What follows belongs to an exercise in optimizing a design on an open flow for small area; a production flow would make more cautious choices.
In this exercise RTL edits were held to simulation tests only and were not proved equivalent to the original.
Not every run is shown, and edits may drop behaviour that the tests do not exercise.
Power and IR drop assume default switching activity.

## design/flow/config.mk

```make
export PLATFORM = sky130hd
export DESIGN_NAME = ITVM
export DESIGN_NICKNAME = ITVM
export VERILOG_FILES = /design/flow/design.v
export SDC_FILE = /design/flow/constraint.sdc
export NUM_CORES = 4
export LEC_CHECK = 0
export CAP_MARGIN = 20
export CORE_MARGIN = 2
export CORE_UTILIZATION = 40
export SLEW_MARGIN = 20
```

## design/flow/run.sh

```bash
#!/bin/bash
# synth_recipe.tcl (not shown) runs the flow's synth.tcl, then flattens the netlist and writes it again
# the make line also repeats each setting of config.mk as NAME=value (left out here)
make -C /OpenROAD-flow-scripts/flow DESIGN_CONFIG=/design/flow/config.mk WORK_HOME=/design/flow/orfs CLKGATE_MAP_FILE= SYNTH_SCRIPT=/design/flow/synth_recipe.tcl finish
```

## design/flow/constraint.sdc

```tcl
create_clock -name core_clock -period 10.0 [get_ports {clk}]
set_input_delay 2.0000 -clock core_clock [delete_from_list [all_inputs] [get_ports {clk}]]
set_output_delay 2.0000 -clock core_clock [all_outputs]
set_load 0.01 [all_outputs]
```

## design/flow/design.v

```verilog
module ITVM(clk,rst,vehicleType,destination,seatType,numSeat,confirm,paymentMethod,mobileBank,tk50,tk100,tk500,tk1000,cashin,ticket,totalFare, returnMoney);
input clk, rst;
input [1:0]vehicleType;  
input destination; 
input [1:0]seatType;  
input [11:0]numSeat;
input confirm;
input paymentMethod; 
input mobileBank;  
input tk50; 
input tk100; 
input tk500; 
input tk1000;
output reg [13:0]cashin;
output reg ticket;
output reg [13:0]returnMoney;
output reg [13:0] totalFare;
reg [13:0] noteCounter;
reg [3:0]state;
parameter Bus_Ac_Sylhet = 600;
parameter Bus_NonAc_Cox = 500;
parameter Train_Ac_Sylhet = 400;
parameter Train_NonAc_Cox = 500;
parameter Ship_Ac_Sylhet = 400 ;
parameter Ship_NonAc_Cox = 300;
parameter Aero_Busi_Sylhet = 4000;
parameter Aero_Eco_Cox = 3000;
parameter Bus_NonAc_Sylhet = 400;
parameter Bus_Ac_Cox = 1000;
parameter Train_NonAc_Sylhet = 200;
parameter Train_Ac_Cox = 700;
parameter Ship_NonAc_Sylhet = 300;
parameter Ship_Ac_Cox = 500;
parameter Aero_Eco_Sylhet = 2000;
parameter Aero_Busi_Cox = 5000;
localparam 
Start= 4'd0,
chooseVehicle= 4'd1, 
chooseDestination= 4'd2, 
chooseSeatType= 4'd3,
calculation = 4'd4,
confirmation= 4'd5,
choosePayment= 4'd6,
mobilebaking= 4'd7,
cashcount=4'd8,
ticketOut=4'd9,
returnticket=4'd10;
always @(posedge clk )
begin
if(rst)
begin cashin<=0;
noteCounter<=0;end
else
begin
if(tk50) begin noteCounter<=noteCounter+50; end
else if(tk100) begin noteCounter<=noteCounter+100;end
else if(tk500) begin noteCounter<=noteCounter+500;end
else if(tk1000) begin noteCounter<=noteCounter+1000;end
else  begin noteCounter<=noteCounter;end
end
cashin<=noteCounter;
end
always @(posedge clk )
begin
if( rst==1'b1)
begin
state<= Start;
ticket<=1'b0;
returnMoney<=11'b0;
totalFare<=0;
end
else
begin
case(state)
Start: 
 begin
 state<=((vehicleType==2'b00 ||vehicleType==2'b01|| vehicleType==2'b10||vehicleType==2'b11))?chooseVehicle:Start;
 ticket<=1'b0;
 returnMoney<=11'b0;
 end
 chooseVehicle:
 begin
 state<=((destination==1'b0 ||destination==1'b1 ))?chooseDestination:Start;
 ticket<=1'b0;
  returnMoney<=11'b0;
  end
  chooseDestination:
  begin
  state<=((seatType==2'b00 ||seatType==2'b01|| seatType==2'b10||seatType==2'b11))?calculation:Start;
 ticket<=1'b0;
 returnMoney<=11'b0;
  end
  calculation:
 begin
if(vehicleType==2'b00 && destination==1'b0 && seatType==2'b00)
begin
totalFare<=Bus_Ac_Sylhet*numSeat;
ticket<=1'b0;
returnMoney<=11'b0;
state<=confirmation;
end
else if(vehicleType==2'b00 && destination==1'b0 && seatType==2'b01)
begin
totalFare<=Bus_NonAc_Sylhet*numSeat;
ticket<=1'b0;
returnMoney<=11'b0;
state<=confirmation;
end
else if(vehicleType==2'b00 && destination==1'b1 && seatType==2'b00)
begin
totalFare<=Bus_Ac_Cox*numSeat;
ticket<=1'b0;
returnMoney<=11'b0;
state<=confirmation;
end
else if(vehicleType==2'b00 && destination==1'b1 && seatType==2'b01)
begin
totalFare<=Bus_NonAc_Cox*numSeat;
ticket<=1'b0;
returnMoney<=11'b0;
state<=confirmation;
end
else if(vehicleType==2'b01 && destination==1'b0 && seatType==2'b00)
begin
totalFare<=Ship_Ac_Sylhet*numSeat;
ticket<=1'b0;
returnMoney<=11'b0;
state<=confirmation;
end
else if(vehicleType==2'b01 && destination==1'b0 && seatType==2'b01)
begin
totalFare<=Ship_NonAc_Sylhet*numSeat;
ticket<=1'b0;
returnMoney<=11'b0;
state<=confirmation;
end
else if(vehicleType==2'b01 && destination==1'b1 && seatType==2'b00)
begin
totalFare<=Ship_Ac_Cox*numSeat;
ticket<=1'b0;
returnMoney<=11'b0;
state<=confirmation;
end
else if(vehicleType==2'b01 && destination==1'b1 && seatType==2'b01)
begin
totalFare<=Ship_NonAc_Cox*numSeat;
ticket<=1'b0;
returnMoney<=11'b0;
state<=confirmation;
end
else if(vehicleType==2'b10 && destination==1'b0 && seatType==2'b00)
begin
totalFare<=Train_Ac_Sylhet*numSeat;
ticket<=1'b0;
returnMoney<=11'b0;
state<=confirmation;
end
else if(vehicleType==2'b10 && destination==1'b0 && seatType==2'b01)
begin
totalFare<=Train_NonAc_Sylhet*numSeat;
ticket<=1'b0;
returnMoney<=11'b0;
state<=confirmation;
end
else if(vehicleType==2'b10 && destination==1'b1 && seatType==2'b00)
begin
totalFare<=Train_Ac_Cox*numSeat;
ticket<=1'b0;
returnMoney<=11'b0;
state<=confirmation;
end
else if(vehicleType==2'b10 && destination==1'b1 && seatType==2'b01)
begin
totalFare<=Train_NonAc_Cox*numSeat;
ticket<=1'b0;
returnMoney<=11'b0;
state<=confirmation;
end
else if(vehicleType==2'b11 && destination==1'b0 && seatType==2'b10)
begin
totalFare<=Aero_Busi_Sylhet*numSeat;
ticket<=1'b0;
returnMoney<=11'b0;
state<=confirmation;
end
else if(vehicleType==2'b11 && destination==1'b0 && seatType==2'b11)
begin
totalFare<=Aero_Eco_Sylhet*numSeat;
ticket<=1'b0;
returnMoney<=11'b0;
state<=confirmation;
end
else if(vehicleType==2'b11 && destination==1'b1 && seatType==2'b10)
begin
totalFare<=Aero_Busi_Cox*numSeat;
ticket<=1'b0;
returnMoney<=11'b0;
state<=confirmation;
end
else if(vehicleType==2'b11 && destination==1'b1 && seatType==2'b11)
begin
totalFare<=Aero_Eco_Cox*numSeat;
ticket<=1'b0;
returnMoney<=11'b0;
state<=confirmation;
end
end
confirmation:
begin
state<=(confirm==1'b1)?choosePayment:Start;
ticket<=1'b0;
returnMoney<=11'b0;
end
choosePayment:
begin
state<=(paymentMethod==1'b1)?mobilebaking:((paymentMethod==1'b0)?cashcount:Start);
ticket<=1'b0;
returnMoney<=11'b0;
end
mobilebaking:
begin
state<=(mobileBank==1'b1 )?ticketOut:Start;
ticket<=1'b0;
returnMoney<=11'b0;
end
cashcount:
begin
if(cashin>totalFare)begin ticket<=1'b0; returnMoney<=0 ; state<=returnticket; end
else if(cashin==totalFare)begin ticket<=1'b0; returnMoney<=0; state<=ticketOut; end
else begin ticket<=1'b0; returnMoney<=0; state<=cashcount ;end
end
ticketOut:
begin
  ticket<=1'b1;
  returnMoney<=0;
  state<=Start;
end
returnticket:
begin
  ticket<=1'b1;
  returnMoney<=cashin-totalFare;
    state<=Start;
    end
endcase
end
end
endmodule
```

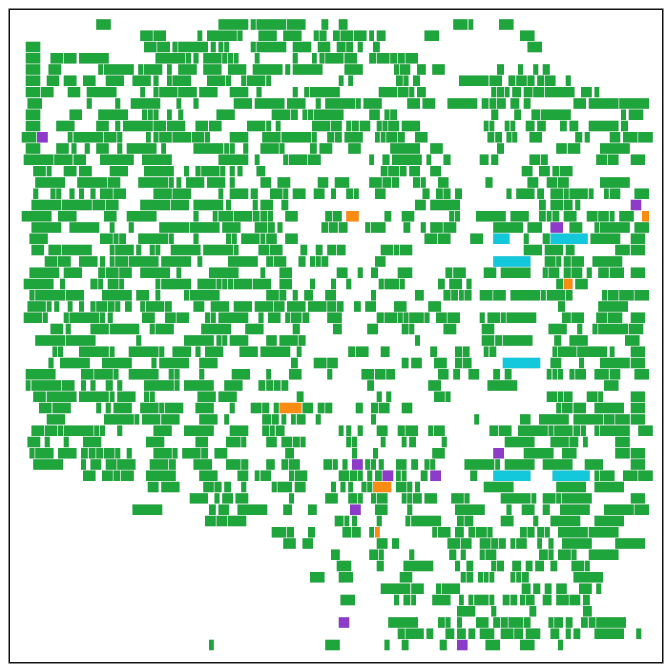
run_1/drive_strength.png
| color | size | cells | share |
|---|---|---|---|
| purple | drive 3 to 4 | 10 | 0.82% |
| cyan | drive 6 and up | 6 | 0.49% |
| green | drive 1 or less | 1193 | 98% |
| orange | drive 2 | 6 | 0.49% |
synthesis-to-finish area growth: 11.5%
Non-clk bufs: 72
cell area after layout: 10500 um^2

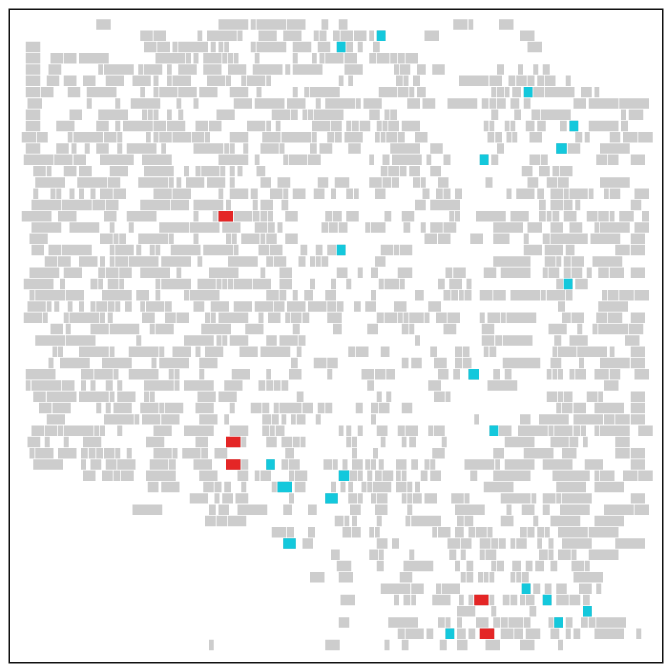
run_1/gate_families.png
| color | family | cells | most used |
|---|---|---|---|
| red | multiplexers | 5 | mux2i_1 |
| cyan | AND and OR gates | 20 | or3_1 |
Non-Filler Instances: 1534
commonest non-fill, non-tap cell in the layout: inv_1

==> results.txt, run 1 <==
Die ar. 24700 um^2; multi-input logic portion of the cell area 0.707; FF+latch area 1120 um^2; top post-synthesis cells by count inv_1 (185), ha_1 (121), nor2_1 (106), fa_1 (83), a21oi_1 (82); seq pwr 281 uW; Clock Sinks 56; crit path from numSeat[1]; Worst setup endpoint totalFare[12]$_SDFFE_PP0P_; fill cell count 2419; worst reg2reg endpoint returnMoney[12]$_SDFFE_PP0P_; Cell variety after synth 62; I/O pin count 69; Top Usage Layer GRT met2; WP buf/inv 3; Place WS 2.08 ns; met3 usage 0.0127; clock skew 0.00515 ns; Synth Area in XOR/XNOR 0.0929; Clock net power 179 uW; YS warnings 1; crit path max fanout 15; Critical Path Most Common Cell fa_1; initial antenna violation count 0; layout cells sized above 1 0.0181; Worst Path Required 10.16 ns; #FFs+latches synth 56; DRT iter0 DRCs 520; total power draw 2.12 mW; Reg2Reg Setup Slack 7.31 ns; Setup Buffers After CTS 0; largest class multi-input combinational cells; worst reg2reg startpoint totalFare[2]$_SDFFE_PP0P_; fraction of synthesized area in multiplexers 0.00533; clock buffer depth 2; clock share of power 0.084; Initial Util 0.403; routed vias 8528; most frequent cell after synthesis inv_1; worst slew pin tran 0.959 ns; Rel. slew slack 0.355; sw frac 0.520; period utilisation layout 0.772; DR pass1 iterations 7; status timing/DRC/antenna clean; max-slew violation count 0; max incr delay on CP 1.07 ns; crit path DAT 7.88 ns; Root Driver clkbuf_16; Leak 4.62 nW; fmax 130 MHz; post-cts resize count 0; first-pass GRT wire length 47200 um; Skew-Pair Late Insertion Delay 0.30 ns; area of the mapped netlist 9380 um^2; final wirelength 29300 um; # placed instances 1526; WL met2 14000 um; CTS H-Tree Depth 2; Core Region 23300 um^2; Avg Synthesized Cell Area 7.99 um^2; sum of net half-perimeters after detailed placement 24100 um; worst path cell trace clkdlybuf4s50_1 > inv_1 > fa_1 > fa_1 > fa_1 > fa_1 > inv_1 > ha_1 > xor2_1 > a21oi_1 > a2111oi_0 > nor4_1 > o22ai_1 > a31o_2 > a211oi_1; Logic pwr share 0.783; met3 routed WL 1080 um; DR top layer met4; die height 157 um; die extent in x 157 um; hold depth 0; simple-gate share of the synthesized area 0.133; reg2reg path depth 12; Clk pin slew, worst setup/hold paths 0.07 ns; grt ovf 0; ant diodes 0; slowest cell on the critical path clkdlybuf4s50_1; Tot GR Track Use 0.245; inverters 186; main area contributors after synthesis fa_1 (18%), ha_1 (16%), dfxtp_1 (12%); Antenna Nets Post-Route 0; TritonCTS buffer count 5
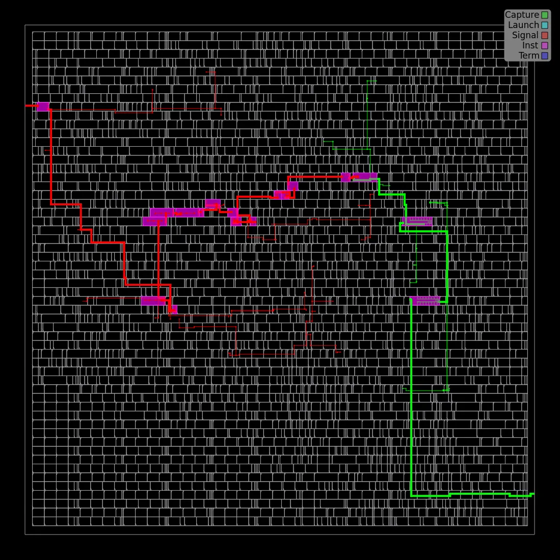
run_1/final_worst_path.png
min Tclk post-route: 7.72 ns
Worst Setup Slack, final: 2.28 ns
Total Neg Setup Slack: 0 ns
Layout Utilization: 0.450

run_1/wire_density.png
Bar = 50 um. The die is cut into 31 by 31 equal tiles; dark purple is low, yellow is high, scaled to the fullest tile. Values are wire area over tile area, all layers added.
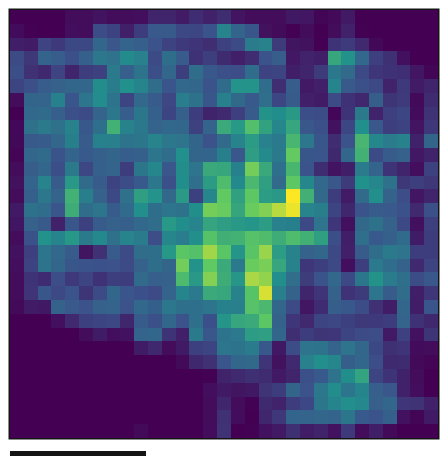

==> run 2: a larger rewrite; changed files in full <==
removed: design/flow/run.sh
==> design/flow/design.v <==
module ITVM(clk,rst,vehicleType,destination,seatType,numSeat,confirm,paymentMethod,mobileBank,tk50,tk100,tk500,tk1000,cashin,ticket,totalFare, returnMoney);
input clk, rst;
input [1:0]vehicleType;  
input destination; 
input [1:0]seatType;  
input [11:0]numSeat;
input confirm;
input paymentMethod; 
input mobileBank;  
input tk50;
input tk100;
input tk500;
input tk1000;
output [13:0]cashin;
output ticket;
output [13:0]returnMoney;
output [13:0] totalFare;
reg [12:0] cash;
reg [2:0] pend;
localparam P_NONE = 3'd0, P_50 = 3'd1, P_100 = 3'd2, P_500 = 3'd3, P_1000 = 3'd4, P_ZERO = 3'd5;
reg [11:0] fare;
reg [12:0] ret;
reg [3:0] state;
localparam
Start = 4'd0,
chooseVehicle = 4'd1,
chooseDestination = 4'd2,
calculation = 4'd3,
confirmation = 4'd4,
choosePayment = 4'd5,
mobilebaking = 4'd6,
cashcount = 4'd7,
ticketOut = 4'd8,
returnticket = 4'd9,
ticketStart = 4'd10;  
assign cashin = {cash, 1'b0};
assign totalFare = {fare, 2'b00};
assign returnMoney = {ret, 1'b0};
assign ticket = (state == ticketStart);
function [12:0] rca;
  input [12:0] a, b;
  input ci;
  integer i;
  reg c;
  begin
    c = ci;
    for (i = 0; i < 13; i = i + 1) begin
      rca[i] = a[i] ^ b[i] ^ c;
      c = (a[i] & b[i]) | (c & (a[i] ^ b[i]));
    end
  end
endfunction
reg [8:0] addv;
always @(*) begin
  case (pend)
    P_50: addv = 9'd25;
    P_100: addv = 9'd50;
    P_500: addv = 9'd250;
    P_1000: addv = 9'd500;
    default: addv = 9'd0;
  endcase
end
wire [12:0] ncSum = rca(cash, {4'd0, addv}, 1'b0);
wire [12:0] noteCounter = (pend == P_ZERO) ? 13'd0 : ncSum;
always @(posedge clk) begin
  cash <= noteCounter;
  if (rst) pend <= P_ZERO;
  else if (tk50) pend <= P_50;
  else if (tk100) pend <= P_100;
  else if (tk500) pend <= P_500;
  else if (tk1000) pend <= P_1000;
  else pend <= P_NONE;
end
reg valid, a2, a4, a8, b1, b2, bn;
always @(*) begin
  valid = 1'b1;
  {a2, a4, a8, b1, b2, bn} = 6'b000000;
  case ({vehicleType, destination, seatType})
    5'b00_0_00: {a4, b2} = 2'b11;           
    5'b00_0_01: a4 = 1'b1;                  
    5'b00_1_00: {a8, b2} = 2'b11;           
    5'b00_1_01: {a4, b1} = 2'b11;           
    5'b01_0_00: a4 = 1'b1;                  
    5'b01_0_01: {a2, b1} = 2'b11;           
    5'b01_1_00: {a4, b1} = 2'b11;           
    5'b01_1_01: {a2, b1} = 2'b11;           
    5'b10_0_00: a4 = 1'b1;                  
    5'b10_0_01: a2 = 1'b1;                  
    5'b10_1_00: {a8, bn} = 2'b11;           
    5'b10_1_01: {a4, b1} = 2'b11;           
    5'b11_0_10: a8 = 1'b1;                  
    5'b11_0_11: a4 = 1'b1;                  
    5'b11_1_10: {a8, b2} = 2'b11;           
    5'b11_1_11: {a4, b2} = 2'b11;           
    default: valid = 1'b0;
  endcase
  if (rst) {a2, a4, a8, b1, b2, bn} = 6'b000000;
end
wire aero = (vehicleType == 2'b11);
wire [11:0] x = numSeat;
wire [11:0] xp = {rca({3'd0, x[11:2]}, {3'd0, x[9:0] & {10{aero}}}, 1'b0), x[1:0]};
wire [11:0] opA = ({12{a2}} & {xp[10:0], 1'b0}) | ({12{a4}} & {xp[9:0], 2'b0}) | ({12{a8}} & {xp[8:0], 3'b0});
wire [11:0] opB = ({12{b1}} & xp) | ({12{b2}} & {xp[10:0], 1'b0}) | ({12{bn}} & ~xp);
wire [11:0] z = rca({1'b0, opA}, {1'b0, opB}, bn);
wire [11:0] t1 = {z[8:0], 3'b0};
wire [11:0] t2 = {z[7:0], 4'b0};
wire [11:0] cs = z ^ t1 ^ t2;
wire [11:0] cc = ((z & t1) | (z & t2) | (t1 & t2));
wire [11:0] prod = rca({1'b0, cs}, {1'b0, cc[10:0], 1'b0}, 1'b0);
wire [12:0] dsum = rca({1'b0, cash[12:1]}, {1'b0, ~fare}, 1'b1);
wire [11:0] diff = dsum[11:0];
wire nb = dsum[12];             
wire same = (diff == 12'd0);    
wire eq = same & !cash[0];
wire gt = nb & !eq;
always @(posedge clk) begin
  if (rst || (state == calculation && valid)) fare <= prod;
  if (rst) begin
    state <= Start;
    ret <= 13'd0;
  end else begin
    ret <= 13'd0;
    case (state)
      Start, ticketStart: state <= chooseVehicle;
      chooseVehicle: state <= chooseDestination;
      chooseDestination: state <= calculation;
      calculation: if (valid) state <= confirmation;
      confirmation: state <= confirm ? choosePayment : Start;
      choosePayment: state <= paymentMethod ? mobilebaking : cashcount;
      mobilebaking: state <= mobileBank ? ticketOut : Start;
      cashcount: state <= gt ? returnticket : (eq ? ticketOut : cashcount);
      ticketOut: state <= ticketStart;
      returnticket: begin
        state <= ticketStart;
        ret <= {diff, cash[0]};
      end
      default: state <= Start;
    endcase
  end
end
endmodule
==> design/flow/flow/run.sh <==
#!/bin/bash
# The standard layout (standard.sh), with two changes:
#  - synthesis maps logic with an area-oriented ABC script (flow/mysynth.tcl);
#  - port buffers are buf_1 cells instead of the default choice.
set -euo pipefail
here=$(pwd)
bash standard.sh SYNTH_SCRIPT="$here/flow/mysynth.tcl" \
  BUFFER_PORTS_ARGS="-buffer_cell sky130_fd_sc_hd__buf_1" finish > standard.log 2>&1
==> design/flow/flow/abc_area.script <==
strash
dch
amap
==> design/flow/flow/mysynth.tcl <==
# The standard flow's synthesis script (synth_recipe.tcl), with ABC run on an area-oriented
# script (abc_area.script beside this file) instead of ORFS's speed script.
set my_abc_script [file join [file dirname [file normalize [info script]]] abc_area.script]
proc synth {args} { yosys synth -nofsm -noshare {*}$args }
proc abc {args} {
  set i [lsearch $args -script]
  if {$i >= 0} { lset args [expr {$i + 1}] $::my_abc_script }
  yosys abc {*}$args
}
source $::env(SCRIPTS_DIR)/synth.tcl
# left out here: clear keep_hierarchy, flatten, clean up, hide names made inside functions, write 1_2_yosys.v
==> design/flow/standard.sh <==
#!/bin/bash
# synth_recipe.tcl (not shown) runs the flow's synth.tcl, then flattens the netlist and writes it again
# the make line also repeats each setting of config.mk as NAME=value (left out here)
make -C /OpenROAD-flow-scripts/flow DESIGN_CONFIG=/design/flow/config.mk WORK_HOME=/design/flow/orfs CLKGATE_MAP_FILE= SYNTH_SCRIPT=/design/flow/synth_recipe.tcl "${@:-finish}"
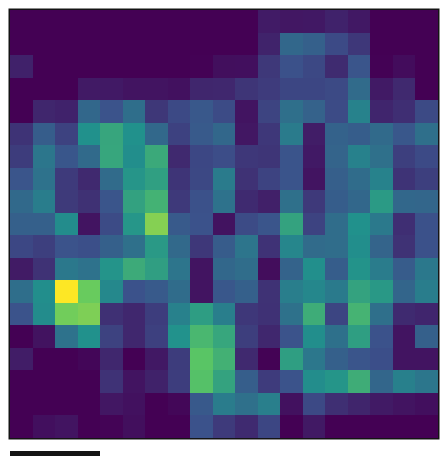
run_2/wire_density.png
Bar = 20 um. The die is cut into 19 by 19 equal tiles; dark purple is low, yellow is high, scaled to the fullest tile. Values are wire area over tile area, all layers added.
fullest tile: 0.48
mean over tiles: 0.11
nearly empty tiles: 19%
tiles over half the peak: 11%

==> run 2 against run 1 <==
Combinational power is 84% lower. Maximum frequency shrank 15%. Sequential share of layout area increased by 16 points. Critical path depth increased by 11. Still clean. Die area fell by 63%. Area after synthesis is 65% lower. Critical endpoint is now fare[11]$_DFFE_PP_. Clock skew is 0.0020 ns higher. Via count shrank 70%. Clock-buffer cell count is the same.
==> results.txt, run 2 <==
clock share of power 0.171 (+0.087); Die ar. 9030 um^2 (-63%); Skew-Pair Late Insertion Delay 0.29 ns (about the same); DR top layer met4; fill cell count 796 (-67%); # placed instances 519 (-66%); Avg Synthesized Cell Area 9.50 um^2 (+19%); period utilisation layout 0.908 (+0.137); Reg2Reg Setup Slack 3.57 ns (-3.74 ns); Core Region 8130 um^2 (-65%); crit path from vehicleType[0]; inverters 63 (-66%); WL met2 3060 um (-78%); main area contributors after synthesis fa_1 (30%), dfxtp_1 (20%), edfxtp_1 (11%); Top Usage Layer GRT met2; sum of net half-perimeters after detailed placement 5400 um (-78%); DRT iter0 DRCs 66 (-87%); Non-Filler Instances 527 (-66%); slowest cell on the critical path fa_1; Worst setup endpoint fare[11]$_DFFE_PP_; post-cts resize count 0 (unchanged); sw frac 0.385 (-0.135); seq pwr 253 uW (-10%); DR pass1 iterations 4 (-3); final wirelength 6250 um (-79%); Setup Buffers After CTS 0 (unchanged); fraction of synthesized area in multiplexers 0 (-0.00533); hold depth 1 (+1); die height 95.0 um (-40%); fmax 110 MHz (-15%); area of the mapped netlist 3320 um^2 (-65%); Worst Path Required 10.04 ns (-0.12 ns); Leak 1.36 nW (-71%); largest family of logic cells by synthesized area adder cells; number of multi-input logic gates 240; Cell variety after synth 32 (-48%); post-synth top area share 0.302; Layout Utilization 0.463 (+0.0131); Initial Util 0.408 (+0.00428); initial antenna violation count 0 (unchanged); met3 usage 0.0269 (+0.0142); combinational power 259 uW; switching pwr 237 uW; FF+latch area 1020 um^2 (-8.9%); worst slew pin tran 1.01 ns (+0.0474 ns); crit path max fanout 11 (-4); Logic pwr share 0.420 (-0.363); Seq cells 45; max-slew violation count 0 (unchanged); total power draw 617 uW (-71%); most frequent cell after synthesis clkinv_1; Clock net power 105 uW (-41%); crit path DAT 9.13 ns (+1.25 ns); reg2reg path depth 20 (+8); ant diodes 0 (unchanged); Synth Area in XOR/XNOR 0.00792 (-0.0850); Tot GR Track Use 0.156 (-0.0892); #FFs+latches synth 45 (-20%); Clock Sinks 45 (-20%); CTS H-Tree Depth 2 (unchanged); first-pass GRT wire length 11100 um (-77%); worst reg2reg endpoint state[1]$_SDFFE_PP0P_; Rel. slew slack 0.322 (-0.0333); grt ovf 0 (unchanged); routed vias 2555 (-70%); I/O pin count 69 (unchanged); largest class multi-input combinational cells; top post-synthesis cells by count clkinv_1 (63), nor2_1 (62), fa_1 (50), dfxtp_1 (33), nor3_1 (19); worst reg2reg startpoint cash[1]$_SDFF_PN0_; simple-gate share of the synthesized area 0.162 (+0.0289); min Tclk post-route 9.08 ns (+1.37 ns); largest registers cash: 13 flops, ret: 13 flops, fare: 12 flops; Critical Path Most Common Cell fa_1; met3 routed WL 338 um (-69%); Clk pin slew, worst setup/hold paths 0.08 ns (about the same); Root Driver clkbuf_8; multi-input logic portion of the cell area 0.542 (-0.165); clock buf count 5; YS warnings 1 (unchanged); area of the multi-input gates 2040 um^2; Antenna Nets Post-Route 0 (unchanged); WP buf/inv 7 (+4); Total Neg Setup Slack 0 ns (unchanged); max incr delay on CP 0.55 ns (-0.52 ns); die extent in x 95.0 um (-40%); TritonCTS buffer count 5 (unchanged); Main synth FF type dfxtp_1; clock skew 0.00713 ns (+0.00198 ns); layout cells sized above 1 0.0190 (+0.000850); status timing/DRC/antenna clean
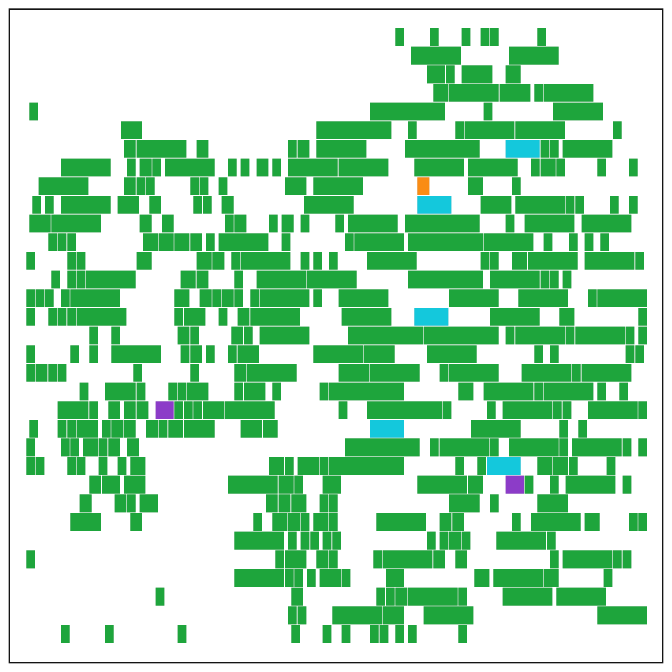
run_2/drive_strength.png
| color | size | cells | share |
|---|---|---|---|
| green | drive 1 or less | 414 | 98% |
| orange | drive 2 | 1 | 0.24% |
| purple | drive 3 to 4 | 2 | 0.47% |
| cyan | drive 6 and up | 5 | 1.2% |
synthesis-to-finish area growth: 13.5%
Non-clk bufs: 66
Worst Setup Slack, final: 0.916 ns
cell area after layout: 3760 um^2

run_2/final_worst_path.png
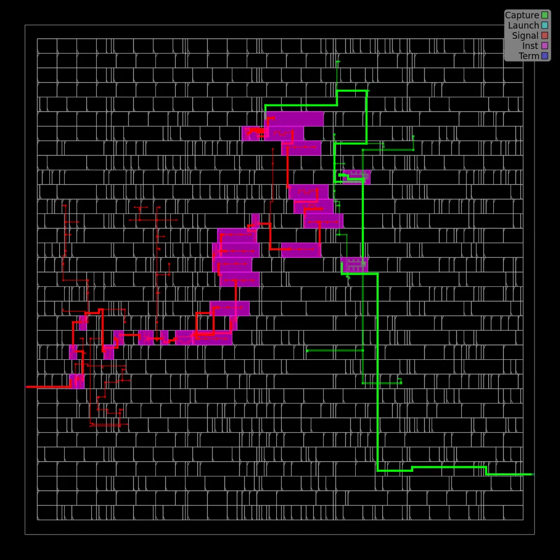

==> run 3: changes to the inputs <==
--- a/design/flow/config.mk
+++ b/design/flow/config.mk
@@ -7,5 +7,5 @@
 export LEC_CHECK = 0
 export CAP_MARGIN = 20
 export CORE_MARGIN = 2
-export CORE_UTILIZATION = 40
+export CORE_UTILIZATION = 70
 export SLEW_MARGIN = 20
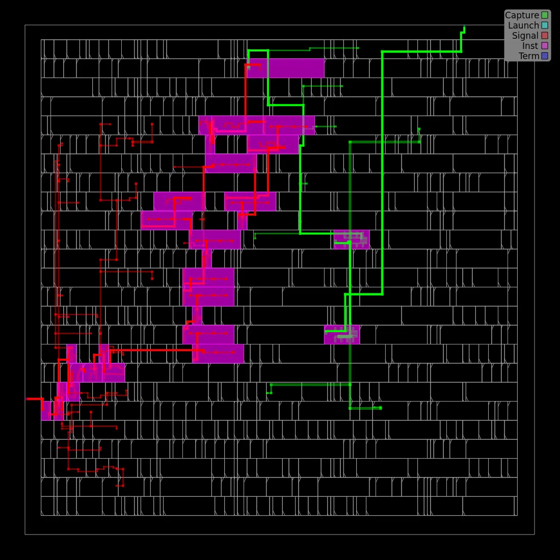
run_3/final_worst_path.png
Non-Filler Instances: 477
Worst Setup Slack, final: 0.849 ns
Layout Utilization: 0.801
min Tclk post-route: 9.15 ns

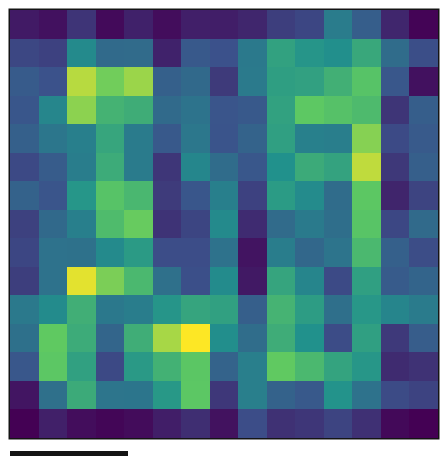
run_3/wire_density.png
Bar = 20 um. The die is cut into 15 by 15 equal tiles; dark purple is low, yellow is high, scaled to the fullest tile. Values are wire area over tile area, all layers added.
fullest tile: 0.49
tiles over half the peak: 30%
mean over tiles: 0.19
nearly empty tiles: 1.8%
wire per inst: 13.2 um
final wirelength: 6300 um
routed vias: 2653
Tot GR Track Use: 0.267

==> run 3 against run 2 <==
Still clean on timing, DRC and antenna. Clock skew is 0.0024 ns lower. Sequential share of layout area up 0.42 points. Worst setup slack worse by 0.067 ns. Wire length increased by 0.85%. Global-route usage grew 11 points. Maximum frequency fell by 0.74%. Sequential power about the same. First-iteration DRC count is 44% higher. Critical path depth did not move. Critical path type unchanged. Critical endpoint unchanged.
==> results.txt, run 3 <==
status timing/DRC/antenna clean; crit path max fanout 11 (unchanged); reg2reg path depth 20 (unchanged); WP buf/inv 7 (unchanged); CTS H-Tree Depth 2 (unchanged); grt ovf 0 (unchanged); Non-clock buffering overhead 0.0702; post-cts resize count 0 (unchanged); Clock net power 106 uW (about the same); Top Usage Layer GRT met2; TritonCTS buffer count 5 (unchanged); WL met2 3270 um (+7.1%); area of the mapped netlist 3320 um^2 (unchanged); largest family of logic cells by synthesized area adder cells; Worst setup endpoint fare[11]$_DFFE_PP_; layout cells sized above 1 0.0236 (+0.00468); fraction of synthesized area in multiplexers 0 (unchanged); I/O pin count 69 (unchanged); met3 routed WL 300 um (-11%); combinational power 266 uW (+3%); area of the multi-input gates 2040 um^2 (unchanged); Skew-Pair Late Insertion Delay 0.29 ns (about the same); seq pwr 254 uW (about the same); DRT iter0 DRCs 95 (+44%); DR top layer met4; total power draw 626 uW (+1.4%); multi-input logic portion of the cell area 0.550 (+0.00841); Avg Synthesized Cell Area 9.50 um^2 (unchanged); most frequent cell after synthesis clkinv_1; worst reg2reg startpoint cash[1]$_SDFF_PN0_; post-synth top area share 0.302 (unchanged); Clock Sinks 45 (unchanged); number of multi-input logic gates 240 (unchanged); Logic pwr share 0.426 (+0.006); Hold Path Sink ret[0]$_SDFF_PP0_; first-pass GRT wire length 11000 um (-0.81%); clock skew 0.00474 ns (-0.00239 ns); Rel. slew slack 0.406 (+0.0844); largest registers cash: 13 flops, ret: 13 flops, fare: 12 flops; Top delay family on crit path adder cells; ant diodes 0 (unchanged); crit path DAT 9.19 ns (+0.06 ns); fmax 109 MHz (-0.74%); Initial Util 0.716 (+0.309); Seq cells 45 (unchanged); largest class multi-input combinational cells; DR pass1 iterations 4 (unchanged); top post-synthesis cells by count clkinv_1 (63), nor2_1 (62), fa_1 (50), dfxtp_1 (33), nor3_1 (19); sw frac 0.387 (+0.00211); Core Region 4630 um^2 (-43%); Leak 1.36 nW (+0.42%); worst slew pin tran 0.890 ns (-0.116 ns); Non-clk bufs 67 (+1.5%); synthesis-to-finish area growth 11.8%; Antenna Nets Post-Route 0 (unchanged); switching pwr 242 uW (+2.0%); Total Neg Setup Slack 0 ns (unchanged); FF+latch area 1020 um^2 (unchanged); fill cell count 325 (-59%); worst reg2reg endpoint state[1]$_SDFFE_PP0P_; die height 72.8 um (-23%); initial antenna violation count 0 (unchanged); Root Driver clkbuf_8; slowest cell on the critical path fa_1; # placed instances 468 (-9.8%); crit path from vehicleType[0]; Die ar. 5300 um^2 (-41%); Synth Area in XOR/XNOR 0.00792 (unchanged); simple-gate share of the synthesized area 0.162 (unchanged); Setup Buffers After CTS 0 (unchanged); clock buf count 6 (+1); RD Place Congestion 0.916; period utilisation layout 0.915 (+0.00674); cell area after layout 3710 um^2 (-1.5%); sum of net half-perimeters after detailed placement 5230 um (-3.1%); #FFs+latches synth 45 (unchanged); clock share of power 0.169 (-0.002); hold depth 1 (unchanged); Worst Path Required 10.04 ns (about the same); Cell variety after synth 32 (unchanged); commonest cells after routing, fill and taps aside buf_1 (64), clkinv_1 (63), nor2_1 (62); Critical Path Most Common Cell fa_1; max incr delay on CP 0.57 ns (+0.02 ns); met3 usage 0.0373 (+0.0104); Reg2Reg Setup Slack 3.43 ns (-0.14 ns); commonest non-fill, non-tap cell in the layout buf_1; PD cells 169 nW/um^2; YS warnings 1 (unchanged); main area contributors after synthesis fa_1 (30%), dfxtp_1 (20%), edfxtp_1 (11%); max-slew violation count 0 (unchanged); inverters 63 (unchanged); Final Hold Violating Endpoints 0
run_3/gate_families.png
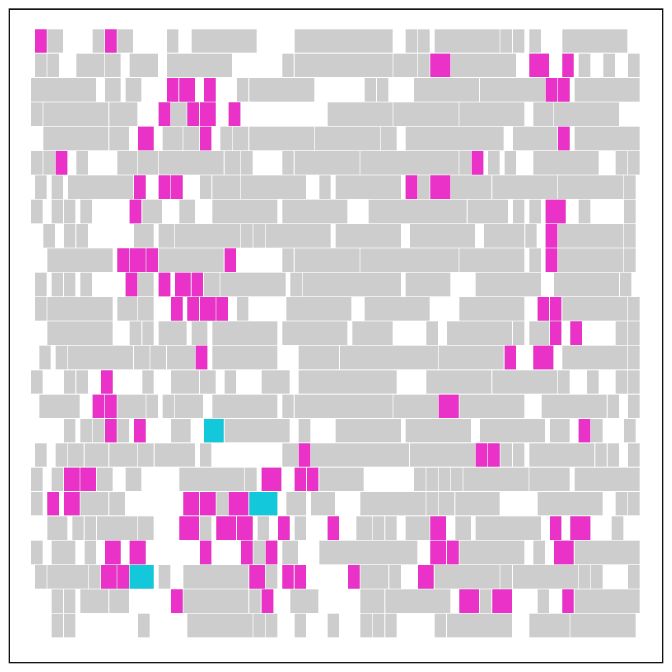

==> run 4: changes to the inputs <==
--- a/design/flow/config.mk
+++ b/design/flow/config.mk
@@ -7,5 +7,6 @@
 export LEC_CHECK = 0
 export CAP_MARGIN = 20
 export CORE_MARGIN = 2
-export CORE_UTILIZATION = 70
+export CORE_UTILIZATION = 40
+export CTS_BUF_LIST = sky130_fd_sc_hd__clkbuf_4 sky130_fd_sc_hd__clkbuf_8
 export SLEW_MARGIN = 20
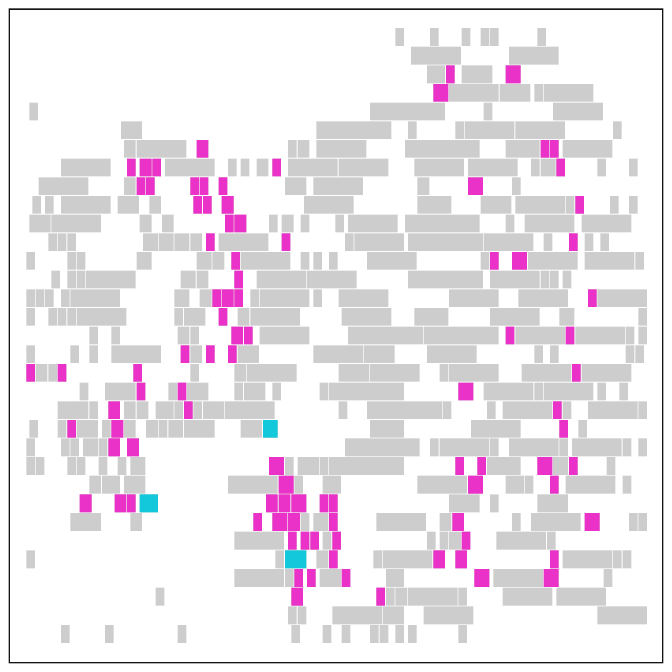
run_4/gate_families.png
| color | family | cells |
|---|---|---|
| cyan | AND and OR gates | 3 |
| magenta | NOR gates | 95 |
multi-input logic portion of the cell area: 0.542
commonest non-fill, non-tap cell in the layout: clkinv_1
Non-Filler Instances: 527

==> run 4 against run 3 <==
Global-route usage shrank 11 points. Wire length shrank 0.84%. Worst setup slack gained 0.067 ns. Highest routed layer unchanged.
==> results.txt, run 4 <==
largest registers cash: 13 flops, ret: 13 flops, fare: 12 flops; Place WS 0.597 ns; simple-gate share of the synthesized area 0.162 (unchanged); post-cts resize count 0 (unchanged); seq pwr 253 uW (about the same); vias in the first global route 2509; RSZ-0062 raised after global routing false; first-pass GRT wire length 11100 um (+0.81%); Rel. slew slack 0.322 (-0.0844); DRT iter0 DRCs 66 (-31%); I/O pin count 69 (unchanged); Post-synth EDFFs 12; sequential area share after synthesis 0.308; initial antenna violation count 0 (unchanged); max incr delay on CP 0.55 ns (-0.02 ns); Pint 380 uW; largest net degree at the start of global routing 14; combinational power 259 uW (-3%); Worst Setup End Kind flop; ant diodes 0 (unchanged); FF+latch area 1020 um^2 (unchanged); largest class multi-input combinational cells; WP buf/inv 7 (unchanged); Top Usage Layer GRT met2; min Tclk post-route 9.08 ns (-0.0674 ns); routed vias 2555 (-3.7%); Worst setup endpoint fare[11]$_DFFE_PP_; total power draw 617 uW (-1.4%); crit path DAT 9.13 ns (-0.06 ns); fraction of synthesized area in multiplexers 0 (unchanged); slowest cell on the critical path fa_1; Initial Util 0.408 (-0.309); status timing/DRC/antenna clean; Worst Setup Slack, final 0.916 ns (+0.0674 ns); HP Start cash[0]$_SDFF_PN0_; inverters 63 (unchanged); sw frac 0.385 (-0.00211); hold depth 1 (unchanged); Root Driver clkbuf_8; worst slew pin tran 1.01 ns (+0.116 ns); post-synthesis cell count 349; switching pwr 237 uW (-1.9%); PD cells 164 nW/um^2 (-2.9%); DR top layer met4; met3 routed WL 338 um (+13%); #FFs+latches synth 45 (unchanged); max-slew violation count 0 (unchanged); Std-Cell Rows 33; area leader, netlist fa_1; most frequent cell after synthesis clkinv_1; area of the multi-input gates 2040 um^2 (unchanged); Total Nets Final 508; Non-clk bufs 66 (-1.5%); WL met2 3060 um (-6.6%); RD Place Congestion 0.941 (+2.8%); TritonCTS buffer count 5 (unchanged); vias per cell 4.85; clock share of power 0.171 (+0.002); fmax 110 MHz (+0.74%); layout cells sized above 1 0.0190 (-0.00468); Antenna Nets Post-Route 0 (unchanged); CTS H-Tree Depth 2 (unchanged); Hold WS 0.536 ns; DR pass1 iterations 4 (unchanged); CP startpoint kind primary input; Leak 1.36 nW (-0.42%); Clock Sinks 45 (unchanged); Skew-Pair Late Insertion Delay 0.29 ns (about the same); Layout Utilization 0.463 (-0.338); die height 95.0 um (+31%); Hold Path Class flop to flop; post-synth top area share 0.302 (unchanged); number of multi-input logic gates 240 (unchanged); met3 usage 0.0269 (-0.0104); wire per inst 11.9 um (-10%); Final Hold Violating Endpoints 0 (unchanged); # placed instances 519 (+11%); commonest cells after routing, fill and taps aside clkinv_1 (65), buf_1 (64), nor2_1 (62); Critical Path Most Common Cell fa_1; M1 WL 2770 um; sum of net half-perimeters after detailed placement 5400 um (+3.2%); die extent in x 95.0 um; clock buffer depth 2; Reg2Reg Setup Slack 3.57 ns (+0.14 ns); YS warnings 1 (unchanged); Die ar. 9030 um^2 (+70%); maxcap violations 0; worst reg2reg endpoint state[1]$_SDFFE_PP0P_; cell area after layout 3760 um^2 (+1.6%); largest family of logic cells by synthesized area adder cells; worst reg2reg startpoint cash[1]$_SDFF_PN0_; top post-synthesis cells by count clkinv_1 (63), nor2_1 (62), fa_1 (50), dfxtp_1 (33), nor3_1 (19); Setup Buffers After CTS 0 (unchanged); Clock net power 105 uW (about the same); grt ovf 0 (unchanged); Top delay family on crit path adder cells; Core Region 8130 um^2 (+76%); Synth Area in XOR/XNOR 0.00792 (unchanged); Seq cells 45 (unchanged); Cell variety after synth 32 (unchanged); Total Neg Setup Slack 0 ns (unchanged); crit path from vehicleType[0]; synthesis-to-finish area growth 13.5%; area of the mapped netlist 3320 um^2 (unchanged); main area contributors after synthesis fa_1 (30%), dfxtp_1 (20%), edfxtp_1 (11%); Avg Synthesized Cell Area 9.50 um^2 (unchanged); clock buf count 5 (-1); Logic pwr share 0.420 (-0.006); share of power burned in registers 0.410; period utilisation layout 0.908 (-0.00674); Worst Path Required 10.04 ns (about the same); Hold Path Sink ret[0]$_SDFF_PP0_; Clock-cell share 0.0216; clock skew 0.00713 ns (+0.00239 ns); reg2reg path depth 20 (unchanged); Final Setup Violations 0; crit path max fanout 11 (unchanged); Main synth FF type dfxtp_1; fill cell count 796 (+140%); final wirelength 6250 um (-0.84%); Tot GR Track Use 0.156 (-0.111); Non-clock buffering overhead 0.0678 (-0.00240); PortBufs 64
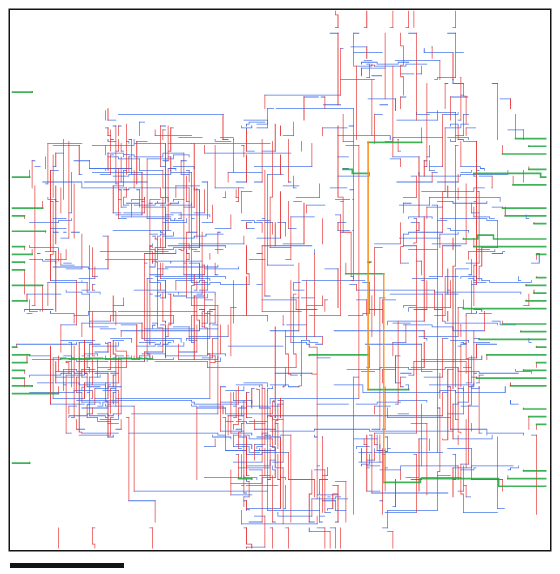
run_4/metal_stack.png
Bar = 20 um.
| color | layer | wire length |
|---|---|---|
| orange | met4 | 80.2 um |
| red | met2 | 3060 um |
| green | met3 | 338 um |
| blue | met1 | 2770 um |

==> run 5: changes to the inputs <==
==> design/flow/run.sh (new file) <==
#!/bin/bash
# synth_recipe.tcl (not shown) runs the flow's synth.tcl, then flattens the netlist and writes it again
# the make line also repeats each setting of config.mk as NAME=value (left out here)
make -C /OpenROAD-flow-scripts/flow DESIGN_CONFIG=/design/flow/config.mk WORK_HOME=/design/flow/orfs CLKGATE_MAP_FILE= SYNTH_SCRIPT=/design/flow/synth_recipe.tcl finish
--- a/design/flow/config.mk
+++ b/design/flow/config.mk
@@ -8,5 +8,4 @@
 export CAP_MARGIN = 20
 export CORE_MARGIN = 2
 export CORE_UTILIZATION = 40
-export CTS_BUF_LIST = sky130_fd_sc_hd__clkbuf_4 sky130_fd_sc_hd__clkbuf_8
 export SLEW_MARGIN = 20
removed: design/flow/flow/run.sh
removed: design/flow/flow/abc_area.script
removed: design/flow/flow/mysynth.tcl
removed: design/flow/standard.sh
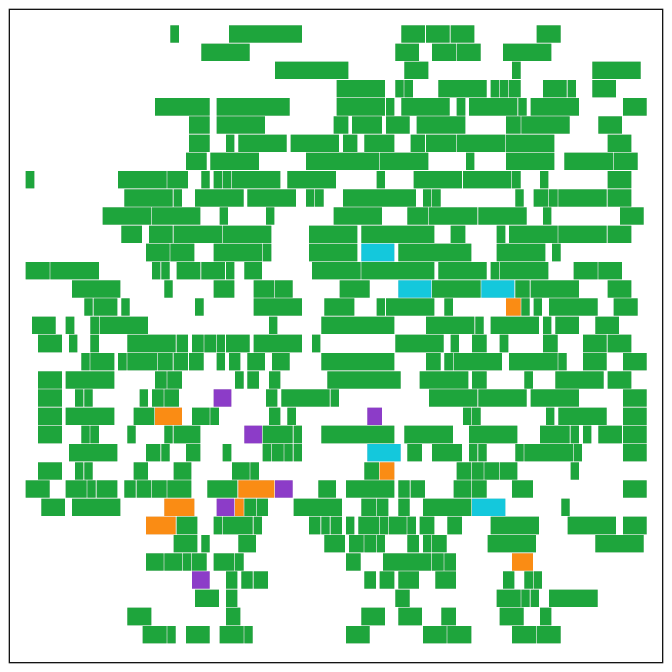
run_5/drive_strength.png
| color | size | cells | share |
|---|---|---|---|
| orange | drive 2 | 8 | 2.0% |
| green | drive 1 or less | 391 | 95% |
| cyan | drive 6 and up | 5 | 1.2% |
| purple | drive 3 to 4 | 6 | 1.5% |
cell area after layout: 4300 um^2
Non-clk bufs: 69

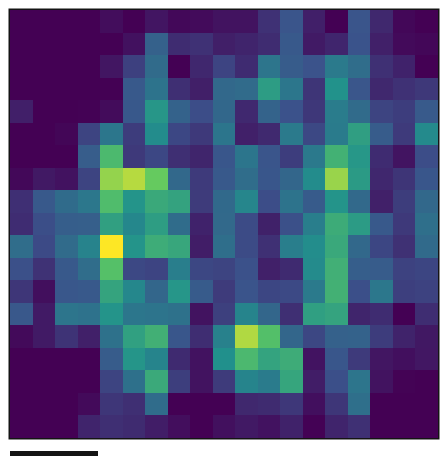
run_5/wire_density.png
Bar = 20 um. The die is cut into 19 by 19 equal tiles; dark purple is low, yellow is high, scaled to the fullest tile. Values are wire area over tile area, all layers added.
emptiest ninth of the die: upper left
mean over tiles: 0.12
nearly empty tiles: 17%
fullest tile: 0.49
routed vias: 2568
wire per inst: 13.5 um
Tot GR Track Use: 0.158
final wirelength: 7020 um

==> run 5 against run 4 <==
Still clean. Worst setup slack got worse by 0.31 ns. Global-route usage is 0.19 points higher. First-iteration DRC count is 38% higher.
==> results.txt, run 5 <==
status timing/DRC/antenna clean; CP startpoint kind primary input; top post-synthesis cells by count inv_1 (57), fa_1 (50), dfxtp_1 (33), nor2_1 (32), a21oi_1 (16); largest family of logic cells by synthesized area adder cells; number of multi-input logic gates 230 (-4.2%); PD cells 161 nW/um^2 (-1.6%); post-synthesis cell count 347 (-0.57%); M1 WL 2840 um (+2.5%); Pint 442 uW (+16%); ant diodes 0 (unchanged); Hold Path Sink ret[0]$_SDFF_PP0_; Worst Setup End Kind flop; #FFs+latches synth 45 (unchanged); RD Place Congestion 0.837 (-11%); clock buffer depth 2 (unchanged); RSZ-0062 raised after global routing false; layout cells sized above 1 0.0463 (+0.0274); Reg2Reg Setup Slack 3.55 ns (-0.02 ns); Std-Cell Rows 34 (+3.0%); maxcap violations 0 (unchanged); Layout Utilization 0.501 (+0.0379); crit path DAT 9.43 ns (+0.30 ns); Worst Setup Slack, final 0.609 ns (-0.307 ns); crit path max fanout 9 (-2); GRT met1 Usage 0.182; Synth Area in XOR/XNOR 0.0240 (+0.0161); switching pwr 252 uW (+6.0%); WL met2 3740 um (+22%); Non-Filler Instances 518 (-1.7%); die height 97.4 um (+2.5%); fmax 106 MHz (-3.3%); WP buf/inv 5 (-2); Hold Path Class flop to flop; synthesis-to-finish area growth 23.2%; met3 routed WL 330 um (-2.4%); area of the multi-input gates 2170 um^2 (+6.3%); max incr delay on CP 0.56 ns (about the same); simple-gate share of the synthesized area 0.148 (-0.0139); Total Neg Setup Slack 0 ns (unchanged); Worst setup endpoint fare[11]$_DFFE_PP_; Post-synth EDFFs 12 (unchanged); Hold WS 0.488 ns (-0.0481 ns); first-pass GRT wire length 12200 um (+10%); main area contributors after synthesis fa_1 (29%), dfxtp_1 (19%), edfxtp_1 (10%); clock share of power 0.156 (-0.015); FF+latch area 1020 um^2 (unchanged); CTS H-Tree Depth 2 (unchanged); Clock-cell share 0.0192 (-0.00241); worst slew pin tran 0.689 ns (-0.318 ns); Core Region 8590 um^2 (+5.6%); worst reg2reg startpoint fare[0]$_DFFE_PP_; Clock Sinks 45 (unchanged); DR pass1 iterations 6 (+2); fraction of synthesized area in multiplexers 0 (unchanged); largest class multi-input combinational cells; die extent in x 97.4 um (+2.5%); Die ar. 9490 um^2 (+5.1%); clock buf count 7 (+2); area of the mapped netlist 3490 um^2 (+5.3%); Main synth FF type dfxtp_1; max-slew violation count 0 (unchanged); Leak 1.81 nW (+34%); total power draw 694 uW (+12%); commonest cells after routing, fill and taps aside clkdlybuf4s50_1 (64), inv_1 (57), fa_1 (50); placed cell areas 4220 um^2; Logic pwr share 0.465 (+0.045); # placed instances 510 (-1.7%); largest registers cash: 13 flops, ret: 13 flops, fare: 12 flops; crit path from seatType[1]; combinational power 323 uW (+25%); Seq cells 45 (unchanged); most frequent cell after synthesis inv_1; inverters 58 (-7.9%); PortBufs 64 (unchanged); sw frac 0.363 (-0.0218); YS warnings 1 (unchanged); commonest non-fill, non-tap cell in the layout clkdlybuf4s50_1; post-cts resize count 0 (unchanged); share of power burned in registers 0.378 (-0.032); met3 usage 0.0245 (-0.00242); post-synth top area share 0.287 (-0.0153); Cell variety after synth 57 (+78%); initial antenna violation count 0 (unchanged); Final Hold Violating Endpoints 0 (unchanged); area leader, netlist fa_1; period utilisation layout 0.939 (+0.0307); DR top layer met4; fill cell count 799 (+0.38%); slowest cell on the critical path fa_1; reg2reg path depth 18 (-10%); Final Setup Violations 0 (unchanged); HP Start cash[0]$_SDFF_PN0_; Skew-Pair Late Insertion Delay 0.29 ns (about the same); Rel. slew slack 0.540 (+0.218); Setup Buffers After CTS 0 (unchanged); Initial Util 0.406 (-0.00125); Worst Path Required 10.04 ns (about the same); vias per cell 4.96 (+2.3%); largest net degree at the start of global routing 17 (+3); grt ovf 0 (unchanged); seq pwr 262 uW (+4%); hold depth 2 (+1); multi-input logic portion of the cell area 0.504 (-0.0378); Synth Area in Compound Gates 0.119; worst reg2reg endpoint state[2]$_SDFFE_PP0P_; DRT iter0 DRCs 91 (+38%); Root Driver clkbuf_8; TritonCTS buffer count 5 (unchanged); min Tclk post-route 9.39 ns (+0.307 ns)
run_5/final_worst_path.png
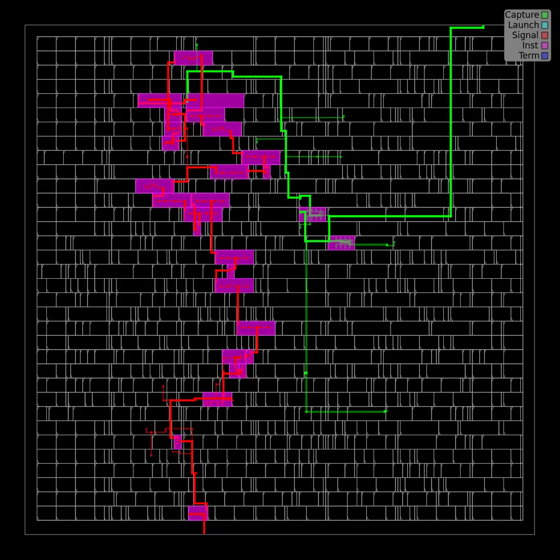

==> run 6: changes to the inputs <==
--- a/design/flow/design.v
+++ b/design/flow/design.v
@@ -71,36 +71,38 @@
   else if (tk1000) pend <= P_1000;
   else pend <= P_NONE;
 end
-reg valid, a2, a4, a8, b1, b2, bn;
+reg valid, a4, a8, b1, b2, bn;
 always @(*) begin
   valid = 1'b1;
-  {a2, a4, a8, b1, b2, bn} = 6'b000000;
+  {a8, b1, b2, bn} = 4'b0000;
+  a4 = 1'b0;
   case ({vehicleType, destination, seatType})
-    5'b00_0_00: {a4, b2} = 2'b11;           
-    5'b00_0_01: a4 = 1'b1;                  
+    5'b00_0_00: {b2} = 1'b1;                
+    5'b00_0_01: ;                           
     5'b00_1_00: {a8, b2} = 2'b11;           
-    5'b00_1_01: {a4, b1} = 2'b11;           
-    5'b01_0_00: a4 = 1'b1;                  
-    5'b01_0_01: {a2, b1} = 2'b11;           
-    5'b01_1_00: {a4, b1} = 2'b11;           
-    5'b01_1_01: {a2, b1} = 2'b11;           
-    5'b10_0_00: a4 = 1'b1;                  
-    5'b10_0_01: a2 = 1'b1;                  
-    5'b10_1_00: {a8, bn} = 2'b11;           
-    5'b10_1_01: {a4, b1} = 2'b11;           
+    5'b00_1_01: {b1} = 1'b1;                
+    5'b01_0_00: ;                           
+    5'b01_0_01: {b1, bn} = 2'b11;           
+    5'b01_1_00: {b1} = 1'b1;                
+    5'b01_1_01: {b1, bn} = 2'b11;           
+    5'b10_0_00: ;                           
+    5'b10_0_01: {b2, bn} = 2'b11;           
+    5'b10_1_00: {a8, b1, bn} = 3'b111;      
+    5'b10_1_01: {b1} = 1'b1;                
     5'b11_0_10: a8 = 1'b1;                  
-    5'b11_0_11: a4 = 1'b1;                  
+    5'b11_0_11: ;                           
     5'b11_1_10: {a8, b2} = 2'b11;           
-    5'b11_1_11: {a4, b2} = 2'b11;           
+    5'b11_1_11: {b2} = 1'b1;                
     default: valid = 1'b0;
   endcase
-  if (rst) {a2, a4, a8, b1, b2, bn} = 6'b000000;
+  a4 = !a8;
+  if (rst) {a4, a8, b1, b2, bn} = 5'b00000;
 end
 wire aero = (vehicleType == 2'b11);
 wire [11:0] x = numSeat;
 wire [11:0] xp = {rca({3'd0, x[11:2]}, {3'd0, x[9:0] & {10{aero}}}, 1'b0), x[1:0]};
-wire [11:0] opA = ({12{a2}} & {xp[10:0], 1'b0}) | ({12{a4}} & {xp[9:0], 2'b0}) | ({12{a8}} & {xp[8:0], 3'b0});
-wire [11:0] opB = ({12{b1}} & xp) | ({12{b2}} & {xp[10:0], 1'b0}) | ({12{bn}} & ~xp);
+wire [11:0] opA = ({12{a4}} & {xp[9:0], 2'b0}) | ({12{a8}} & {xp[8:0], 3'b0});
+wire [11:0] opB = (({12{b1}} & xp) | ({12{b2}} & {xp[10:0], 1'b0})) ^ {12{bn}};
 wire [11:0] z = rca({1'b0, opA}, {1'b0, opB}, bn);
 wire [11:0] t1 = {z[8:0], 3'b0};
 wire [11:0] t2 = {z[7:0], 4'b0};
==> design/flow/flow/run.sh (new file) <==
#!/bin/bash
# The standard layout (standard.sh), with two changes:
#  - synthesis maps logic with an area-oriented ABC script (flow/mysynth.tcl);
#  - port buffers are buf_1 cells instead of the default choice.
set -euo pipefail
here=$(pwd)
bash standard.sh SYNTH_SCRIPT="$here/flow/mysynth.tcl" \
  BUFFER_PORTS_ARGS="-buffer_cell sky130_fd_sc_hd__buf_1" finish > standard.log 2>&1
==> design/flow/flow/abc_area.script (new file) <==
strash
dch
amap
==> design/flow/flow/mysynth.tcl (new file) <==
# The standard flow's synthesis script (synth_recipe.tcl), with ABC run on an area-oriented
# script (abc_area.script beside this file) instead of ORFS's speed script.
set my_abc_script [file join [file dirname [file normalize [info script]]] abc_area.script]
proc synth {args} { yosys synth -nofsm -noshare {*}$args }
proc abc {args} {
  set i [lsearch $args -script]
  if {$i >= 0} { lset args [expr {$i + 1}] $::my_abc_script }
  yosys abc {*}$args
}
source $::env(SCRIPTS_DIR)/synth.tcl
# left out here: clear keep_hierarchy, flatten, clean up, hide names made inside functions, write 1_2_yosys.v
==> design/flow/standard.sh (new file) <==
#!/bin/bash
# synth_recipe.tcl (not shown) runs the flow's synth.tcl, then flattens the netlist and writes it again
# the make line also repeats each setting of config.mk as NAME=value (left out here)
make -C /OpenROAD-flow-scripts/flow DESIGN_CONFIG=/design/flow/config.mk WORK_HOME=/design/flow/orfs CLKGATE_MAP_FILE= SYNTH_SCRIPT=/design/flow/synth_recipe.tcl "${@:-finish}"
--- a/design/flow/config.mk
+++ b/design/flow/config.mk
@@ -8,4 +8,7 @@
 export CAP_MARGIN = 20
 export CORE_MARGIN = 2
 export CORE_UTILIZATION = 40
+export CTS_BUF_LIST = sky130_fd_sc_hd__clkbuf_8
+export CTS_CLUSTER_DIAMETER = 200
+export CTS_CLUSTER_SIZE = 25
 export SLEW_MARGIN = 20
removed: design/flow/run.sh
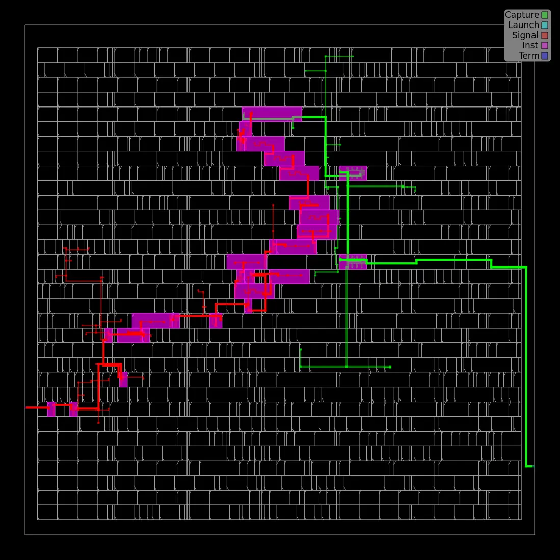
run_6/final_worst_path.png
Non-Filler Instances: 509
Layout Utilization: 0.476
min Tclk post-route: 8.55 ns
Worst Setup Slack, final: 1.45 ns

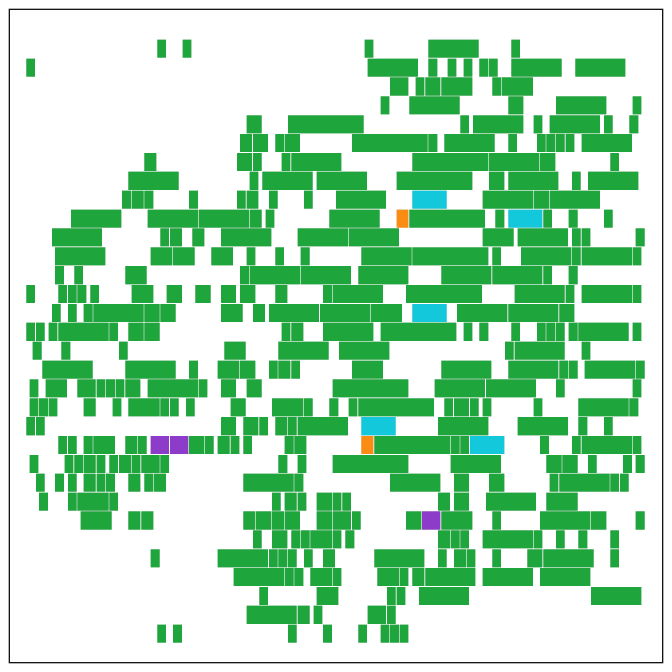
run_6/drive_strength.png
| color | size | cells | share |
|---|---|---|---|
| purple | drive 3 to 4 | 3 | 0.74% |
| orange | drive 2 | 2 | 0.49% |
| cyan | drive 6 and up | 5 | 1.2% |
| green | drive 1 or less | 397 | 98% |
cell area after layout: 3690 um^2
Non-clk bufs: 67
synthesis-to-finish area growth: 14.0%

==> run 6 against run 5 <==
Clock skew down 0.0015 ns. Synthesized cell count fell by 4.0%. Cell area shrank 14%. Worst hold slack better by 0.040 ns. Wire length is 15% lower. Power grew 2.0%. Global-route usage is 0.68 points lower. Utilization fell by 2.5 points. Sequential power is 2% higher. Critical path depth decreased by 1. Clock-buffer cell count decreased by 2. Largest power group unchanged.
==> results.txt, run 6 <==
status timing/DRC/antenna clean; reg2reg path depth 20 (+2); CTS H-Tree Depth 2 (unchanged); Leak 1.35 nW (-26%); combinational power 335 uW (+4%); first-pass GRT wire length 10700 um (-12%); number of multi-input logic gates 231 (+0.43%); die height 94.0 um (-3.5%); largest family of logic cells by synthesized area adder cells; largest class multi-input combinational cells; max-slew violation count 0 (unchanged); YS warnings 1 (unchanged); M2 GR Usage 0.269; worst reg2reg startpoint cash[1]$_SDFF_PN0_; initial antenna violation count 0 (unchanged); simple-gate share of the synthesized area 0.158 (+0.0100); Hold WS 0.528 ns (+0.0399 ns); final wirelength 5930 um (-15%); placed cell areas 3610 um^2 (-14%); switching pwr 277 uW (+9.9%); Initial Util 0.417 (+0.0107); wire per inst 11.6 um (-14%); Final Hold Violating Endpoints 0 (unchanged); crit path max fanout 9 (unchanged); most frequent cell after synthesis nor2_1; #FFs+latches synth 45 (unchanged); Reg2Reg Setup Slack 3.57 ns (+0.02 ns); RSZ-0062 raised after global routing false; post-synthesis cell count 333 (-4.0%); worst reg2reg endpoint state[1]$_SDFFE_PP0P_; CP startpoint kind primary input; Rel. slew slack 0.499 (-0.0406); share of power burned in registers 0.379 (about the same); grt ovf 0 (unchanged); commonest cells after routing, fill and taps aside buf_1 (64), nor2_1 (57), clkinv_1 (56); clock share of power 0.148 (-0.008); WP buf/inv 6 (+1); seq pwr 268 uW (+2%); met3 usage 0.0281 (+0.00363); I/O pin count 69; main area contributors after synthesis fa_1 (30%), dfxtp_1 (20%), edfxtp_1 (11%); Setup Buffers After CTS 0 (unchanged); max incr delay on CP 0.45 ns (-0.11 ns); post-cts resize count 0 (unchanged); Main synth FF type dfxtp_1; Post-synth EDFFs 12 (unchanged); vias in the first global route 2468; GRT met1 Usage 0.187 (+0.00529); layout cells sized above 1 0.0246 (-0.0218); crit path kind primary input to flop; area of the multi-input gates 1990 um^2 (-8.3%); PD cells 192 nW/um^2 (+19%); Synth Area in XOR/XNOR 0.00811 (-0.0159); routed vias 2439 (-5.0%); Std-Cell Rows 32 (-5.9%); crit path from vehicleType[0]; period utilisation layout 0.855 (-0.0846); Hold Path Class flop to flop; fmax 117 MHz (+9.9%); TritonCTS buffer count 5 (unchanged); WL met2 2870 um (-23%); post-synth top area share 0.303 (+0.0162); DR top layer met4; Pint 431 uW (-2.5%); Root Driver clkbuf_8; Logic pwr share 0.473 (+0.008); Skew-Pair Late Insertion Delay 0.29 ns (about the same); slowest cell on the critical path nor2_1; Cell variety after synth 31 (-46%); Seq cells 45 (unchanged); worst slew pin tran 0.746 ns (+0.0574 ns); FF+latch area 1020 um^2 (unchanged); DRT iter0 DRCs 96 (+5.5%); fill cell count 760 (-4.9%); fraction of synthesized area in multiplexers 0 (unchanged); Residual DRC 0; met3 routed WL 349 um (+5.8%); Final Setup Violations 0 (unchanged); RD Place Congestion 0.924 (+10%); top post-synthesis cells by count nor2_1 (57), clkinv_1 (56), fa_1 (49), dfxtp_1 (33), nand2_1 (19); maxcap violations 0 (unchanged); largest registers cash: 13 flops, ret: 13 flops, fare: 12 flops; crit path DAT 8.59 ns (-0.84 ns); HP Start cash[0]$_SDFF_PN0_; total power draw 708 uW (+2.0%); vias per cell 4.79 (-3.3%); commonest non-fill, non-tap cell in the layout buf_1; Hold Path Sink ret[0]$_SDFF_PP0_; area of the mapped netlist 3240 um^2 (-7.2%); Clock Sinks 45 (unchanged); area leader, netlist fa_1; M1 WL 2640 um (-7.0%); Core Region 7770 um^2 (-9.6%); largest net degree at the start of global routing 23 (+6); multi-input logic portion of the cell area 0.539 (+0.0347); DR pass1 iterations 5 (-1); PortBufs 64 (unchanged); inverters 56 (-3.4%); Die ar. 8830 um^2 (-6.9%); sw frac 0.391 (+0.0282); Worst Path Required 10.04 ns (about the same); clock buf count 5 (-2); Worst setup endpoint fare[11]$_DFFE_PP_; ant diodes 0 (unchanged); # placed instances 501 (-1.8%); Clock-cell share 0.0224 (+0.00317); clock buffer depth 2 (unchanged); Total Neg Setup Slack 0 ns (unchanged); Tot GR Track Use 0.151 (-0.00680)
run_6/metal_stack.png
Bar = 20 um.
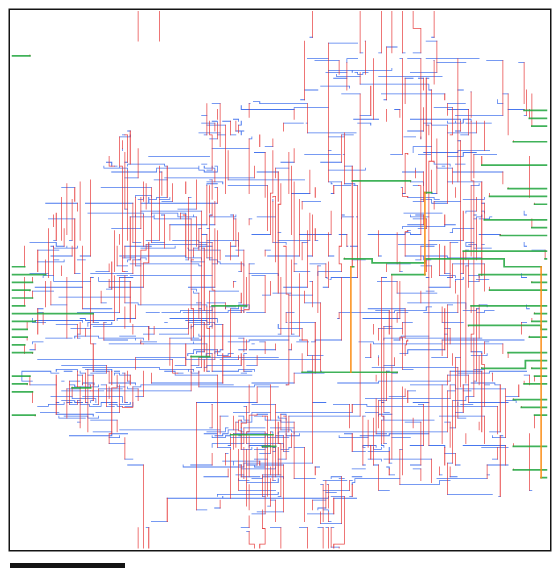

==> run 7: changes to the inputs <==
--- a/design/flow/config.mk
+++ b/design/flow/config.mk
@@ -8,7 +8,4 @@
 export CAP_MARGIN = 20
 export CORE_MARGIN = 2
 export CORE_UTILIZATION = 40
-export CTS_BUF_LIST = sky130_fd_sc_hd__clkbuf_8
-export CTS_CLUSTER_DIAMETER = 200
-export CTS_CLUSTER_SIZE = 25
 export SLEW_MARGIN = 20
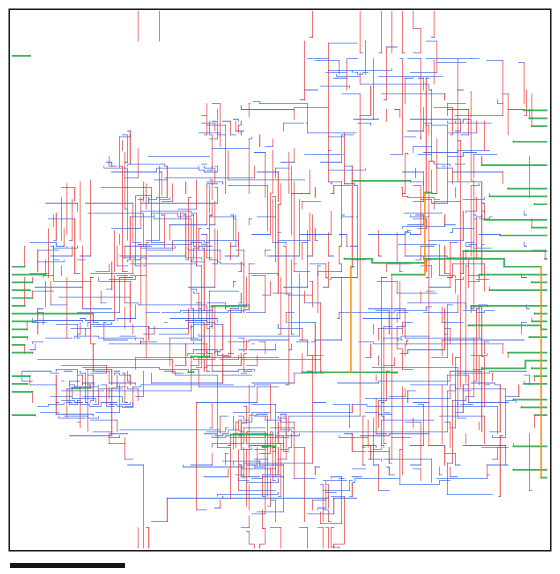
run_7/metal_stack.png
Bar = 20 um.
| color | layer | wire length |
|---|---|---|
| red | met2 | 2870 um |
| orange | met4 | 69.4 um |
| green | met3 | 351 um |
| blue | met1 | 2640 um |
Tot GR Track Use: 0.151
final wirelength: 5930 um
wire per inst: 11.6 um
routed vias: 2444

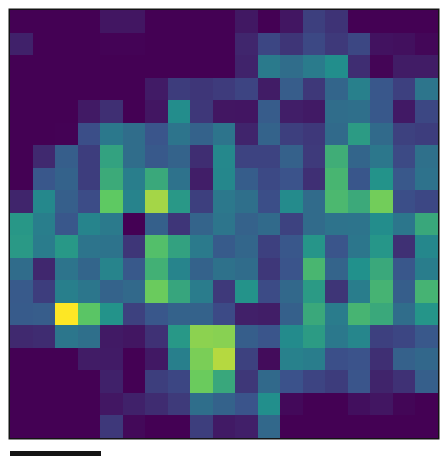
run_7/wire_density.png
Bar = 20 um. The die is cut into 19 by 19 equal tiles; dark purple is low, yellow is high, scaled to the fullest tile. Values are wire area over tile area, all layers added.
nearly empty tiles: 22%
tiles over half the peak: 13%
densest ninth of the die: middle right
mean over tiles: 0.11
emptiest ninth of the die: upper left
fullest tile: 0.43

==> run 7 against run 6 <==
Clock-buffer cell count rose by 1. Combinational power about the same. Worst hold slack got worse by 0.00086 ns. Flip-flop and latch count unchanged. Area after synthesis unchanged. Highest routed layer unchanged. Worst setup slack hardly changed. Clock power about the same. Clock skew rose by 0.00066 ns. Wire length about the same. Maximum frequency about the same. Global-route usage unchanged.
==> results.txt, run 7 <==
Worst Path Required 10.04 ns (about the same); Seq cells 45 (unchanged); placed cell areas 3610 um^2 (unchanged); area leader, netlist fa_1; Total Neg Setup Slack 0 ns (unchanged); total power draw 709 uW (+0.16%); CP startpoint kind primary input; #FFs+latches synth 45 (unchanged); cell area after layout 3690 um^2 (unchanged); met3 usage 0.0281 (unchanged); WP buf/inv 6 (unchanged); layout cells sized above 1 0.0246 (unchanged); first-pass GRT wire length 10700 um (unchanged); commonest cells after routing, fill and taps aside buf_1 (64), nor2_1 (57), clkinv_1 (56); period utilisation layout 0.855 (about the same); crit path DAT 8.59 ns (about the same); crit path from vehicleType[0]; Synth Area in XOR/XNOR 0.00811 (unchanged); DRT iter0 DRCs 96 (unchanged); Residual DRC 0 (unchanged); Non-clk bufs 67 (unchanged); Clock-cell share 0.0224 (unchanged); post-synthesis cell count 333 (unchanged); inverters 56 (unchanged); die height 94.0 um (unchanged); multi-input logic portion of the cell area 0.539 (unchanged); post-synth top area share 0.303 (unchanged); Post-synth EDFFs 12 (unchanged); Setup Buffers After CTS 0 (unchanged); post-cts resize count 0 (unchanged); Skew-Pair Late Insertion Delay 0.29 ns (about the same); Critical Path Stages 25; slowest cell on the critical path nor2_1; combinational power 335 uW (about the same); HP Start cash[0]$_SDFF_PN0_; area of the multi-input gates 1990 um^2 (unchanged); max incr delay on CP 0.45 ns (about the same); Hold WS 0.527 ns (-0.000857 ns); share of power burned in registers 0.378 (about the same); DR top layer met4; fraction of synthesized area in multiplexers 0 (unchanged); worst reg2reg startpoint cash[1]$_SDFF_PN0_; Total Nets Final 492; adder-cell share of the synthesized area 0.345; Logic pwr share 0.473 (about the same); Layout Utilization 0.476 (unchanged); worst slew pin tran 0.752 ns (+0.00625 ns); fmax 117 MHz (about the same); largest class multi-input combinational cells; clock buffer depth 2 (unchanged); grt ovf 0 (unchanged); GRT met1 Usage 0.187 (unchanged); crit path kind primary input to flop; vias in the first global route 2468 (unchanged); crit path max fanout 9 (unchanged); worst reg2reg endpoint state[1]$_SDFFE_PP0P_; status timing/DRC/antenna clean; Cell variety after synth 31 (unchanged); YS warnings 1 (unchanged); Worst Setup Slack, final 1.45 ns (-0.000390 ns); largest family of logic cells by synthesized area adder cells; commonest non-fill, non-tap cell in the layout buf_1; RSZ-0062 raised after global routing false; Die ar. 8830 um^2 (unchanged); Non-clock buffering overhead 0.0711; CTS H-Tree Depth 2 (unchanged); Synth Area in Compound Gates 0.0981; clock share of power 0.149 (about the same); Final Setup Violations 0 (unchanged); I/O pin count 69 (unchanged); Initial Util 0.417 (unchanged); met3 routed WL 350 um (+0.29%); Final Hold Violating Endpoints 0 (unchanged); most frequent cell after synthesis nor2_1; top post-synthesis cells by count nor2_1 (57), clkinv_1 (56), fa_1 (49), dfxtp_1 (33), nand2_1 (19); DR pass1 iterations 5 (unchanged); PD cells 192 nW/um^2 (+0.16%); FF+latch area 1020 um^2 (unchanged); synthesis-to-finish area growth 14.0% (unchanged); RD Place Congestion 0.924 (unchanged); Top delay family on crit path adder cells; number of multi-input logic gates 231 (unchanged); reg2reg path depth 20 (unchanged); vias per cell 4.80 (+0.21%); Main synth FF type dfxtp_1; largest registers cash: 13 flops, ret: 13 flops, fare: 12 flops; initial antenna violation count 0 (unchanged); Std-Cell Rows 32 (unchanged); Hold Path Sink ret[0]$_SDFF_PP0_; main area contributors after synthesis fa_1 (30%), dfxtp_1 (20%), edfxtp_1 (11%); largest net degree at the start of global routing 23 (unchanged); min Tclk post-route 8.55 ns (+0.000390 ns); TritonCTS buffer count 5 (unchanged); Leak 1.35 nW (-0.31%); Worst setup endpoint fare[11]$_DFFE_PP_; Reg2Reg Setup Slack 3.57 ns (about the same); M2 GR Usage 0.269 (unchanged); sw frac 0.391 (-0.000495); M1 WL 2640 um (-0.23%); max-slew violation count 0 (unchanged); switching pwr 277 uW (about the same); clock buf count 6 (+1); hold depth 1; Core Region 7770 um^2 (unchanged); Clock Sinks 45 (unchanged); Root Driver clkbuf_8; Non-Filler Instances 509 (unchanged); PortBufs 64 (unchanged); simple-gate share of the synthesized area 0.158 (unchanged); maxcap violations 0 (unchanged); # placed instances 501 (unchanged); fill cell count 760 (unchanged); seq pwr 268 uW (about the same); area of the mapped netlist 3240 um^2 (unchanged); Top pwr grp combinational cells; Rel. slew slack 0.495 (-0.00420); WL met2 2870 um (about the same)
run_7/gate_families.png
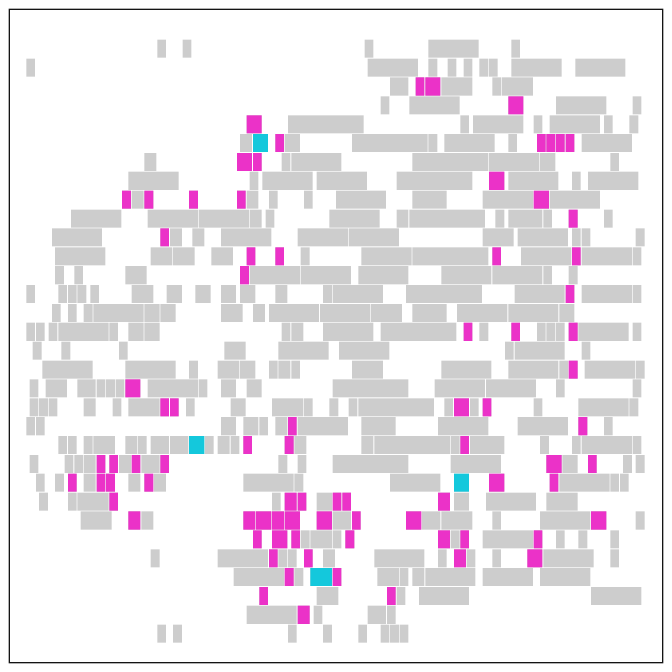

==> run 8: changes to the inputs <==
--- a/design/flow/config.mk
+++ b/design/flow/config.mk
@@ -8,4 +8,7 @@
 export CAP_MARGIN = 20
 export CORE_MARGIN = 2
 export CORE_UTILIZATION = 40
+export CTS_BUF_LIST = sky130_fd_sc_hd__clkbuf_16
+export CTS_CLUSTER_DIAMETER = 500
+export CTS_CLUSTER_SIZE = 50
 export SLEW_MARGIN = 20
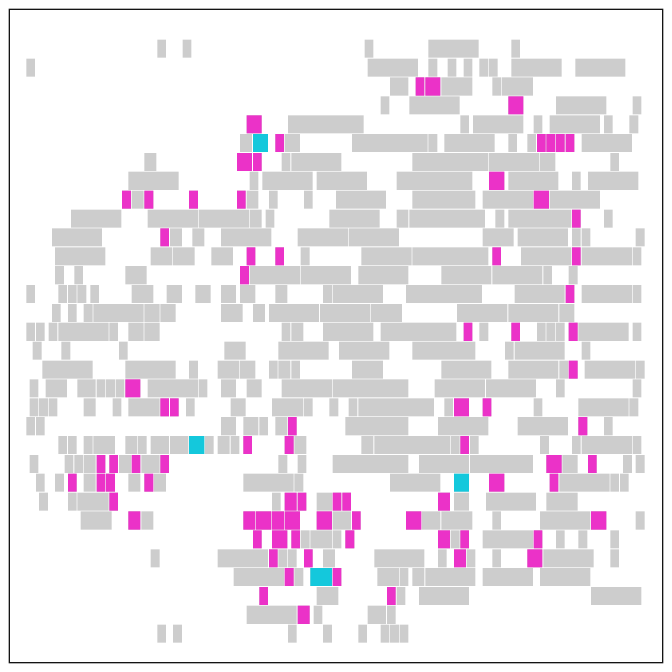
run_8/gate_families.png
| color | family | cells | most used |
|---|---|---|---|
| magenta | NOR gates | 82 | nor2_1 |
| cyan | AND and OR gates | 4 | or2_0 |
commonest non-fill, non-tap cell in the layout: buf_1
multi-input logic portion of the cell area: 0.531

==> run 8 against run 7 <==
Sequential power is essentially flat. Combinational power barely moved. Flip-flop and latch count unchanged. Die area unchanged. Area after synthesis is the same. Largest cell class unchanged.
==> results.txt, run 8 <==
Total Nets Final 492 (unchanged); HP Start cash[12]$_SDFF_PN0_; vias in the first global route 2467 (-0.041%); Worst Setup Slack, final 1.43 ns (-0.0270 ns); post-cts resize count 0 (unchanged); max incr delay on CP 0.45 ns (about the same); crit path DAT 8.61 ns (+0.02 ns); Non-clock buffering overhead 0.0701 (-0.00107); commonest cells after routing, fill and taps aside buf_1 (64), nor2_1 (57), clkinv_1 (56); post-synthesis cell count 333 (unchanged); clock share of power 0.203 (+0.054); clock skew 0.00480 ns; DR pass1 iterations 4 (-1); cell area after layout 3750 um^2 (+1.5%); # placed instances 501 (unchanged); Main synth FF type dfxtp_1; fraction of synthesized area in multiplexers 0 (unchanged); min Tclk post-route 8.57 ns (+0.0271 ns); YS warnings 1 (unchanged); first-pass GRT wire length 10800 um (+0.58%); wire per inst 11.7 um (+0.84%); Reg2Reg Setup Slack 3.58 ns (about the same); Synth Area in Compound Gates 0.0981 (unchanged); met3 routed WL 359 um (+2.6%); simple-gate share of the synthesized area 0.158 (unchanged); M2 GR Usage 0.269 (unchanged); PD cells 202 nW/um^2 (+5.4%); Top delay family on crit path adder cells; share of power burned in registers 0.355 (-0.023); adder-cell share of the synthesized area 0.345 (unchanged); inverters 56 (unchanged); status timing/DRC/antenna clean; Skew-Pair Late Insertion Delay 0.28 ns (about the same); final wirelength 5980 um (+0.84%); Residual DRC 0 (unchanged); DR top layer met4; post-synth top area share 0.303 (unchanged); Hold WS 0.527 ns (-0.000166 ns); Clock-cell share 0.0370 (+0.0147); fill cell count 754 (-0.79%); switching pwr 284 uW (+2.6%); crit path kind primary input to flop; hold depth 1 (unchanged); WL met2 2870 um (+0.14%); Clock Sinks 45 (unchanged); Post-synth EDFFs 12 (unchanged); total power draw 759 uW (+7.0%); largest registers cash: 13 flops, ret: 13 flops, fare: 12 flops; Logic pwr share 0.443 (-0.030); I/O pin count 69 (unchanged); M1 WL 2660 um (+0.99%); max-slew violation count 0 (unchanged); Layout Utilization 0.483 (+0.00725); Non-clk bufs 67 (unchanged); area of the multi-input gates 1990 um^2 (unchanged); Total Neg Setup Slack 0 ns (unchanged); met3 usage 0.0281 (unchanged); CP startpoint kind primary input; number of multi-input logic gates 231 (unchanged); Top pwr grp combinational cells; maxcap violations 0 (unchanged); die height 94.0 um (unchanged); worst reg2reg endpoint state[1]$_SDFFE_PP0P_; initial antenna violation count 0 (unchanged); FF+latch area 1020 um^2 (unchanged); most frequent cell after synthesis nor2_1; RD Place Congestion 0.924 (unchanged); layout cells sized above 1 0.0246 (unchanged); GRT met1 Usage 0.190 (+0.00302); Std-Cell Rows 32 (unchanged); synthesis-to-finish area growth 15.8%; Non-Filler Instances 509 (unchanged); Die ar. 8830 um^2 (unchanged); DRT iter0 DRCs 92 (-4.2%); Root Driver clkbuf_16; PortBufs 64 (unchanged); Critical Path Stages 26 (+4.0%); largest family of logic cells by synthesized area adder cells; largest class multi-input combinational cells; crit path max fanout 9 (unchanged); placed cell areas 3610 um^2 (unchanged); largest net degree at the start of global routing 23 (unchanged); Setup Buffers After CTS 0 (unchanged); routed vias 2443 (-0.041%); period utilisation layout 0.857 (+0.00271); Final Hold Violating Endpoints 0 (unchanged); Hold Path Sink cash[12]$_SDFF_PN0_; Final Setup Violations 0 (unchanged); seq pwr 269 uW (about the same); grt ovf 0 (unchanged); combinational power 336 uW (about the same); TritonCTS buffer count 5 (unchanged); RSZ-0062 raised after global routing false; Rel. slew slack 0.480 (-0.0152); main area contributors after synthesis fa_1 (30%), dfxtp_1 (20%), edfxtp_1 (11%); Seq cells 45 (unchanged); vias per cell 4.80 (about the same); Synth Area in XOR/XNOR 0.00811 (unchanged); sw frac 0.374 (-0.0162); fmax 117 MHz (-0.32%); worst slew pin tran 0.775 ns (+0.0227 ns); #FFs+latches synth 45 (unchanged); clock buffer depth 2 (unchanged); Core Region 7770 um^2 (unchanged); Cell variety after synth 31 (unchanged); Leak 1.38 nW (+2.2%); area of the mapped netlist 3240 um^2 (unchanged)
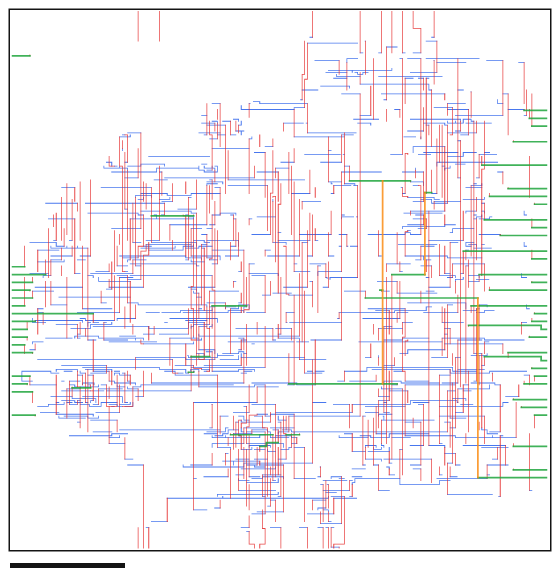
run_8/metal_stack.png
Bar = 20 um.
| color | layer | wire length |
|---|---|---|
| green | met3 | 360 um |
| red | met2 | 2870 um |
| orange | met4 | 80.9 um |
| blue | met1 | 2660 um |

run_8/wire_density.png
Bar = 20 um. The die is cut into 19 by 19 equal tiles; dark purple is low, yellow is high, scaled to the fullest tile. Values are wire area over tile area, all layers added.
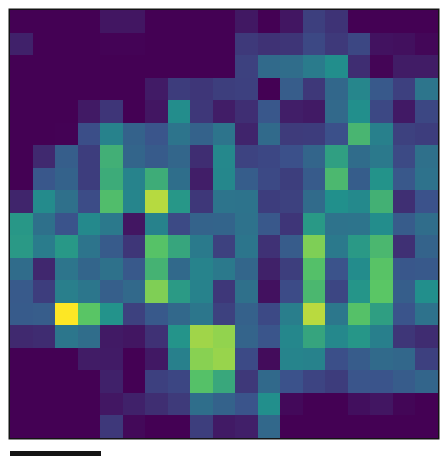

==> run 9: changes to the inputs <==
==> design/flow/flow/abc_area.script (replaced) <==
&get -n
&st
&deepsyn -T 40
&put
dch -f
amap
&get -n
&st
&deepsyn -T 20 -S 7
&put
dch
amap
==> design/flow/flow/mysynth.tcl (replaced) <==
# The standard flow's synthesis script (synth_recipe.tcl), with two changes for area:
#  - ABC runs an area-oriented script (abc_area.script beside this file)
#    instead of ORFS's speed script;
#  - only full adders are extracted as adder cells; half adders stay plain
#    logic for ABC to map.
set my_abc_script [file join [file dirname [file normalize [info script]]] abc_area.script]
proc synth {args} { yosys synth -nofsm -noshare {*}$args }
proc abc {args} {
  set i [lsearch $args -script]
  if {$i >= 0} { lset args [expr {$i + 1}] $::my_abc_script }
  yosys abc {*}$args
}
proc extract_fa {args} { yosys extract_fa -fa }
source $::env(SCRIPTS_DIR)/synth.tcl
# left out here: clear keep_hierarchy, flatten, clean up, hide names made inside functions, write 1_2_yosys.v
--- a/design/flow/config.mk
+++ b/design/flow/config.mk
@@ -8,7 +8,4 @@
 export CAP_MARGIN = 20
 export CORE_MARGIN = 2
 export CORE_UTILIZATION = 40
-export CTS_BUF_LIST = sky130_fd_sc_hd__clkbuf_16
-export CTS_CLUSTER_DIAMETER = 500
-export CTS_CLUSTER_SIZE = 50
 export SLEW_MARGIN = 20
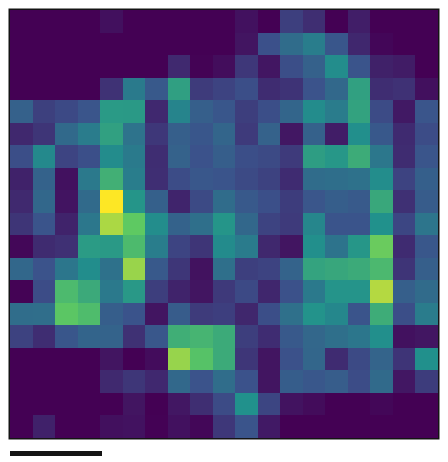
run_9/wire_density.png
Bar = 20 um. The die is cut into 19 by 19 equal tiles; dark purple is low, yellow is high, scaled to the fullest tile. Values are wire area over tile area, all layers added.
tiles over half the peak: 12%
fullest tile: 0.48
mean over tiles: 0.11
wire per inst: 12.2 um
Tot GR Track Use: 0.158

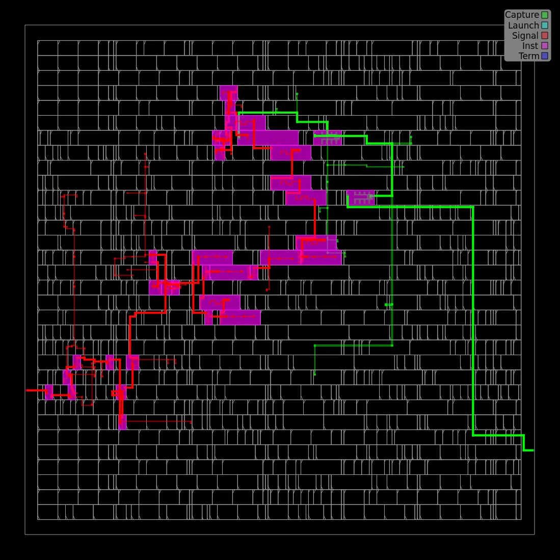
run_9/final_worst_path.png
min Tclk post-route: 9.27 ns
Worst Setup Slack, final: 0.730 ns
Layout Utilization: 0.470

==> run 9 against run 8 <==
Still clean on timing, DRC and antenna. Register-to-register slack improved by 0.34 ns. Worst hold slack worse by 0.028 ns. Synthesized cell count fell by 2.1%. Critical path type unchanged. Cell area shrank 4.1%. Utilization decreased by 1.2 points.
==> results.txt, run 9 <==
status timing/DRC/antenna clean; fraction of synthesized area in multiplexers 0 (unchanged); Critical Path Stages 31 (+19%); commonest non-fill, non-tap cell in the layout buf_1; largest net degree at the start of global routing 14 (-39%); CP startpoint kind primary input; worst reg2reg endpoint state[1]$_SDFFE_PP0P_; crit path max fanout 10 (+1); multi-input logic portion of the cell area 0.519 (-0.0116); share of power burned in registers 0.388 (+0.033); inverters 62 (+11%); I/O pin count 69 (unchanged); Reg2Reg Setup Slack 3.92 ns (+0.34 ns); Logic pwr share 0.431 (-0.012); clock buffer depth 2 (unchanged); DR top layer met4; main area contributors after synthesis fa_1 (31%), dfxtp_1 (21%), edfxtp_1 (11%); Skew-Pair Late Insertion Delay 0.29 ns (about the same); met3 usage 0.0252 (-0.00287); M1 WL 2690 um (+1.2%); initial antenna violation count 0 (unchanged); Clock-cell share 0.0282 (-0.00886); post-cts resize count 0 (unchanged); Die ar. 8570 um^2 (-3.0%); final wirelength 6080 um (+1.7%); vias per cell 4.85 (+1.0%); area of the multi-input gates 1870 um^2 (-6.2%); YS warnings 1 (unchanged); Total Neg Setup Slack 0 ns (unchanged); commonest cells after routing, fill and taps aside buf_1 (64), clkinv_1 (63), fa_1 (49); #FFs+latches synth 45 (unchanged); cell area after layout 3600 um^2 (-4.1%); Cell variety after synth 30 (-3.2%); switching pwr 259 uW (-9.0%); GRT met1 Usage 0.190 (-0.000438); seq pwr 262 uW (-3%); max-slew violation count 0 (unchanged); Hold Path Sink ret[0]$_SDFF_PP0_; Final Setup Violations 0 (unchanged); Seq cells 45 (unchanged); post-synthesis cell count 326 (-2.1%); sw frac 0.383 (+0.00827); # placed instances 492 (-1.8%); post-synth top area share 0.312 (+0.00966); DRT iter0 DRCs 82 (-11%); fill cell count 768 (+1.9%); crit path kind primary input to flop; routed vias 2424 (-0.78%); PortBufs 64 (unchanged); placed cell areas 3500 um^2 (-3.2%); synthesis-to-finish area growth 14.6%; Hold WS 0.499 ns (-0.0280 ns); die height 92.6 um (-1.5%); clock share of power 0.181 (-0.022); Top delay family on crit path adder cells; adder-cell share of the synthesized area 0.312 (-0.0328); worst slew pin tran 0.916 ns (+0.141 ns); layout cells sized above 1 0.0176 (-0.00698); max incr delay on CP 0.55 ns (+0.10 ns); Leak 1.24 nW (-9.9%); Synth Area in XOR/XNOR 0.00558 (-0.00253); Non-clk bufs 65 (-3.0%); M2 GR Usage 0.285 (+0.0162); Total Nets Final 472 (-4.1%); Synth Area in Compound Gates 0.136 (+0.0374); Final Hold Violating Endpoints 0 (unchanged); DR pass1 iterations 4 (unchanged); Std-Cell Rows 32 (unchanged); Main synth FF type dfxtp_1; FF+latch area 1020 um^2 (unchanged); RSZ-0062 raised after global routing false; fmax 108 MHz (-7.5%); TritonCTS buffer count 5 (unchanged); vias in the first global route 2410 (-2.3%); Non-Filler Instances 500 (-1.8%); WL met2 2950 um (+2.7%); met3 routed WL 300 um (-16%); Core Region 7650 um^2 (-1.5%); crit path DAT 9.31 ns (+0.70 ns); clock skew 0.00804 ns (+0.00324 ns); Root Driver clkbuf_8; largest registers cash: 13 flops, ret: 13 flops, fare: 12 flops
run_9/drive_strength.png
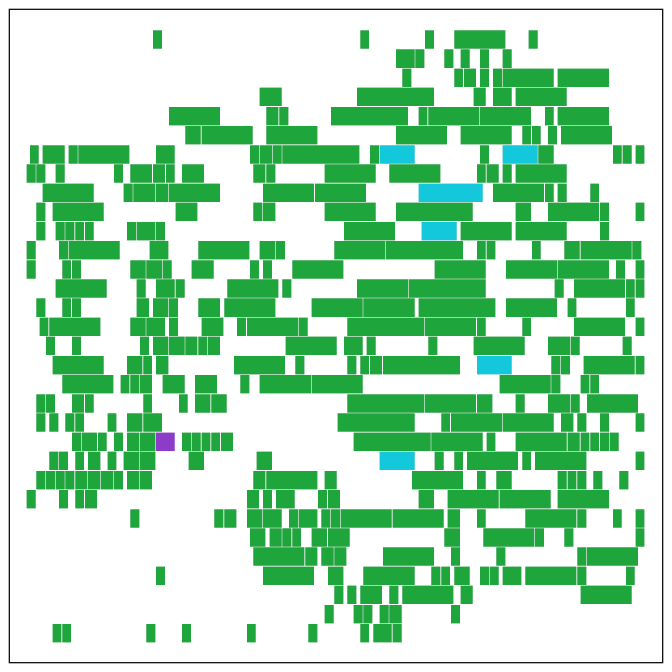

==> run 10: changes to the inputs <==
--- a/design/flow/design.v
+++ b/design/flow/design.v
@@ -17,7 +17,7 @@
 output [13:0] totalFare;
 reg [12:0] cash;
 reg [2:0] pend;
-localparam P_NONE = 3'd0, P_50 = 3'd1, P_100 = 3'd2, P_500 = 3'd3, P_1000 = 3'd4, P_ZERO = 3'd5;
+localparam P_NONE = 3'd0, P_50 = 3'd1, P_100 = 3'd2, P_500 = 3'd3, P_1000 = 3'd4;
 reg [11:0] fare;
 reg [12:0] ret;
 reg [3:0] state;
@@ -32,7 +32,8 @@
 cashcount = 4'd7,
 ticketOut = 4'd8,
 returnticket = 4'd9,
-ticketStart = 4'd10;  
+ticketStart = 4'd10,  
+resetStart = 4'd11;  
 assign cashin = {cash, 1'b0};
 assign totalFare = {fare, 2'b00};
 assign returnMoney = {ret, 1'b0};
@@ -61,11 +62,10 @@
   endcase
 end
 wire [12:0] ncSum = rca(cash, {4'd0, addv}, 1'b0);
-wire [12:0] noteCounter = (pend == P_ZERO) ? 13'd0 : ncSum;
+wire [12:0] noteCounter = (state == resetStart) ? 13'd0 : ncSum;
 always @(posedge clk) begin
   cash <= noteCounter;
-  if (rst) pend <= P_ZERO;
-  else if (tk50) pend <= P_50;
+  if (tk50) pend <= P_50;
   else if (tk100) pend <= P_100;
   else if (tk500) pend <= P_500;
   else if (tk1000) pend <= P_1000;
@@ -118,12 +118,12 @@
 always @(posedge clk) begin
   if (rst || (state == calculation && valid)) fare <= prod;
   if (rst) begin
-    state <= Start;
+    state <= resetStart;
     ret <= 13'd0;
   end else begin
     ret <= 13'd0;
     case (state)
-      Start, ticketStart: state <= chooseVehicle;
+      Start, ticketStart, resetStart: state <= chooseVehicle;
       chooseVehicle: state <= chooseDestination;
       chooseDestination: state <= calculation;
       calculation: if (valid) state <= confirmation;
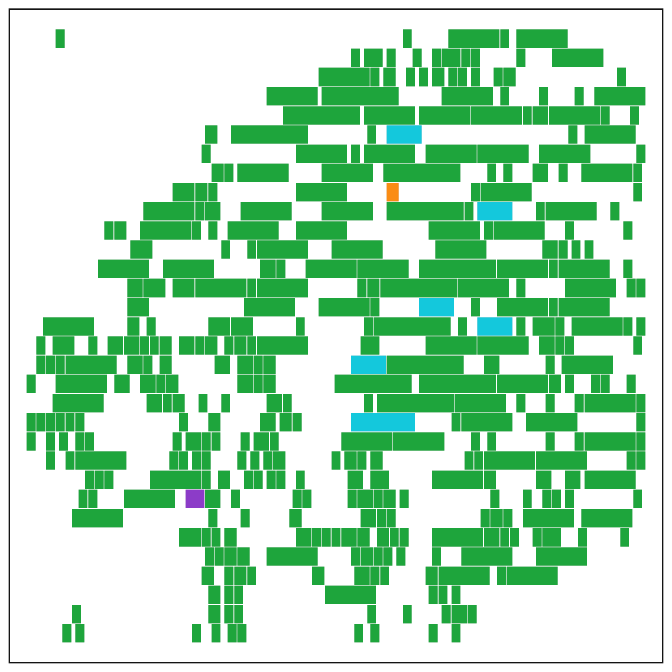
run_10/drive_strength.png
| color | size | cells | share |
|---|---|---|---|
| green | drive 1 or less | 400 | 98% |
| purple | drive 3 to 4 | 1 | 0.25% |
| cyan | drive 6 and up | 6 | 1.5% |
| orange | drive 2 | 1 | 0.25% |

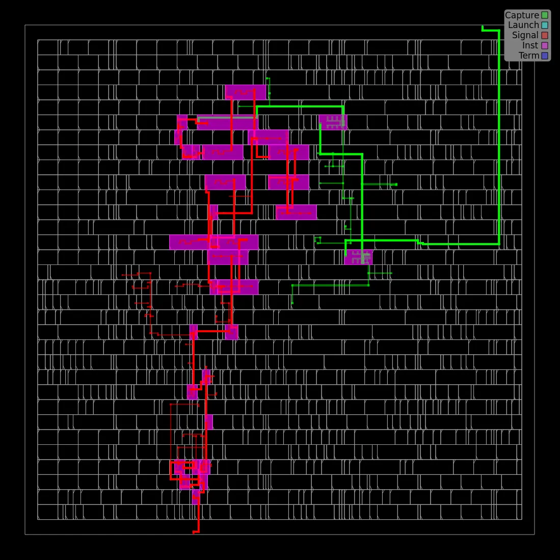
run_10/final_worst_path.png
Layout Utilization: 0.469
Worst Setup Slack, final: 0.903 ns
min Tclk post-route: 9.10 ns
Non-Filler Instances: 510

==> run 10 against run 9 <==
Final cell count is 2.0% higher. Sequential power is 8.8% higher. Sequential share of layout area is 0.089 points higher. Register-to-register slack worse by 0.20 ns. Critical path type unchanged. Power rose by 14%.
==> results.txt, run 10 <==
status timing/DRC/antenna clean; adder-cell share of the synthesized area 0.313 (+0.000874); seq pwr 285 uW (+8.8%); DRT iter0 DRCs 78 (-4.9%); Root Driver clkbuf_8; crit path DAT 9.13 ns (-0.18 ns); Leak 1.26 nW (+1.8%); WL met2 3280 um (+11%); Synth Area in Compound Gates 0.112 (-0.0240); vias in the first global route 2439 (+1.2%); post-synthesis cell count 337 (+3.4%); largest family of logic cells by synthesized area adder cells; met3 usage 0.0252 (unchanged); Die ar. 8550 um^2 (-0.27%); DR pass1 iterations 5 (+1); worst reg2reg startpoint cash[2]$_SDFF_PP0_; Final Hold Violating Endpoints 0 (unchanged); maxcap violations 0; vias per cell 4.77 (-1.5%); CP startpoint kind primary input; main area contributors after synthesis fa_1 (31%), dfxtp_1 (21%), edfxtp_1 (12%); ant diodes 0; max incr delay on CP 0.54 ns (about the same); Pint 460 uW; #FFs+latches synth 45 (unchanged); commonest cells after routing, fill and taps aside nor2_1 (67), clkinv_1 (64), buf_1 (64); FF+latch area 1020 um^2 (unchanged); largest net degree at the start of global routing 20 (+6); post-cts resize count 0 (unchanged); clock buffer depth 2 (unchanged); commonest non-fill, non-tap cell in the layout nor2_1; sw frac 0.405 (+0.0221); RSZ-0062 raised after global routing false; M2 GR Usage 0.305 (+0.0201); hold depth 2; Total Neg Setup Slack 0 ns (unchanged); most frequent cell after synthesis nor2_1; Rel. slew slack 0.392; Logic pwr share 0.476 (+0.045); Worst Setup End Kind flop; Total Nets Final 483 (+2.3%); crit path kind primary input to flop; Seq cells 45 (unchanged); area of the multi-input gates 1850 um^2 (-0.87%); Top delay family on crit path adder cells; wire per inst 12.0 um (-0.96%); Std-Cell Rows 32 (unchanged); layout cells sized above 1 0.0196 (+0.00202); final wirelength 6140 um (+1.0%); cell area after layout 3590 um^2 (-0.31%); largest class multi-input combinational cells; combinational power 367 uW; DR top layer met4; Hold WS 0.498 ns (-0.000649 ns); clock share of power 0.155 (-0.026); switching pwr 312 uW (+21%); Reg2Reg Setup Slack 3.72 ns (-0.20 ns); Peak VDD IR 0.0000739 V; TritonCTS buffer count 5 (unchanged); fill cell count 746 (-2.9%); PortBufs 64 (unchanged); first-pass GRT wire length 10900 um; simple-gate share of the synthesized area 0.156; Core Region 7650 um^2 (unchanged); reg2reg path depth 21; post-synth top area share 0.313 (+0.000874); Final Setup Violations 0 (unchanged); total power draw 772 uW; grt ovf 0; M1 WL 2510 um (-6.8%); share of power burned in registers 0.370 (-0.018); largest registers cash: 13 flops, ret: 13 flops, fare: 12 flops; Critical Path Stages 29 (-6.5%); Hold Path Sink ret[0]$_SDFF_PP0_; Non-clk bufs 65 (unchanged); max-slew violation count 0 (unchanged); fraction of synthesized area in multiplexers 0 (unchanged); die height 92.5 um (-0.14%); met3 routed WL 270 um (-10%); I/O pin count 69 (unchanged); Clock net power 119 uW; placed cell areas 3490 um^2 (-0.25%); initial antenna violation count 0 (unchanged); Main synth FF type dfxtp_1; Synth Area in XOR/XNOR 0.00560 (+0.0000156); Worst Path Required 10.04 ns; inverters 64 (+3.2%); sum of net half-perimeters after detailed placement 5290 um; multi-input logic portion of the cell area 0.516 (-0.00291); fmax 110 MHz (+1.9%); CTS H-Tree Depth 2; Tot GR Track Use 0.159 (+0.00172); worst slew pin tran 0.909 ns (-0.00710 ns); # placed instances 503 (+2.2%); YS warnings 1 (unchanged); Antenna Nets Post-Route 0; routed vias 2435 (+0.45%); Cell variety after synth 27 (-10%); number of multi-input logic gates 227; synthesis-to-finish area growth 14.5% (about the same); Skew-Pair Late Insertion Delay 0.29 ns (about the same); Clock-cell share 0.0276 (-0.000609); clock skew 0.00676 ns (-0.00128 ns); worst reg2reg endpoint state[1]$_SDFFE_PP1P_; GRT met1 Usage 0.185 (-0.00488); crit path max fanout 19 (+9)
run_10/metal_stack.png
Bar = 20 um.
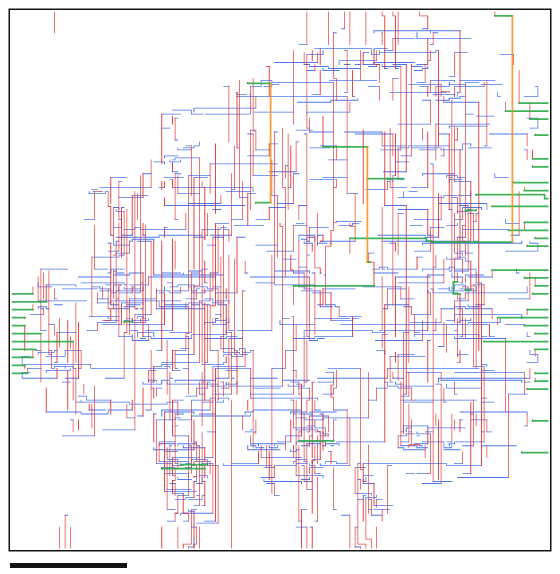

==> run 11: changes to the inputs <==
==> design/flow/flow/run.sh (replaced) <==
#!/bin/bash
# The standard layout (standard.sh), with three changes:
#  - synthesis maps logic with an area-oriented ABC script (flow/mysynth.tcl);
#  - port buffers are buf_1 cells instead of the default choice;
#  - clock tree synthesis adds no dummy loads to the clock nets.
set -euo pipefail
here=$(pwd)
bash standard.sh SYNTH_SCRIPT="$here/flow/mysynth.tcl" \
  BUFFER_PORTS_ARGS="-buffer_cell sky130_fd_sc_hd__buf_1" \
  CTS_ARGS="-sink_clustering_enable -repair_clock_nets -dont_use_dummy_load" \
  finish > standard.log 2>&1
==> design/flow/config.mk (replaced) <==
export PLATFORM = sky130hd
export DESIGN_NAME = ITVM
export DESIGN_NICKNAME = ITVM
export VERILOG_FILES = /design/flow/design.v
export SDC_FILE = /design/flow/constraint.sdc
export NUM_CORES = 4
export LEC_CHECK = 0
export CAP_MARGIN = 0
export CORE_MARGIN = 2
export CORE_UTILIZATION = 40
export SLEW_MARGIN = 0
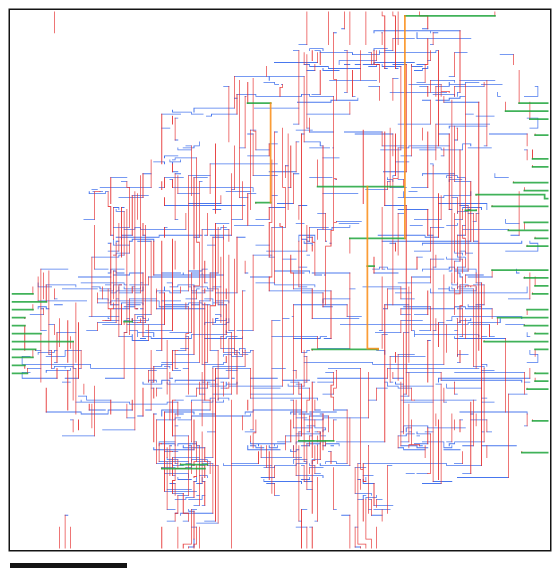
run_11/metal_stack.png
Bar = 20 um.
| color | layer | wire length |
|---|---|---|
| orange | met4 | 84.8 um |
| blue | met1 | 2510 um |
| green | met3 | 259 um |
| red | met2 | 3270 um |

==> run 11 against run 10 <==
Synthesized cell count stayed put. Critical path type unchanged. Area after synthesis unchanged. Sequential share of layout area rose by 0.24 points. Power is 2.9% lower. Clock-buffer cell count is 1 lower. Die area unchanged. Flip-flop and latch count is the same. Global-route usage about the same. Critical path depth is the same. Worst hold slack barely moved.
==> results.txt, run 11 <==
number of tapcells 102; Worst setup endpoint fare[11]$_DFFE_PP_; CP startpoint kind primary input; asr flop ratio synth 0; Final Setup Violations 0 (unchanged); Avg Synthesized Cell Area 9.29 um^2; reg2reg path depth 21 (unchanged); largest net degree at the start of global routing 20 (unchanged); met3 usage 0.0252 (unchanged); Critical Path Most Common Cell fa_1; Synth Area in XOR/XNOR 0.00560 (unchanged); switching pwr 308 uW (-1.5%); sequential area share after synthesis 0.326; clock share of power 0.130 (-0.025); min Tclk post-route 9.10 ns (+0.00522 ns); Layout Utilization 0.465 (-0.00393); max incr delay on CP 0.54 ns (about the same); Clock Sinks 45; Rel. slew slack 0.391 (-0.000815); Top delay family on crit path adder cells; area leader, netlist fa_1; placed cell areas 3490 um^2 (unchanged); WL met2 3270 um (-0.27%); slowest cell on the critical path fa_1; Initial Util 0.409; share of power burned in registers 0.381 (+0.011); M2 GR Usage 0.306 (+0.000608); clock skew 0.0156 ns (+0.00889 ns); Std-Cell Rows 32 (unchanged); maxcap violations 0 (unchanged); grt ovf 0 (unchanged); Clock-cell share 0.0194 (-0.00821); # placed instances 503 (unchanged); met3 routed WL 258 um (-4.4%); commonest cells after routing, fill and taps aside nor2_1 (67), clkinv_1 (64), buf_1 (64); Hold WS 0.498 ns (-0.000165 ns); I/O pin count 69 (unchanged); M1 WL 2510 um (+0.20%); Logic pwr share 0.489 (+0.013); TritonCTS buffer count 5 (unchanged); Total Nets Final 483 (unchanged); Main synth FF type dfxtp_1; Reg2Reg Setup Slack 3.74 ns (+0.02 ns); sw frac 0.411 (+0.00587); Residual DRC 0; Core Region 7650 um^2 (unchanged); Leak 1.25 nW (-1.3%); HP Start cash[0]$_SDFF_PP0_; area of the mapped netlist 3130 um^2; Root Driver clkbuf_8; largest family of logic cells by synthesized area adder cells; YS warnings 1 (unchanged); Critical Path Stages 29 (unchanged); vias per cell 4.77 (-0.18%); worst reg2reg startpoint cash[2]$_SDFF_PP0_; Clock net power 97.6 uW (-18%); top post-synthesis cells by count nor2_1 (67), clkinv_1 (64), fa_1 (49), dfxtp_1 (33), a21oi_1 (20); DR top layer met4; status timing/DRC/antenna clean; layout cells sized above 1 0.0148 (-0.00483); Post-synth EDFFs 12; clock buf count 5; clock buffer depth 2 (unchanged); GRT met1 Usage 0.184 (-0.00106); largest registers cash: 13 flops, ret: 13 flops, fare: 12 flops; hold depth 2 (unchanged); DRT iter0 DRCs 66 (-15%); crit path max fanout 19 (unchanged); fmax 110 MHz (about the same); combinational power 366 uW (about the same); adder-cell share of the synthesized area 0.313 (unchanged); WP buf/inv 5; FF+latch area 1020 um^2 (unchanged); post-synth top area share 0.313 (unchanged); CTS H-Tree Depth 2 (unchanged); DR pass1 iterations 6 (+1); worst reg2reg endpoint state[1]$_SDFFE_PP1P_; initial antenna violation count 0 (unchanged); PortBufs 64 (unchanged); first-pass GRT wire length 10900 um (-0.18%); most frequent cell after synthesis nor2_1; main area contributors after synthesis fa_1 (31%), dfxtp_1 (21%), edfxtp_1 (12%); Non-clk bufs 65 (unchanged); cts hold-fix bufs 0; Clk pin slew, worst setup/hold paths 0.08 ns; Worst Setup End Kind flop; Top pwr grp combinational cells; routed vias 2421 (-0.57%); synthesis-to-finish area growth 13.6%; Peak VDD IR 0.0000737 V (-0.30%); vias in the first global route 2432 (-0.29%); fill cell count 745 (-0.13%); inverters 64 (unchanged); Pint 442 uW (-3.8%); fraction of synthesized area in multiplexers 0 (unchanged); simple-gate share of the synthesized area 0.156 (unchanged); Synth Area in Compound Gates 0.112 (unchanged); number of multi-input logic gates 227 (unchanged); Final Hold Violating Endpoints 0 (unchanged); ant diodes 0 (unchanged); post-cts resize count 0 (unchanged); die extent in x 92.5 um; crit path DAT 9.13 ns (about the same); Hold Path Sink ret[0]$_SDFF_PP0_; post-synthesis cell count 337 (unchanged); Skew-Pair Late Insertion Delay 0.29 ns (about the same); Total Neg Setup Slack 0 ns (unchanged); Non-clock buffering overhead 0.0697; #FFs+latches synth 45 (unchanged); total power draw 750 uW (-2.9%); Seq area share 0.287; Die ar. 8550 um^2 (unchanged); sum of net half-perimeters after detailed placement 5290 um (unchanged); final wirelength 6130 um (-0.16%); Worst Setup Slack, final 0.898 ns (-0.00522 ns); CTS tree yes; worst slew pin tran 0.910 ns (+0.00122 ns); Top Usage Layer GRT met2; Seq cells 45 (unchanged); die height 92.5 um (unchanged); RSZ-0062 raised after global routing false; Worst Path Required 10.03 ns (about the same); Tot GR Track Use 0.160 (+0.000350); Hold Path Class flop to flop; seq pwr 286 uW (about the same); largest class multi-input combinational cells; crit path kind primary input to flop; area of the multi-input gates 1850 um^2 (unchanged); crit path from seatType[0]; max-slew violation count 0 (unchanged); Cell variety after synth 27 (unchanged); PD cells 211 nW/um^2; Setup Buffers After CTS 0; Antenna Nets Post-Route 0 (unchanged); wire per inst 12.1 um (+0.23%); cell area after layout 3560 um^2 (-0.84%); RD Place Congestion 0.784; period utilisation layout 0.910; Place WS 0.546 ns
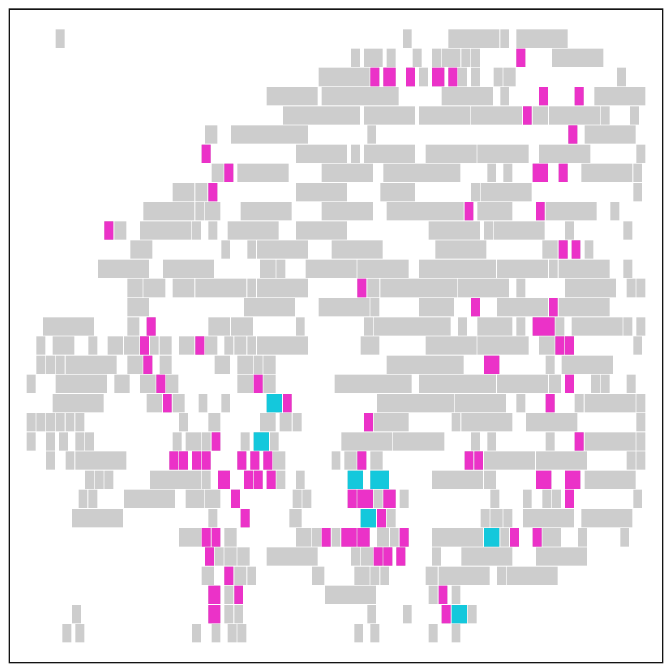
run_11/gate_families.png
| color | family | cells | most used |
|---|---|---|---|
| cyan | AND and OR gates | 7 | or2_0 |
| magenta | NOR gates | 81 | nor2_1 |
multi-input logic portion of the cell area: 0.520
commonest non-fill, non-tap cell in the layout: nor2_1
Non-Filler Instances: 508

==> run 12: changes to the inputs <==
--- a/design/flow/config.mk
+++ b/design/flow/config.mk
@@ -5,7 +5,7 @@
 export SDC_FILE = /design/flow/constraint.sdc
 export NUM_CORES = 4
 export LEC_CHECK = 0
-export CAP_MARGIN = 0
+export CAP_MARGIN = 20
 export CORE_MARGIN = 2
 export CORE_UTILIZATION = 40
-export SLEW_MARGIN = 0
+export SLEW_MARGIN = 20
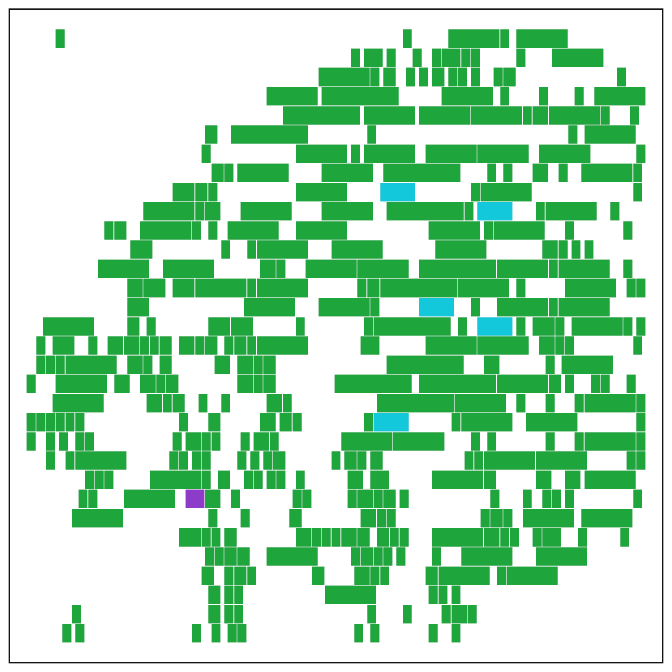
run_12/drive_strength.png
| color | size | cells | share |
|---|---|---|---|
| purple | drive 3 to 4 | 1 | 0.25% |
| cyan | drive 6 and up | 5 | 1.2% |
| green | drive 1 or less | 400 | 99% |
cell area after layout: 3560 um^2
synthesis-to-finish area growth: 13.6%
Non-clk bufs: 65
Worst Setup Slack, final: 0.898 ns

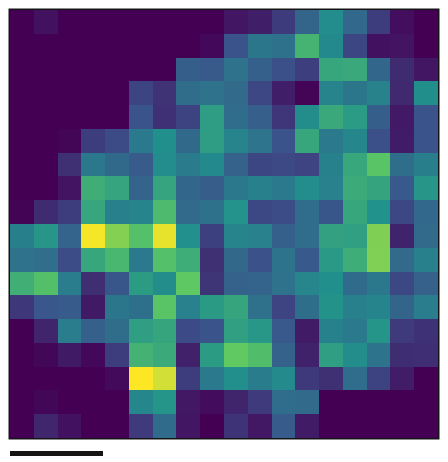
run_12/wire_density.png
Bar = 20 um. The die is cut into 18 by 18 equal tiles; dark purple is low, yellow is high, scaled to the fullest tile. Values are wire area over tile area, all layers added.
nearly empty tiles: 22%
fullest tile: 0.40
tiles over half the peak: 18%
emptiest ninth of the die: upper left
mean over tiles: 0.11
routed vias: 2421
Tot GR Track Use: 0.160
final wirelength: 6130 um
wire per inst: 12.1 um

==> run 12 against run 11 <==
Largest power group unchanged. Clock-buffer cell count is the same. Worst hold slack stayed put. Register-to-register slack about the same. Die area did not move. Largest cell class unchanged. Highest routed layer unchanged. Maximum frequency unchanged. Clock power about the same. Sequential power hardly changed. Utilization did not move. Power is the same.
==> results.txt, run 12 <==
status timing/DRC/antenna clean; crit path kind primary input to flop; most frequent cell after synthesis nor2_1; Logic pwr share 0.489 (about the same); #FFs+latches synth 45 (unchanged); number of multi-input logic gates 227 (unchanged); Final Hold Violating Endpoints 0 (unchanged); met3 routed WL 258 um (unchanged); Layout Utilization 0.465 (unchanged); area leader, netlist fa_1; PD cells 211 nW/um^2 (unchanged); min Tclk post-route 9.10 ns (unchanged); HP Start cash[0]$_SDFF_PP0_; placed cell areas 3490 um^2 (unchanged); die height 92.5 um (unchanged); met3 usage 0.0252 (unchanged); first-pass GRT wire length 10900 um (unchanged); combinational power 366 uW (about the same); Non-Filler Instances 508 (unchanged); Main synth FF type dfxtp_1; fill cell count 745 (unchanged); DR top layer met4; main area contributors after synthesis fa_1 (31%), dfxtp_1 (21%), edfxtp_1 (12%); maxcap violations 0 (unchanged); fraction of synthesized area in multiplexers 0 (unchanged); Setup Buffers After CTS 0 (unchanged); Total Neg Setup Slack 0 ns (unchanged); grt ovf 0 (unchanged); Core Region 7650 um^2 (unchanged); Top delay family on crit path adder cells; die extent in x 92.5 um (unchanged); M2 GR Usage 0.306 (unchanged); Synth Area in Compound Gates 0.112 (unchanged); Post-synth EDFFs 12 (unchanged); CTS H-Tree Depth 2 (unchanged); commonest cells after routing, fill and taps aside nor2_1 (67), clkinv_1 (64), buf_1 (64); slowest cell on the critical path fa_1; TritonCTS buffer count 5 (unchanged); Top Usage Layer GRT met2; period utilisation layout 0.910 (unchanged); Total Nets Final 483 (unchanged); Clk pin slew, worst setup/hold paths 0.08 ns (about the same); area of the multi-input gates 1850 um^2 (unchanged); clock buf count 5 (unchanged); max-slew violation count 0 (unchanged); sum of net half-perimeters after detailed placement 5290 um (unchanged); Clock Sinks 45 (unchanged); WL met2 3270 um (unchanged); clock skew 0.0156 ns (unchanged); YS warnings 1 (unchanged); multi-input logic portion of the cell area 0.520 (unchanged); Cell variety after synth 27 (unchanged); FF+latch area 1020 um^2 (unchanged); Avg Synthesized Cell Area 9.29 um^2 (unchanged); DRT iter0 DRCs 66 (unchanged); RD Place Congestion 0.784 (unchanged); Peak VDD IR 0.0000737 V (unchanged); Initial Util 0.409 (unchanged); hold depth 2 (unchanged); simple-gate share of the synthesized area 0.156 (unchanged); DR pass1 iterations 6 (unchanged); Clock-cell share 0.0194 (unchanged); worst slew pin tran 0.910 ns (unchanged); sw frac 0.411 (unchanged); switching pwr 308 uW (unchanged); Worst Setup End Kind flop; cts hold-fix bufs 0 (unchanged); vias per cell 4.77 (unchanged); Die ar. 8550 um^2 (unchanged); asr flop ratio synth 0 (unchanged); Hold Path Sink ret[0]$_SDFF_PP0_; Critical Path Most Common Cell fa_1; worst reg2reg endpoint state[1]$_SDFFE_PP1P_; area of the mapped netlist 3130 um^2 (unchanged); Pint 442 uW (unchanged); commonest non-fill, non-tap cell in the layout nor2_1; Antenna Nets Post-Route 0 (unchanged); Final Setup Violations 0 (unchanged); largest class multi-input combinational cells; Root Driver clkbuf_8; Critical Path Stages 29 (unchanged); CP startpoint kind primary input; Top pwr grp combinational cells; max incr delay on CP 0.54 ns (about the same); Std-Cell Rows 32 (unchanged); total power draw 750 uW (unchanged); fmax 110 MHz (unchanged); adder-cell share of the synthesized area 0.313 (unchanged); clock buffer depth 2 (unchanged); Reg2Reg Setup Slack 3.74 ns (about the same); Hold Path Class flop to flop; Hold WS 0.498 ns (unchanged); GRT met1 Usage 0.184 (unchanged); ant diodes 0 (unchanged); Residual DRC 0 (unchanged); largest registers cash: 13 flops, ret: 13 flops, fare: 12 flops; inverters 64 (unchanged); reg2reg path depth 21 (unchanged); Synth Area in XOR/XNOR 0.00560 (unchanged)
==> run 13: changes to the inputs <==
--- a/design/flow/flow/run.sh
+++ b/design/flow/flow/run.sh
@@ -7,5 +7,5 @@
 here=$(pwd)
 bash standard.sh SYNTH_SCRIPT="$here/flow/mysynth.tcl" \
   BUFFER_PORTS_ARGS="-buffer_cell sky130_fd_sc_hd__buf_1" \
-  CTS_ARGS="-sink_clustering_enable -repair_clock_nets -dont_use_dummy_load" \
+  CTS_ARGS="-sink_clustering_enable -repair_clock_nets -dont_use_dummy_load -root_buf sky130_fd_sc_hd__clkbuf_4 -buf_list {sky130_fd_sc_hd__clkbuf_4}" \
   finish > standard.log 2>&1
--- a/design/flow/config.mk
+++ b/design/flow/config.mk
@@ -7,5 +7,6 @@
 export LEC_CHECK = 0
 export CAP_MARGIN = 20
 export CORE_MARGIN = 2
-export CORE_UTILIZATION = 40
+export CORE_UTILIZATION = 85
+export PLACE_DENSITY = 0.9
 export SLEW_MARGIN = 20
==> run 13 against run 12 <==
The run now fails in detailed placement. Synthesized cell count unchanged. Area after synthesis unchanged.
==> results.txt, run 13 <==
status stopped before the end; halt point of the flow detailed placement; Log Error [ERROR DPL-0033] detailed placement checks failed during check placement.; largest family of logic cells by synthesized area adder cells; Avg Synthesized Cell Area 9.29 um^2 (unchanged); sum of net half-perimeters after detailed placement 6510 um (+23%); die extent in x 64.7 um (-30%); Post-synth EDFFs 12 (unchanged); Initial Util 0.868 (+0.459); Synth Area in Compound Gates 0.112 (unchanged); main area contributors after synthesis fa_1 (31%), dfxtp_1 (21%), edfxtp_1 (12%); adder-cell share of the synthesized area 0.313 (unchanged); I/O pin count 69; YS warnings 1 (unchanged); RD Place Congestion 0.882 (+13%); fraction of synthesized area in multiplexers 0 (unchanged); area of the mapped netlist 3130 um^2 (unchanged); asr flop ratio synth 0 (unchanged); Synth Area in XOR/XNOR 0.00560 (unchanged); simple-gate share of the synthesized area 0.156 (unchanged); Std-Cell Rows 22 (-31%); PortBufs 64; post-synthesis cell count 337; post-synth top area share 0.313; Cell variety after synth 27 (unchanged); most frequent cell after synthesis nor2_1; sequential area share after synthesis 0.326; Main synth FF type dfxtp_1; die height 64.7 um (-30%); area leader, netlist fa_1; #FFs+latches synth 45 (unchanged); top post-synthesis cells by count nor2_1 (67), clkinv_1 (64), fa_1 (49), dfxtp_1 (33), a21oi_1 (20)
==> run 14: changes to the inputs <==
--- a/design/flow/design.v
+++ b/design/flow/design.v
@@ -74,35 +74,33 @@
 reg valid, a4, a8, b1, b2, bn;
 always @(*) begin
   valid = 1'b1;
-  {a8, b1, b2, bn} = 4'b0000;
-  a4 = 1'b0;
+  {a4, a8, b1, b2, bn} = 5'b00000;
   case ({vehicleType, destination, seatType})
-    5'b00_0_00: {b2} = 1'b1;                
-    5'b00_0_01: ;                           
+    5'b00_0_00: {a4, b2} = 2'b11;           
+    5'b00_0_01: a4 = 1'b1;                  
     5'b00_1_00: {a8, b2} = 2'b11;           
-    5'b00_1_01: {b1} = 1'b1;                
-    5'b01_0_00: ;                           
-    5'b01_0_01: {b1, bn} = 2'b11;           
-    5'b01_1_00: {b1} = 1'b1;                
-    5'b01_1_01: {b1, bn} = 2'b11;           
-    5'b10_0_00: ;                           
-    5'b10_0_01: {b2, bn} = 2'b11;           
-    5'b10_1_00: {a8, b1, bn} = 3'b111;      
-    5'b10_1_01: {b1} = 1'b1;                
+    5'b00_1_01: {a4, b1} = 2'b11;           
+    5'b01_0_00: a4 = 1'b1;                  
+    5'b01_0_01: {a4, bn} = 2'b11;           
+    5'b01_1_00: {a4, b1} = 2'b11;           
+    5'b01_1_01: {a4, bn} = 2'b11;           
+    5'b10_0_00: a4 = 1'b1;                  
+    5'b10_0_01: b2 = 1'b1;                  
+    5'b10_1_00: {a8, bn} = 2'b11;           
+    5'b10_1_01: {a4, b1} = 2'b11;           
     5'b11_0_10: a8 = 1'b1;                  
-    5'b11_0_11: ;                           
+    5'b11_0_11: a4 = 1'b1;                  
     5'b11_1_10: {a8, b2} = 2'b11;           
-    5'b11_1_11: {b2} = 1'b1;                
+    5'b11_1_11: {a4, b2} = 2'b11;           
     default: valid = 1'b0;
   endcase
-  a4 = !a8;
   if (rst) {a4, a8, b1, b2, bn} = 5'b00000;
 end
 wire aero = (vehicleType == 2'b11);
 wire [11:0] x = numSeat;
 wire [11:0] xp = {rca({3'd0, x[11:2]}, {3'd0, x[9:0] & {10{aero}}}, 1'b0), x[1:0]};
 wire [11:0] opA = ({12{a4}} & {xp[9:0], 2'b0}) | ({12{a8}} & {xp[8:0], 3'b0});
-wire [11:0] opB = (({12{b1}} & xp) | ({12{b2}} & {xp[10:0], 1'b0})) ^ {12{bn}};
+wire [11:0] opB = ({12{b1}} & xp) | ({12{b2}} & {xp[10:0], 1'b0}) | ({12{bn}} & ~xp);
 wire [11:0] z = rca({1'b0, opA}, {1'b0, opB}, bn);
 wire [11:0] t1 = {z[8:0], 3'b0};
 wire [11:0] t2 = {z[7:0], 4'b0};
--- a/design/flow/flow/run.sh
+++ b/design/flow/flow/run.sh
@@ -7,5 +7,5 @@
 here=$(pwd)
 bash standard.sh SYNTH_SCRIPT="$here/flow/mysynth.tcl" \
   BUFFER_PORTS_ARGS="-buffer_cell sky130_fd_sc_hd__buf_1" \
-  CTS_ARGS="-sink_clustering_enable -repair_clock_nets -dont_use_dummy_load -root_buf sky130_fd_sc_hd__clkbuf_4 -buf_list {sky130_fd_sc_hd__clkbuf_4}" \
+  CTS_ARGS="-sink_clustering_enable -repair_clock_nets -dont_use_dummy_load" \
   finish > standard.log 2>&1
--- a/design/flow/config.mk
+++ b/design/flow/config.mk
@@ -7,6 +7,5 @@
 export LEC_CHECK = 0
 export CAP_MARGIN = 20
 export CORE_MARGIN = 2
-export CORE_UTILIZATION = 85
-export PLACE_DENSITY = 0.9
+export CORE_UTILIZATION = 40
 export SLEW_MARGIN = 20
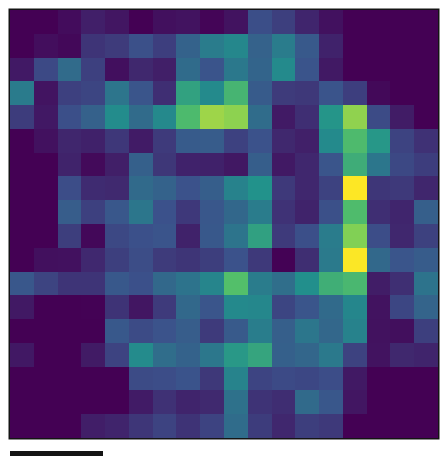
run_14/wire_density.png
Bar = 20 um. The die is cut into 18 by 18 equal tiles; dark purple is low, yellow is high, scaled to the fullest tile. Values are wire area over tile area, all layers added.
tiles over half the peak: 6.5%
emptiest ninth of the die: lower left
nearly empty tiles: 19%
fullest tile: 0.54
mean over tiles: 0.11
wire per inst: 11.9 um
routed vias: 2382
final wirelength: 5960 um
Tot GR Track Use: 0.153

==> run 14 against run 13 <==
Now clean on timing, DRC and antenna. Area after synthesis down 0.60%. Synthesized cell count decreased by 3.0%.
==> results.txt, run 14 <==
maxcap violations 0; number of multi-input logic gates 213; CTS tree yes; Post-synth EDFFs 12 (unchanged); initial antenna violation count 0; Top pwr grp combinational cells; Non-clk bufs 68; Worst Path Required 10.02 ns; combinational power 379 uW; CP startpoint kind primary input; PortBufs 64 (unchanged); Place WS 0.176 ns; die height 92.2 um (+43%); #FFs+latches synth 45 (unchanged); Hold WS 0.491 ns; adder-cell share of the synthesized area 0.315 (+0.00189); Core Region 7650 um^2; simple-gate share of the synthesized area 0.138 (-0.0176); die extent in x 92.2 um (+43%); area leader, netlist fa_1; total power draw 767 uW; # placed instances 496; post-cts resize count 0; Hold Path Class flop to flop; Pint 449 uW; layout cells sized above 1 0.0276; sequential area share after synthesis 0.328 (+0.00197); Non-Filler Instances 501; Main synth FF type dfxtp_1; met3 routed WL 382 um; TritonCTS buffer count 5; Avg Synthesized Cell Area 9.52 um^2 (+2.4%); fraction of synthesized area in multiplexers 0 (unchanged); slowest cell on the critical path fa_1; grt ovf 0; Critical Path Most Common Cell fa_1; Initial Util 0.407 (-0.461); YS warnings 1 (unchanged); Worst Setup Slack, final 0.772 ns; asr flop ratio synth 0 (unchanged); max incr delay on CP 0.54 ns; status timing/DRC/antenna clean; reg2reg path depth 20; I/O pin count 69 (unchanged); multi-input logic portion of the cell area 0.511; area of the mapped netlist 3110 um^2 (-0.60%); sum of net half-perimeters after detailed placement 5260 um (-19%); vias in the first global route 2294; Total Nets Final 476; switching pwr 319 uW; largest family of logic cells by synthesized area adder cells; Cell variety after synth 29 (+7.4%); cell area after layout 3570 um^2; top post-synthesis cells by count clkinv_1 (68), nor2_1 (58), fa_1 (49), dfxtp_1 (33), nand2_1 (23); Rel. slew slack 0.383; main area contributors after synthesis fa_1 (32%), dfxtp_1 (21%), edfxtp_1 (12%); crit path from vehicleType[1]; fill cell count 747; Peak VDD IR 0.0000818 V; Hold Path Sink ret[0]$_SDFF_PP0_; WL met2 2940 um; seq pwr 290 uW; post-synthesis cell count 327 (-3.0%); Clock Sinks 45; Synth Area in Compound Gates 0.123 (+0.0111); sw frac 0.415; worst slew pin tran 0.922 ns; Antenna Nets Post-Route 0; Logic pwr share 0.493; Top Usage Layer GRT met2; RD Place Congestion 0.886 (+0.48%); clock buffer depth 2; post-synth top area share 0.315 (+0.00189); Std-Cell Rows 32 (+45%); Final Setup Violations 0; worst reg2reg startpoint cash[2]$_SDFF_PP0_; Skew-Pair Late Insertion Delay 0.30 ns; GRT met1 Usage 0.192; Worst setup endpoint fare[11]$_DFFE_PP_; fmax 108 MHz; clock skew 0.0168 ns; Synth Area in XOR/XNOR 0.00281 (-0.00278); crit path kind primary input to flop; crit path DAT 9.25 ns; clock buf count 5; PD cells 215 nW/um^2; most frequent cell after synthesis clkinv_1
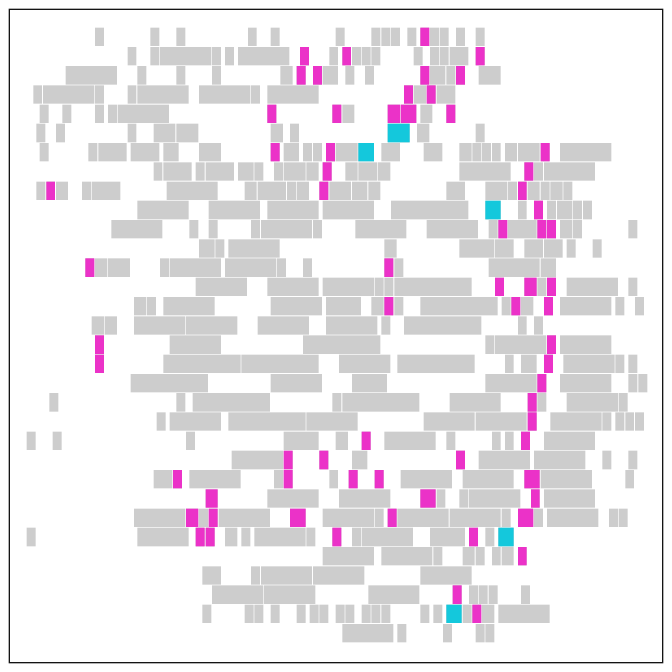
run_14/gate_families.png
| color | family | cells | most used |
|---|---|---|---|
| magenta | NOR gates | 67 | nor2_1 |
| cyan | AND and OR gates | 5 | or2_0 |

## port drivers added, routing unchanged
The results above use ideal ports. As a check the final layouts listed here were re-extracted and re-timed, cells and wires unchanged.
Step 1, drivers: a clkbuf_16 drives clk and a buf_2 each remaining input, both assumed.
Step 2, shift: input delay + t, output delay - t, t = (earliest + latest rising clock arrival at the registers) / 2. This alone moves slack from input paths to output paths.
Slacks: ideal ports / drivers / drivers and shift; pairs: ideal ports / drivers.
run | shift t [ns] | setup WS [ns] | pins driven straight from the clock port
run 1 | 0.335 | 2.283 / 2.301 / 1.967 | 1
run 2 | 0.320 | 0.916 / 0.919 / 0.600 | 1
run 3 | 0.317 | 0.849 / 0.855 / 0.538 | 1
run 4 | 0.320 | 0.916 / 0.919 / 0.600 | 1
run 5 | 0.317 | 0.609 / 0.616 / 0.299 | 1
run 6 | 0.316 | 1.455 / 1.463 / 1.147 | 1
run 7 | 0.316 | 1.454 / 1.462 / 1.147 | 1
run 8 | 0.310 | 1.427 / 1.439 / 1.129 | 1
run 9 | 0.320 | 0.730 / 0.741 / 0.421 | 1
run 10 | 0.314 | 0.903 / 0.906 / 0.592 | 1
run 11 | 0.307 | 0.898 / 0.898 / 0.591 | 1
run 12 | 0.307 | 0.898 / 0.898 / 0.591 | 1
run 14 | 0.316 | 0.772 / 0.778 / 0.462 | 1
After both steps every run listed still meets setup and hold.
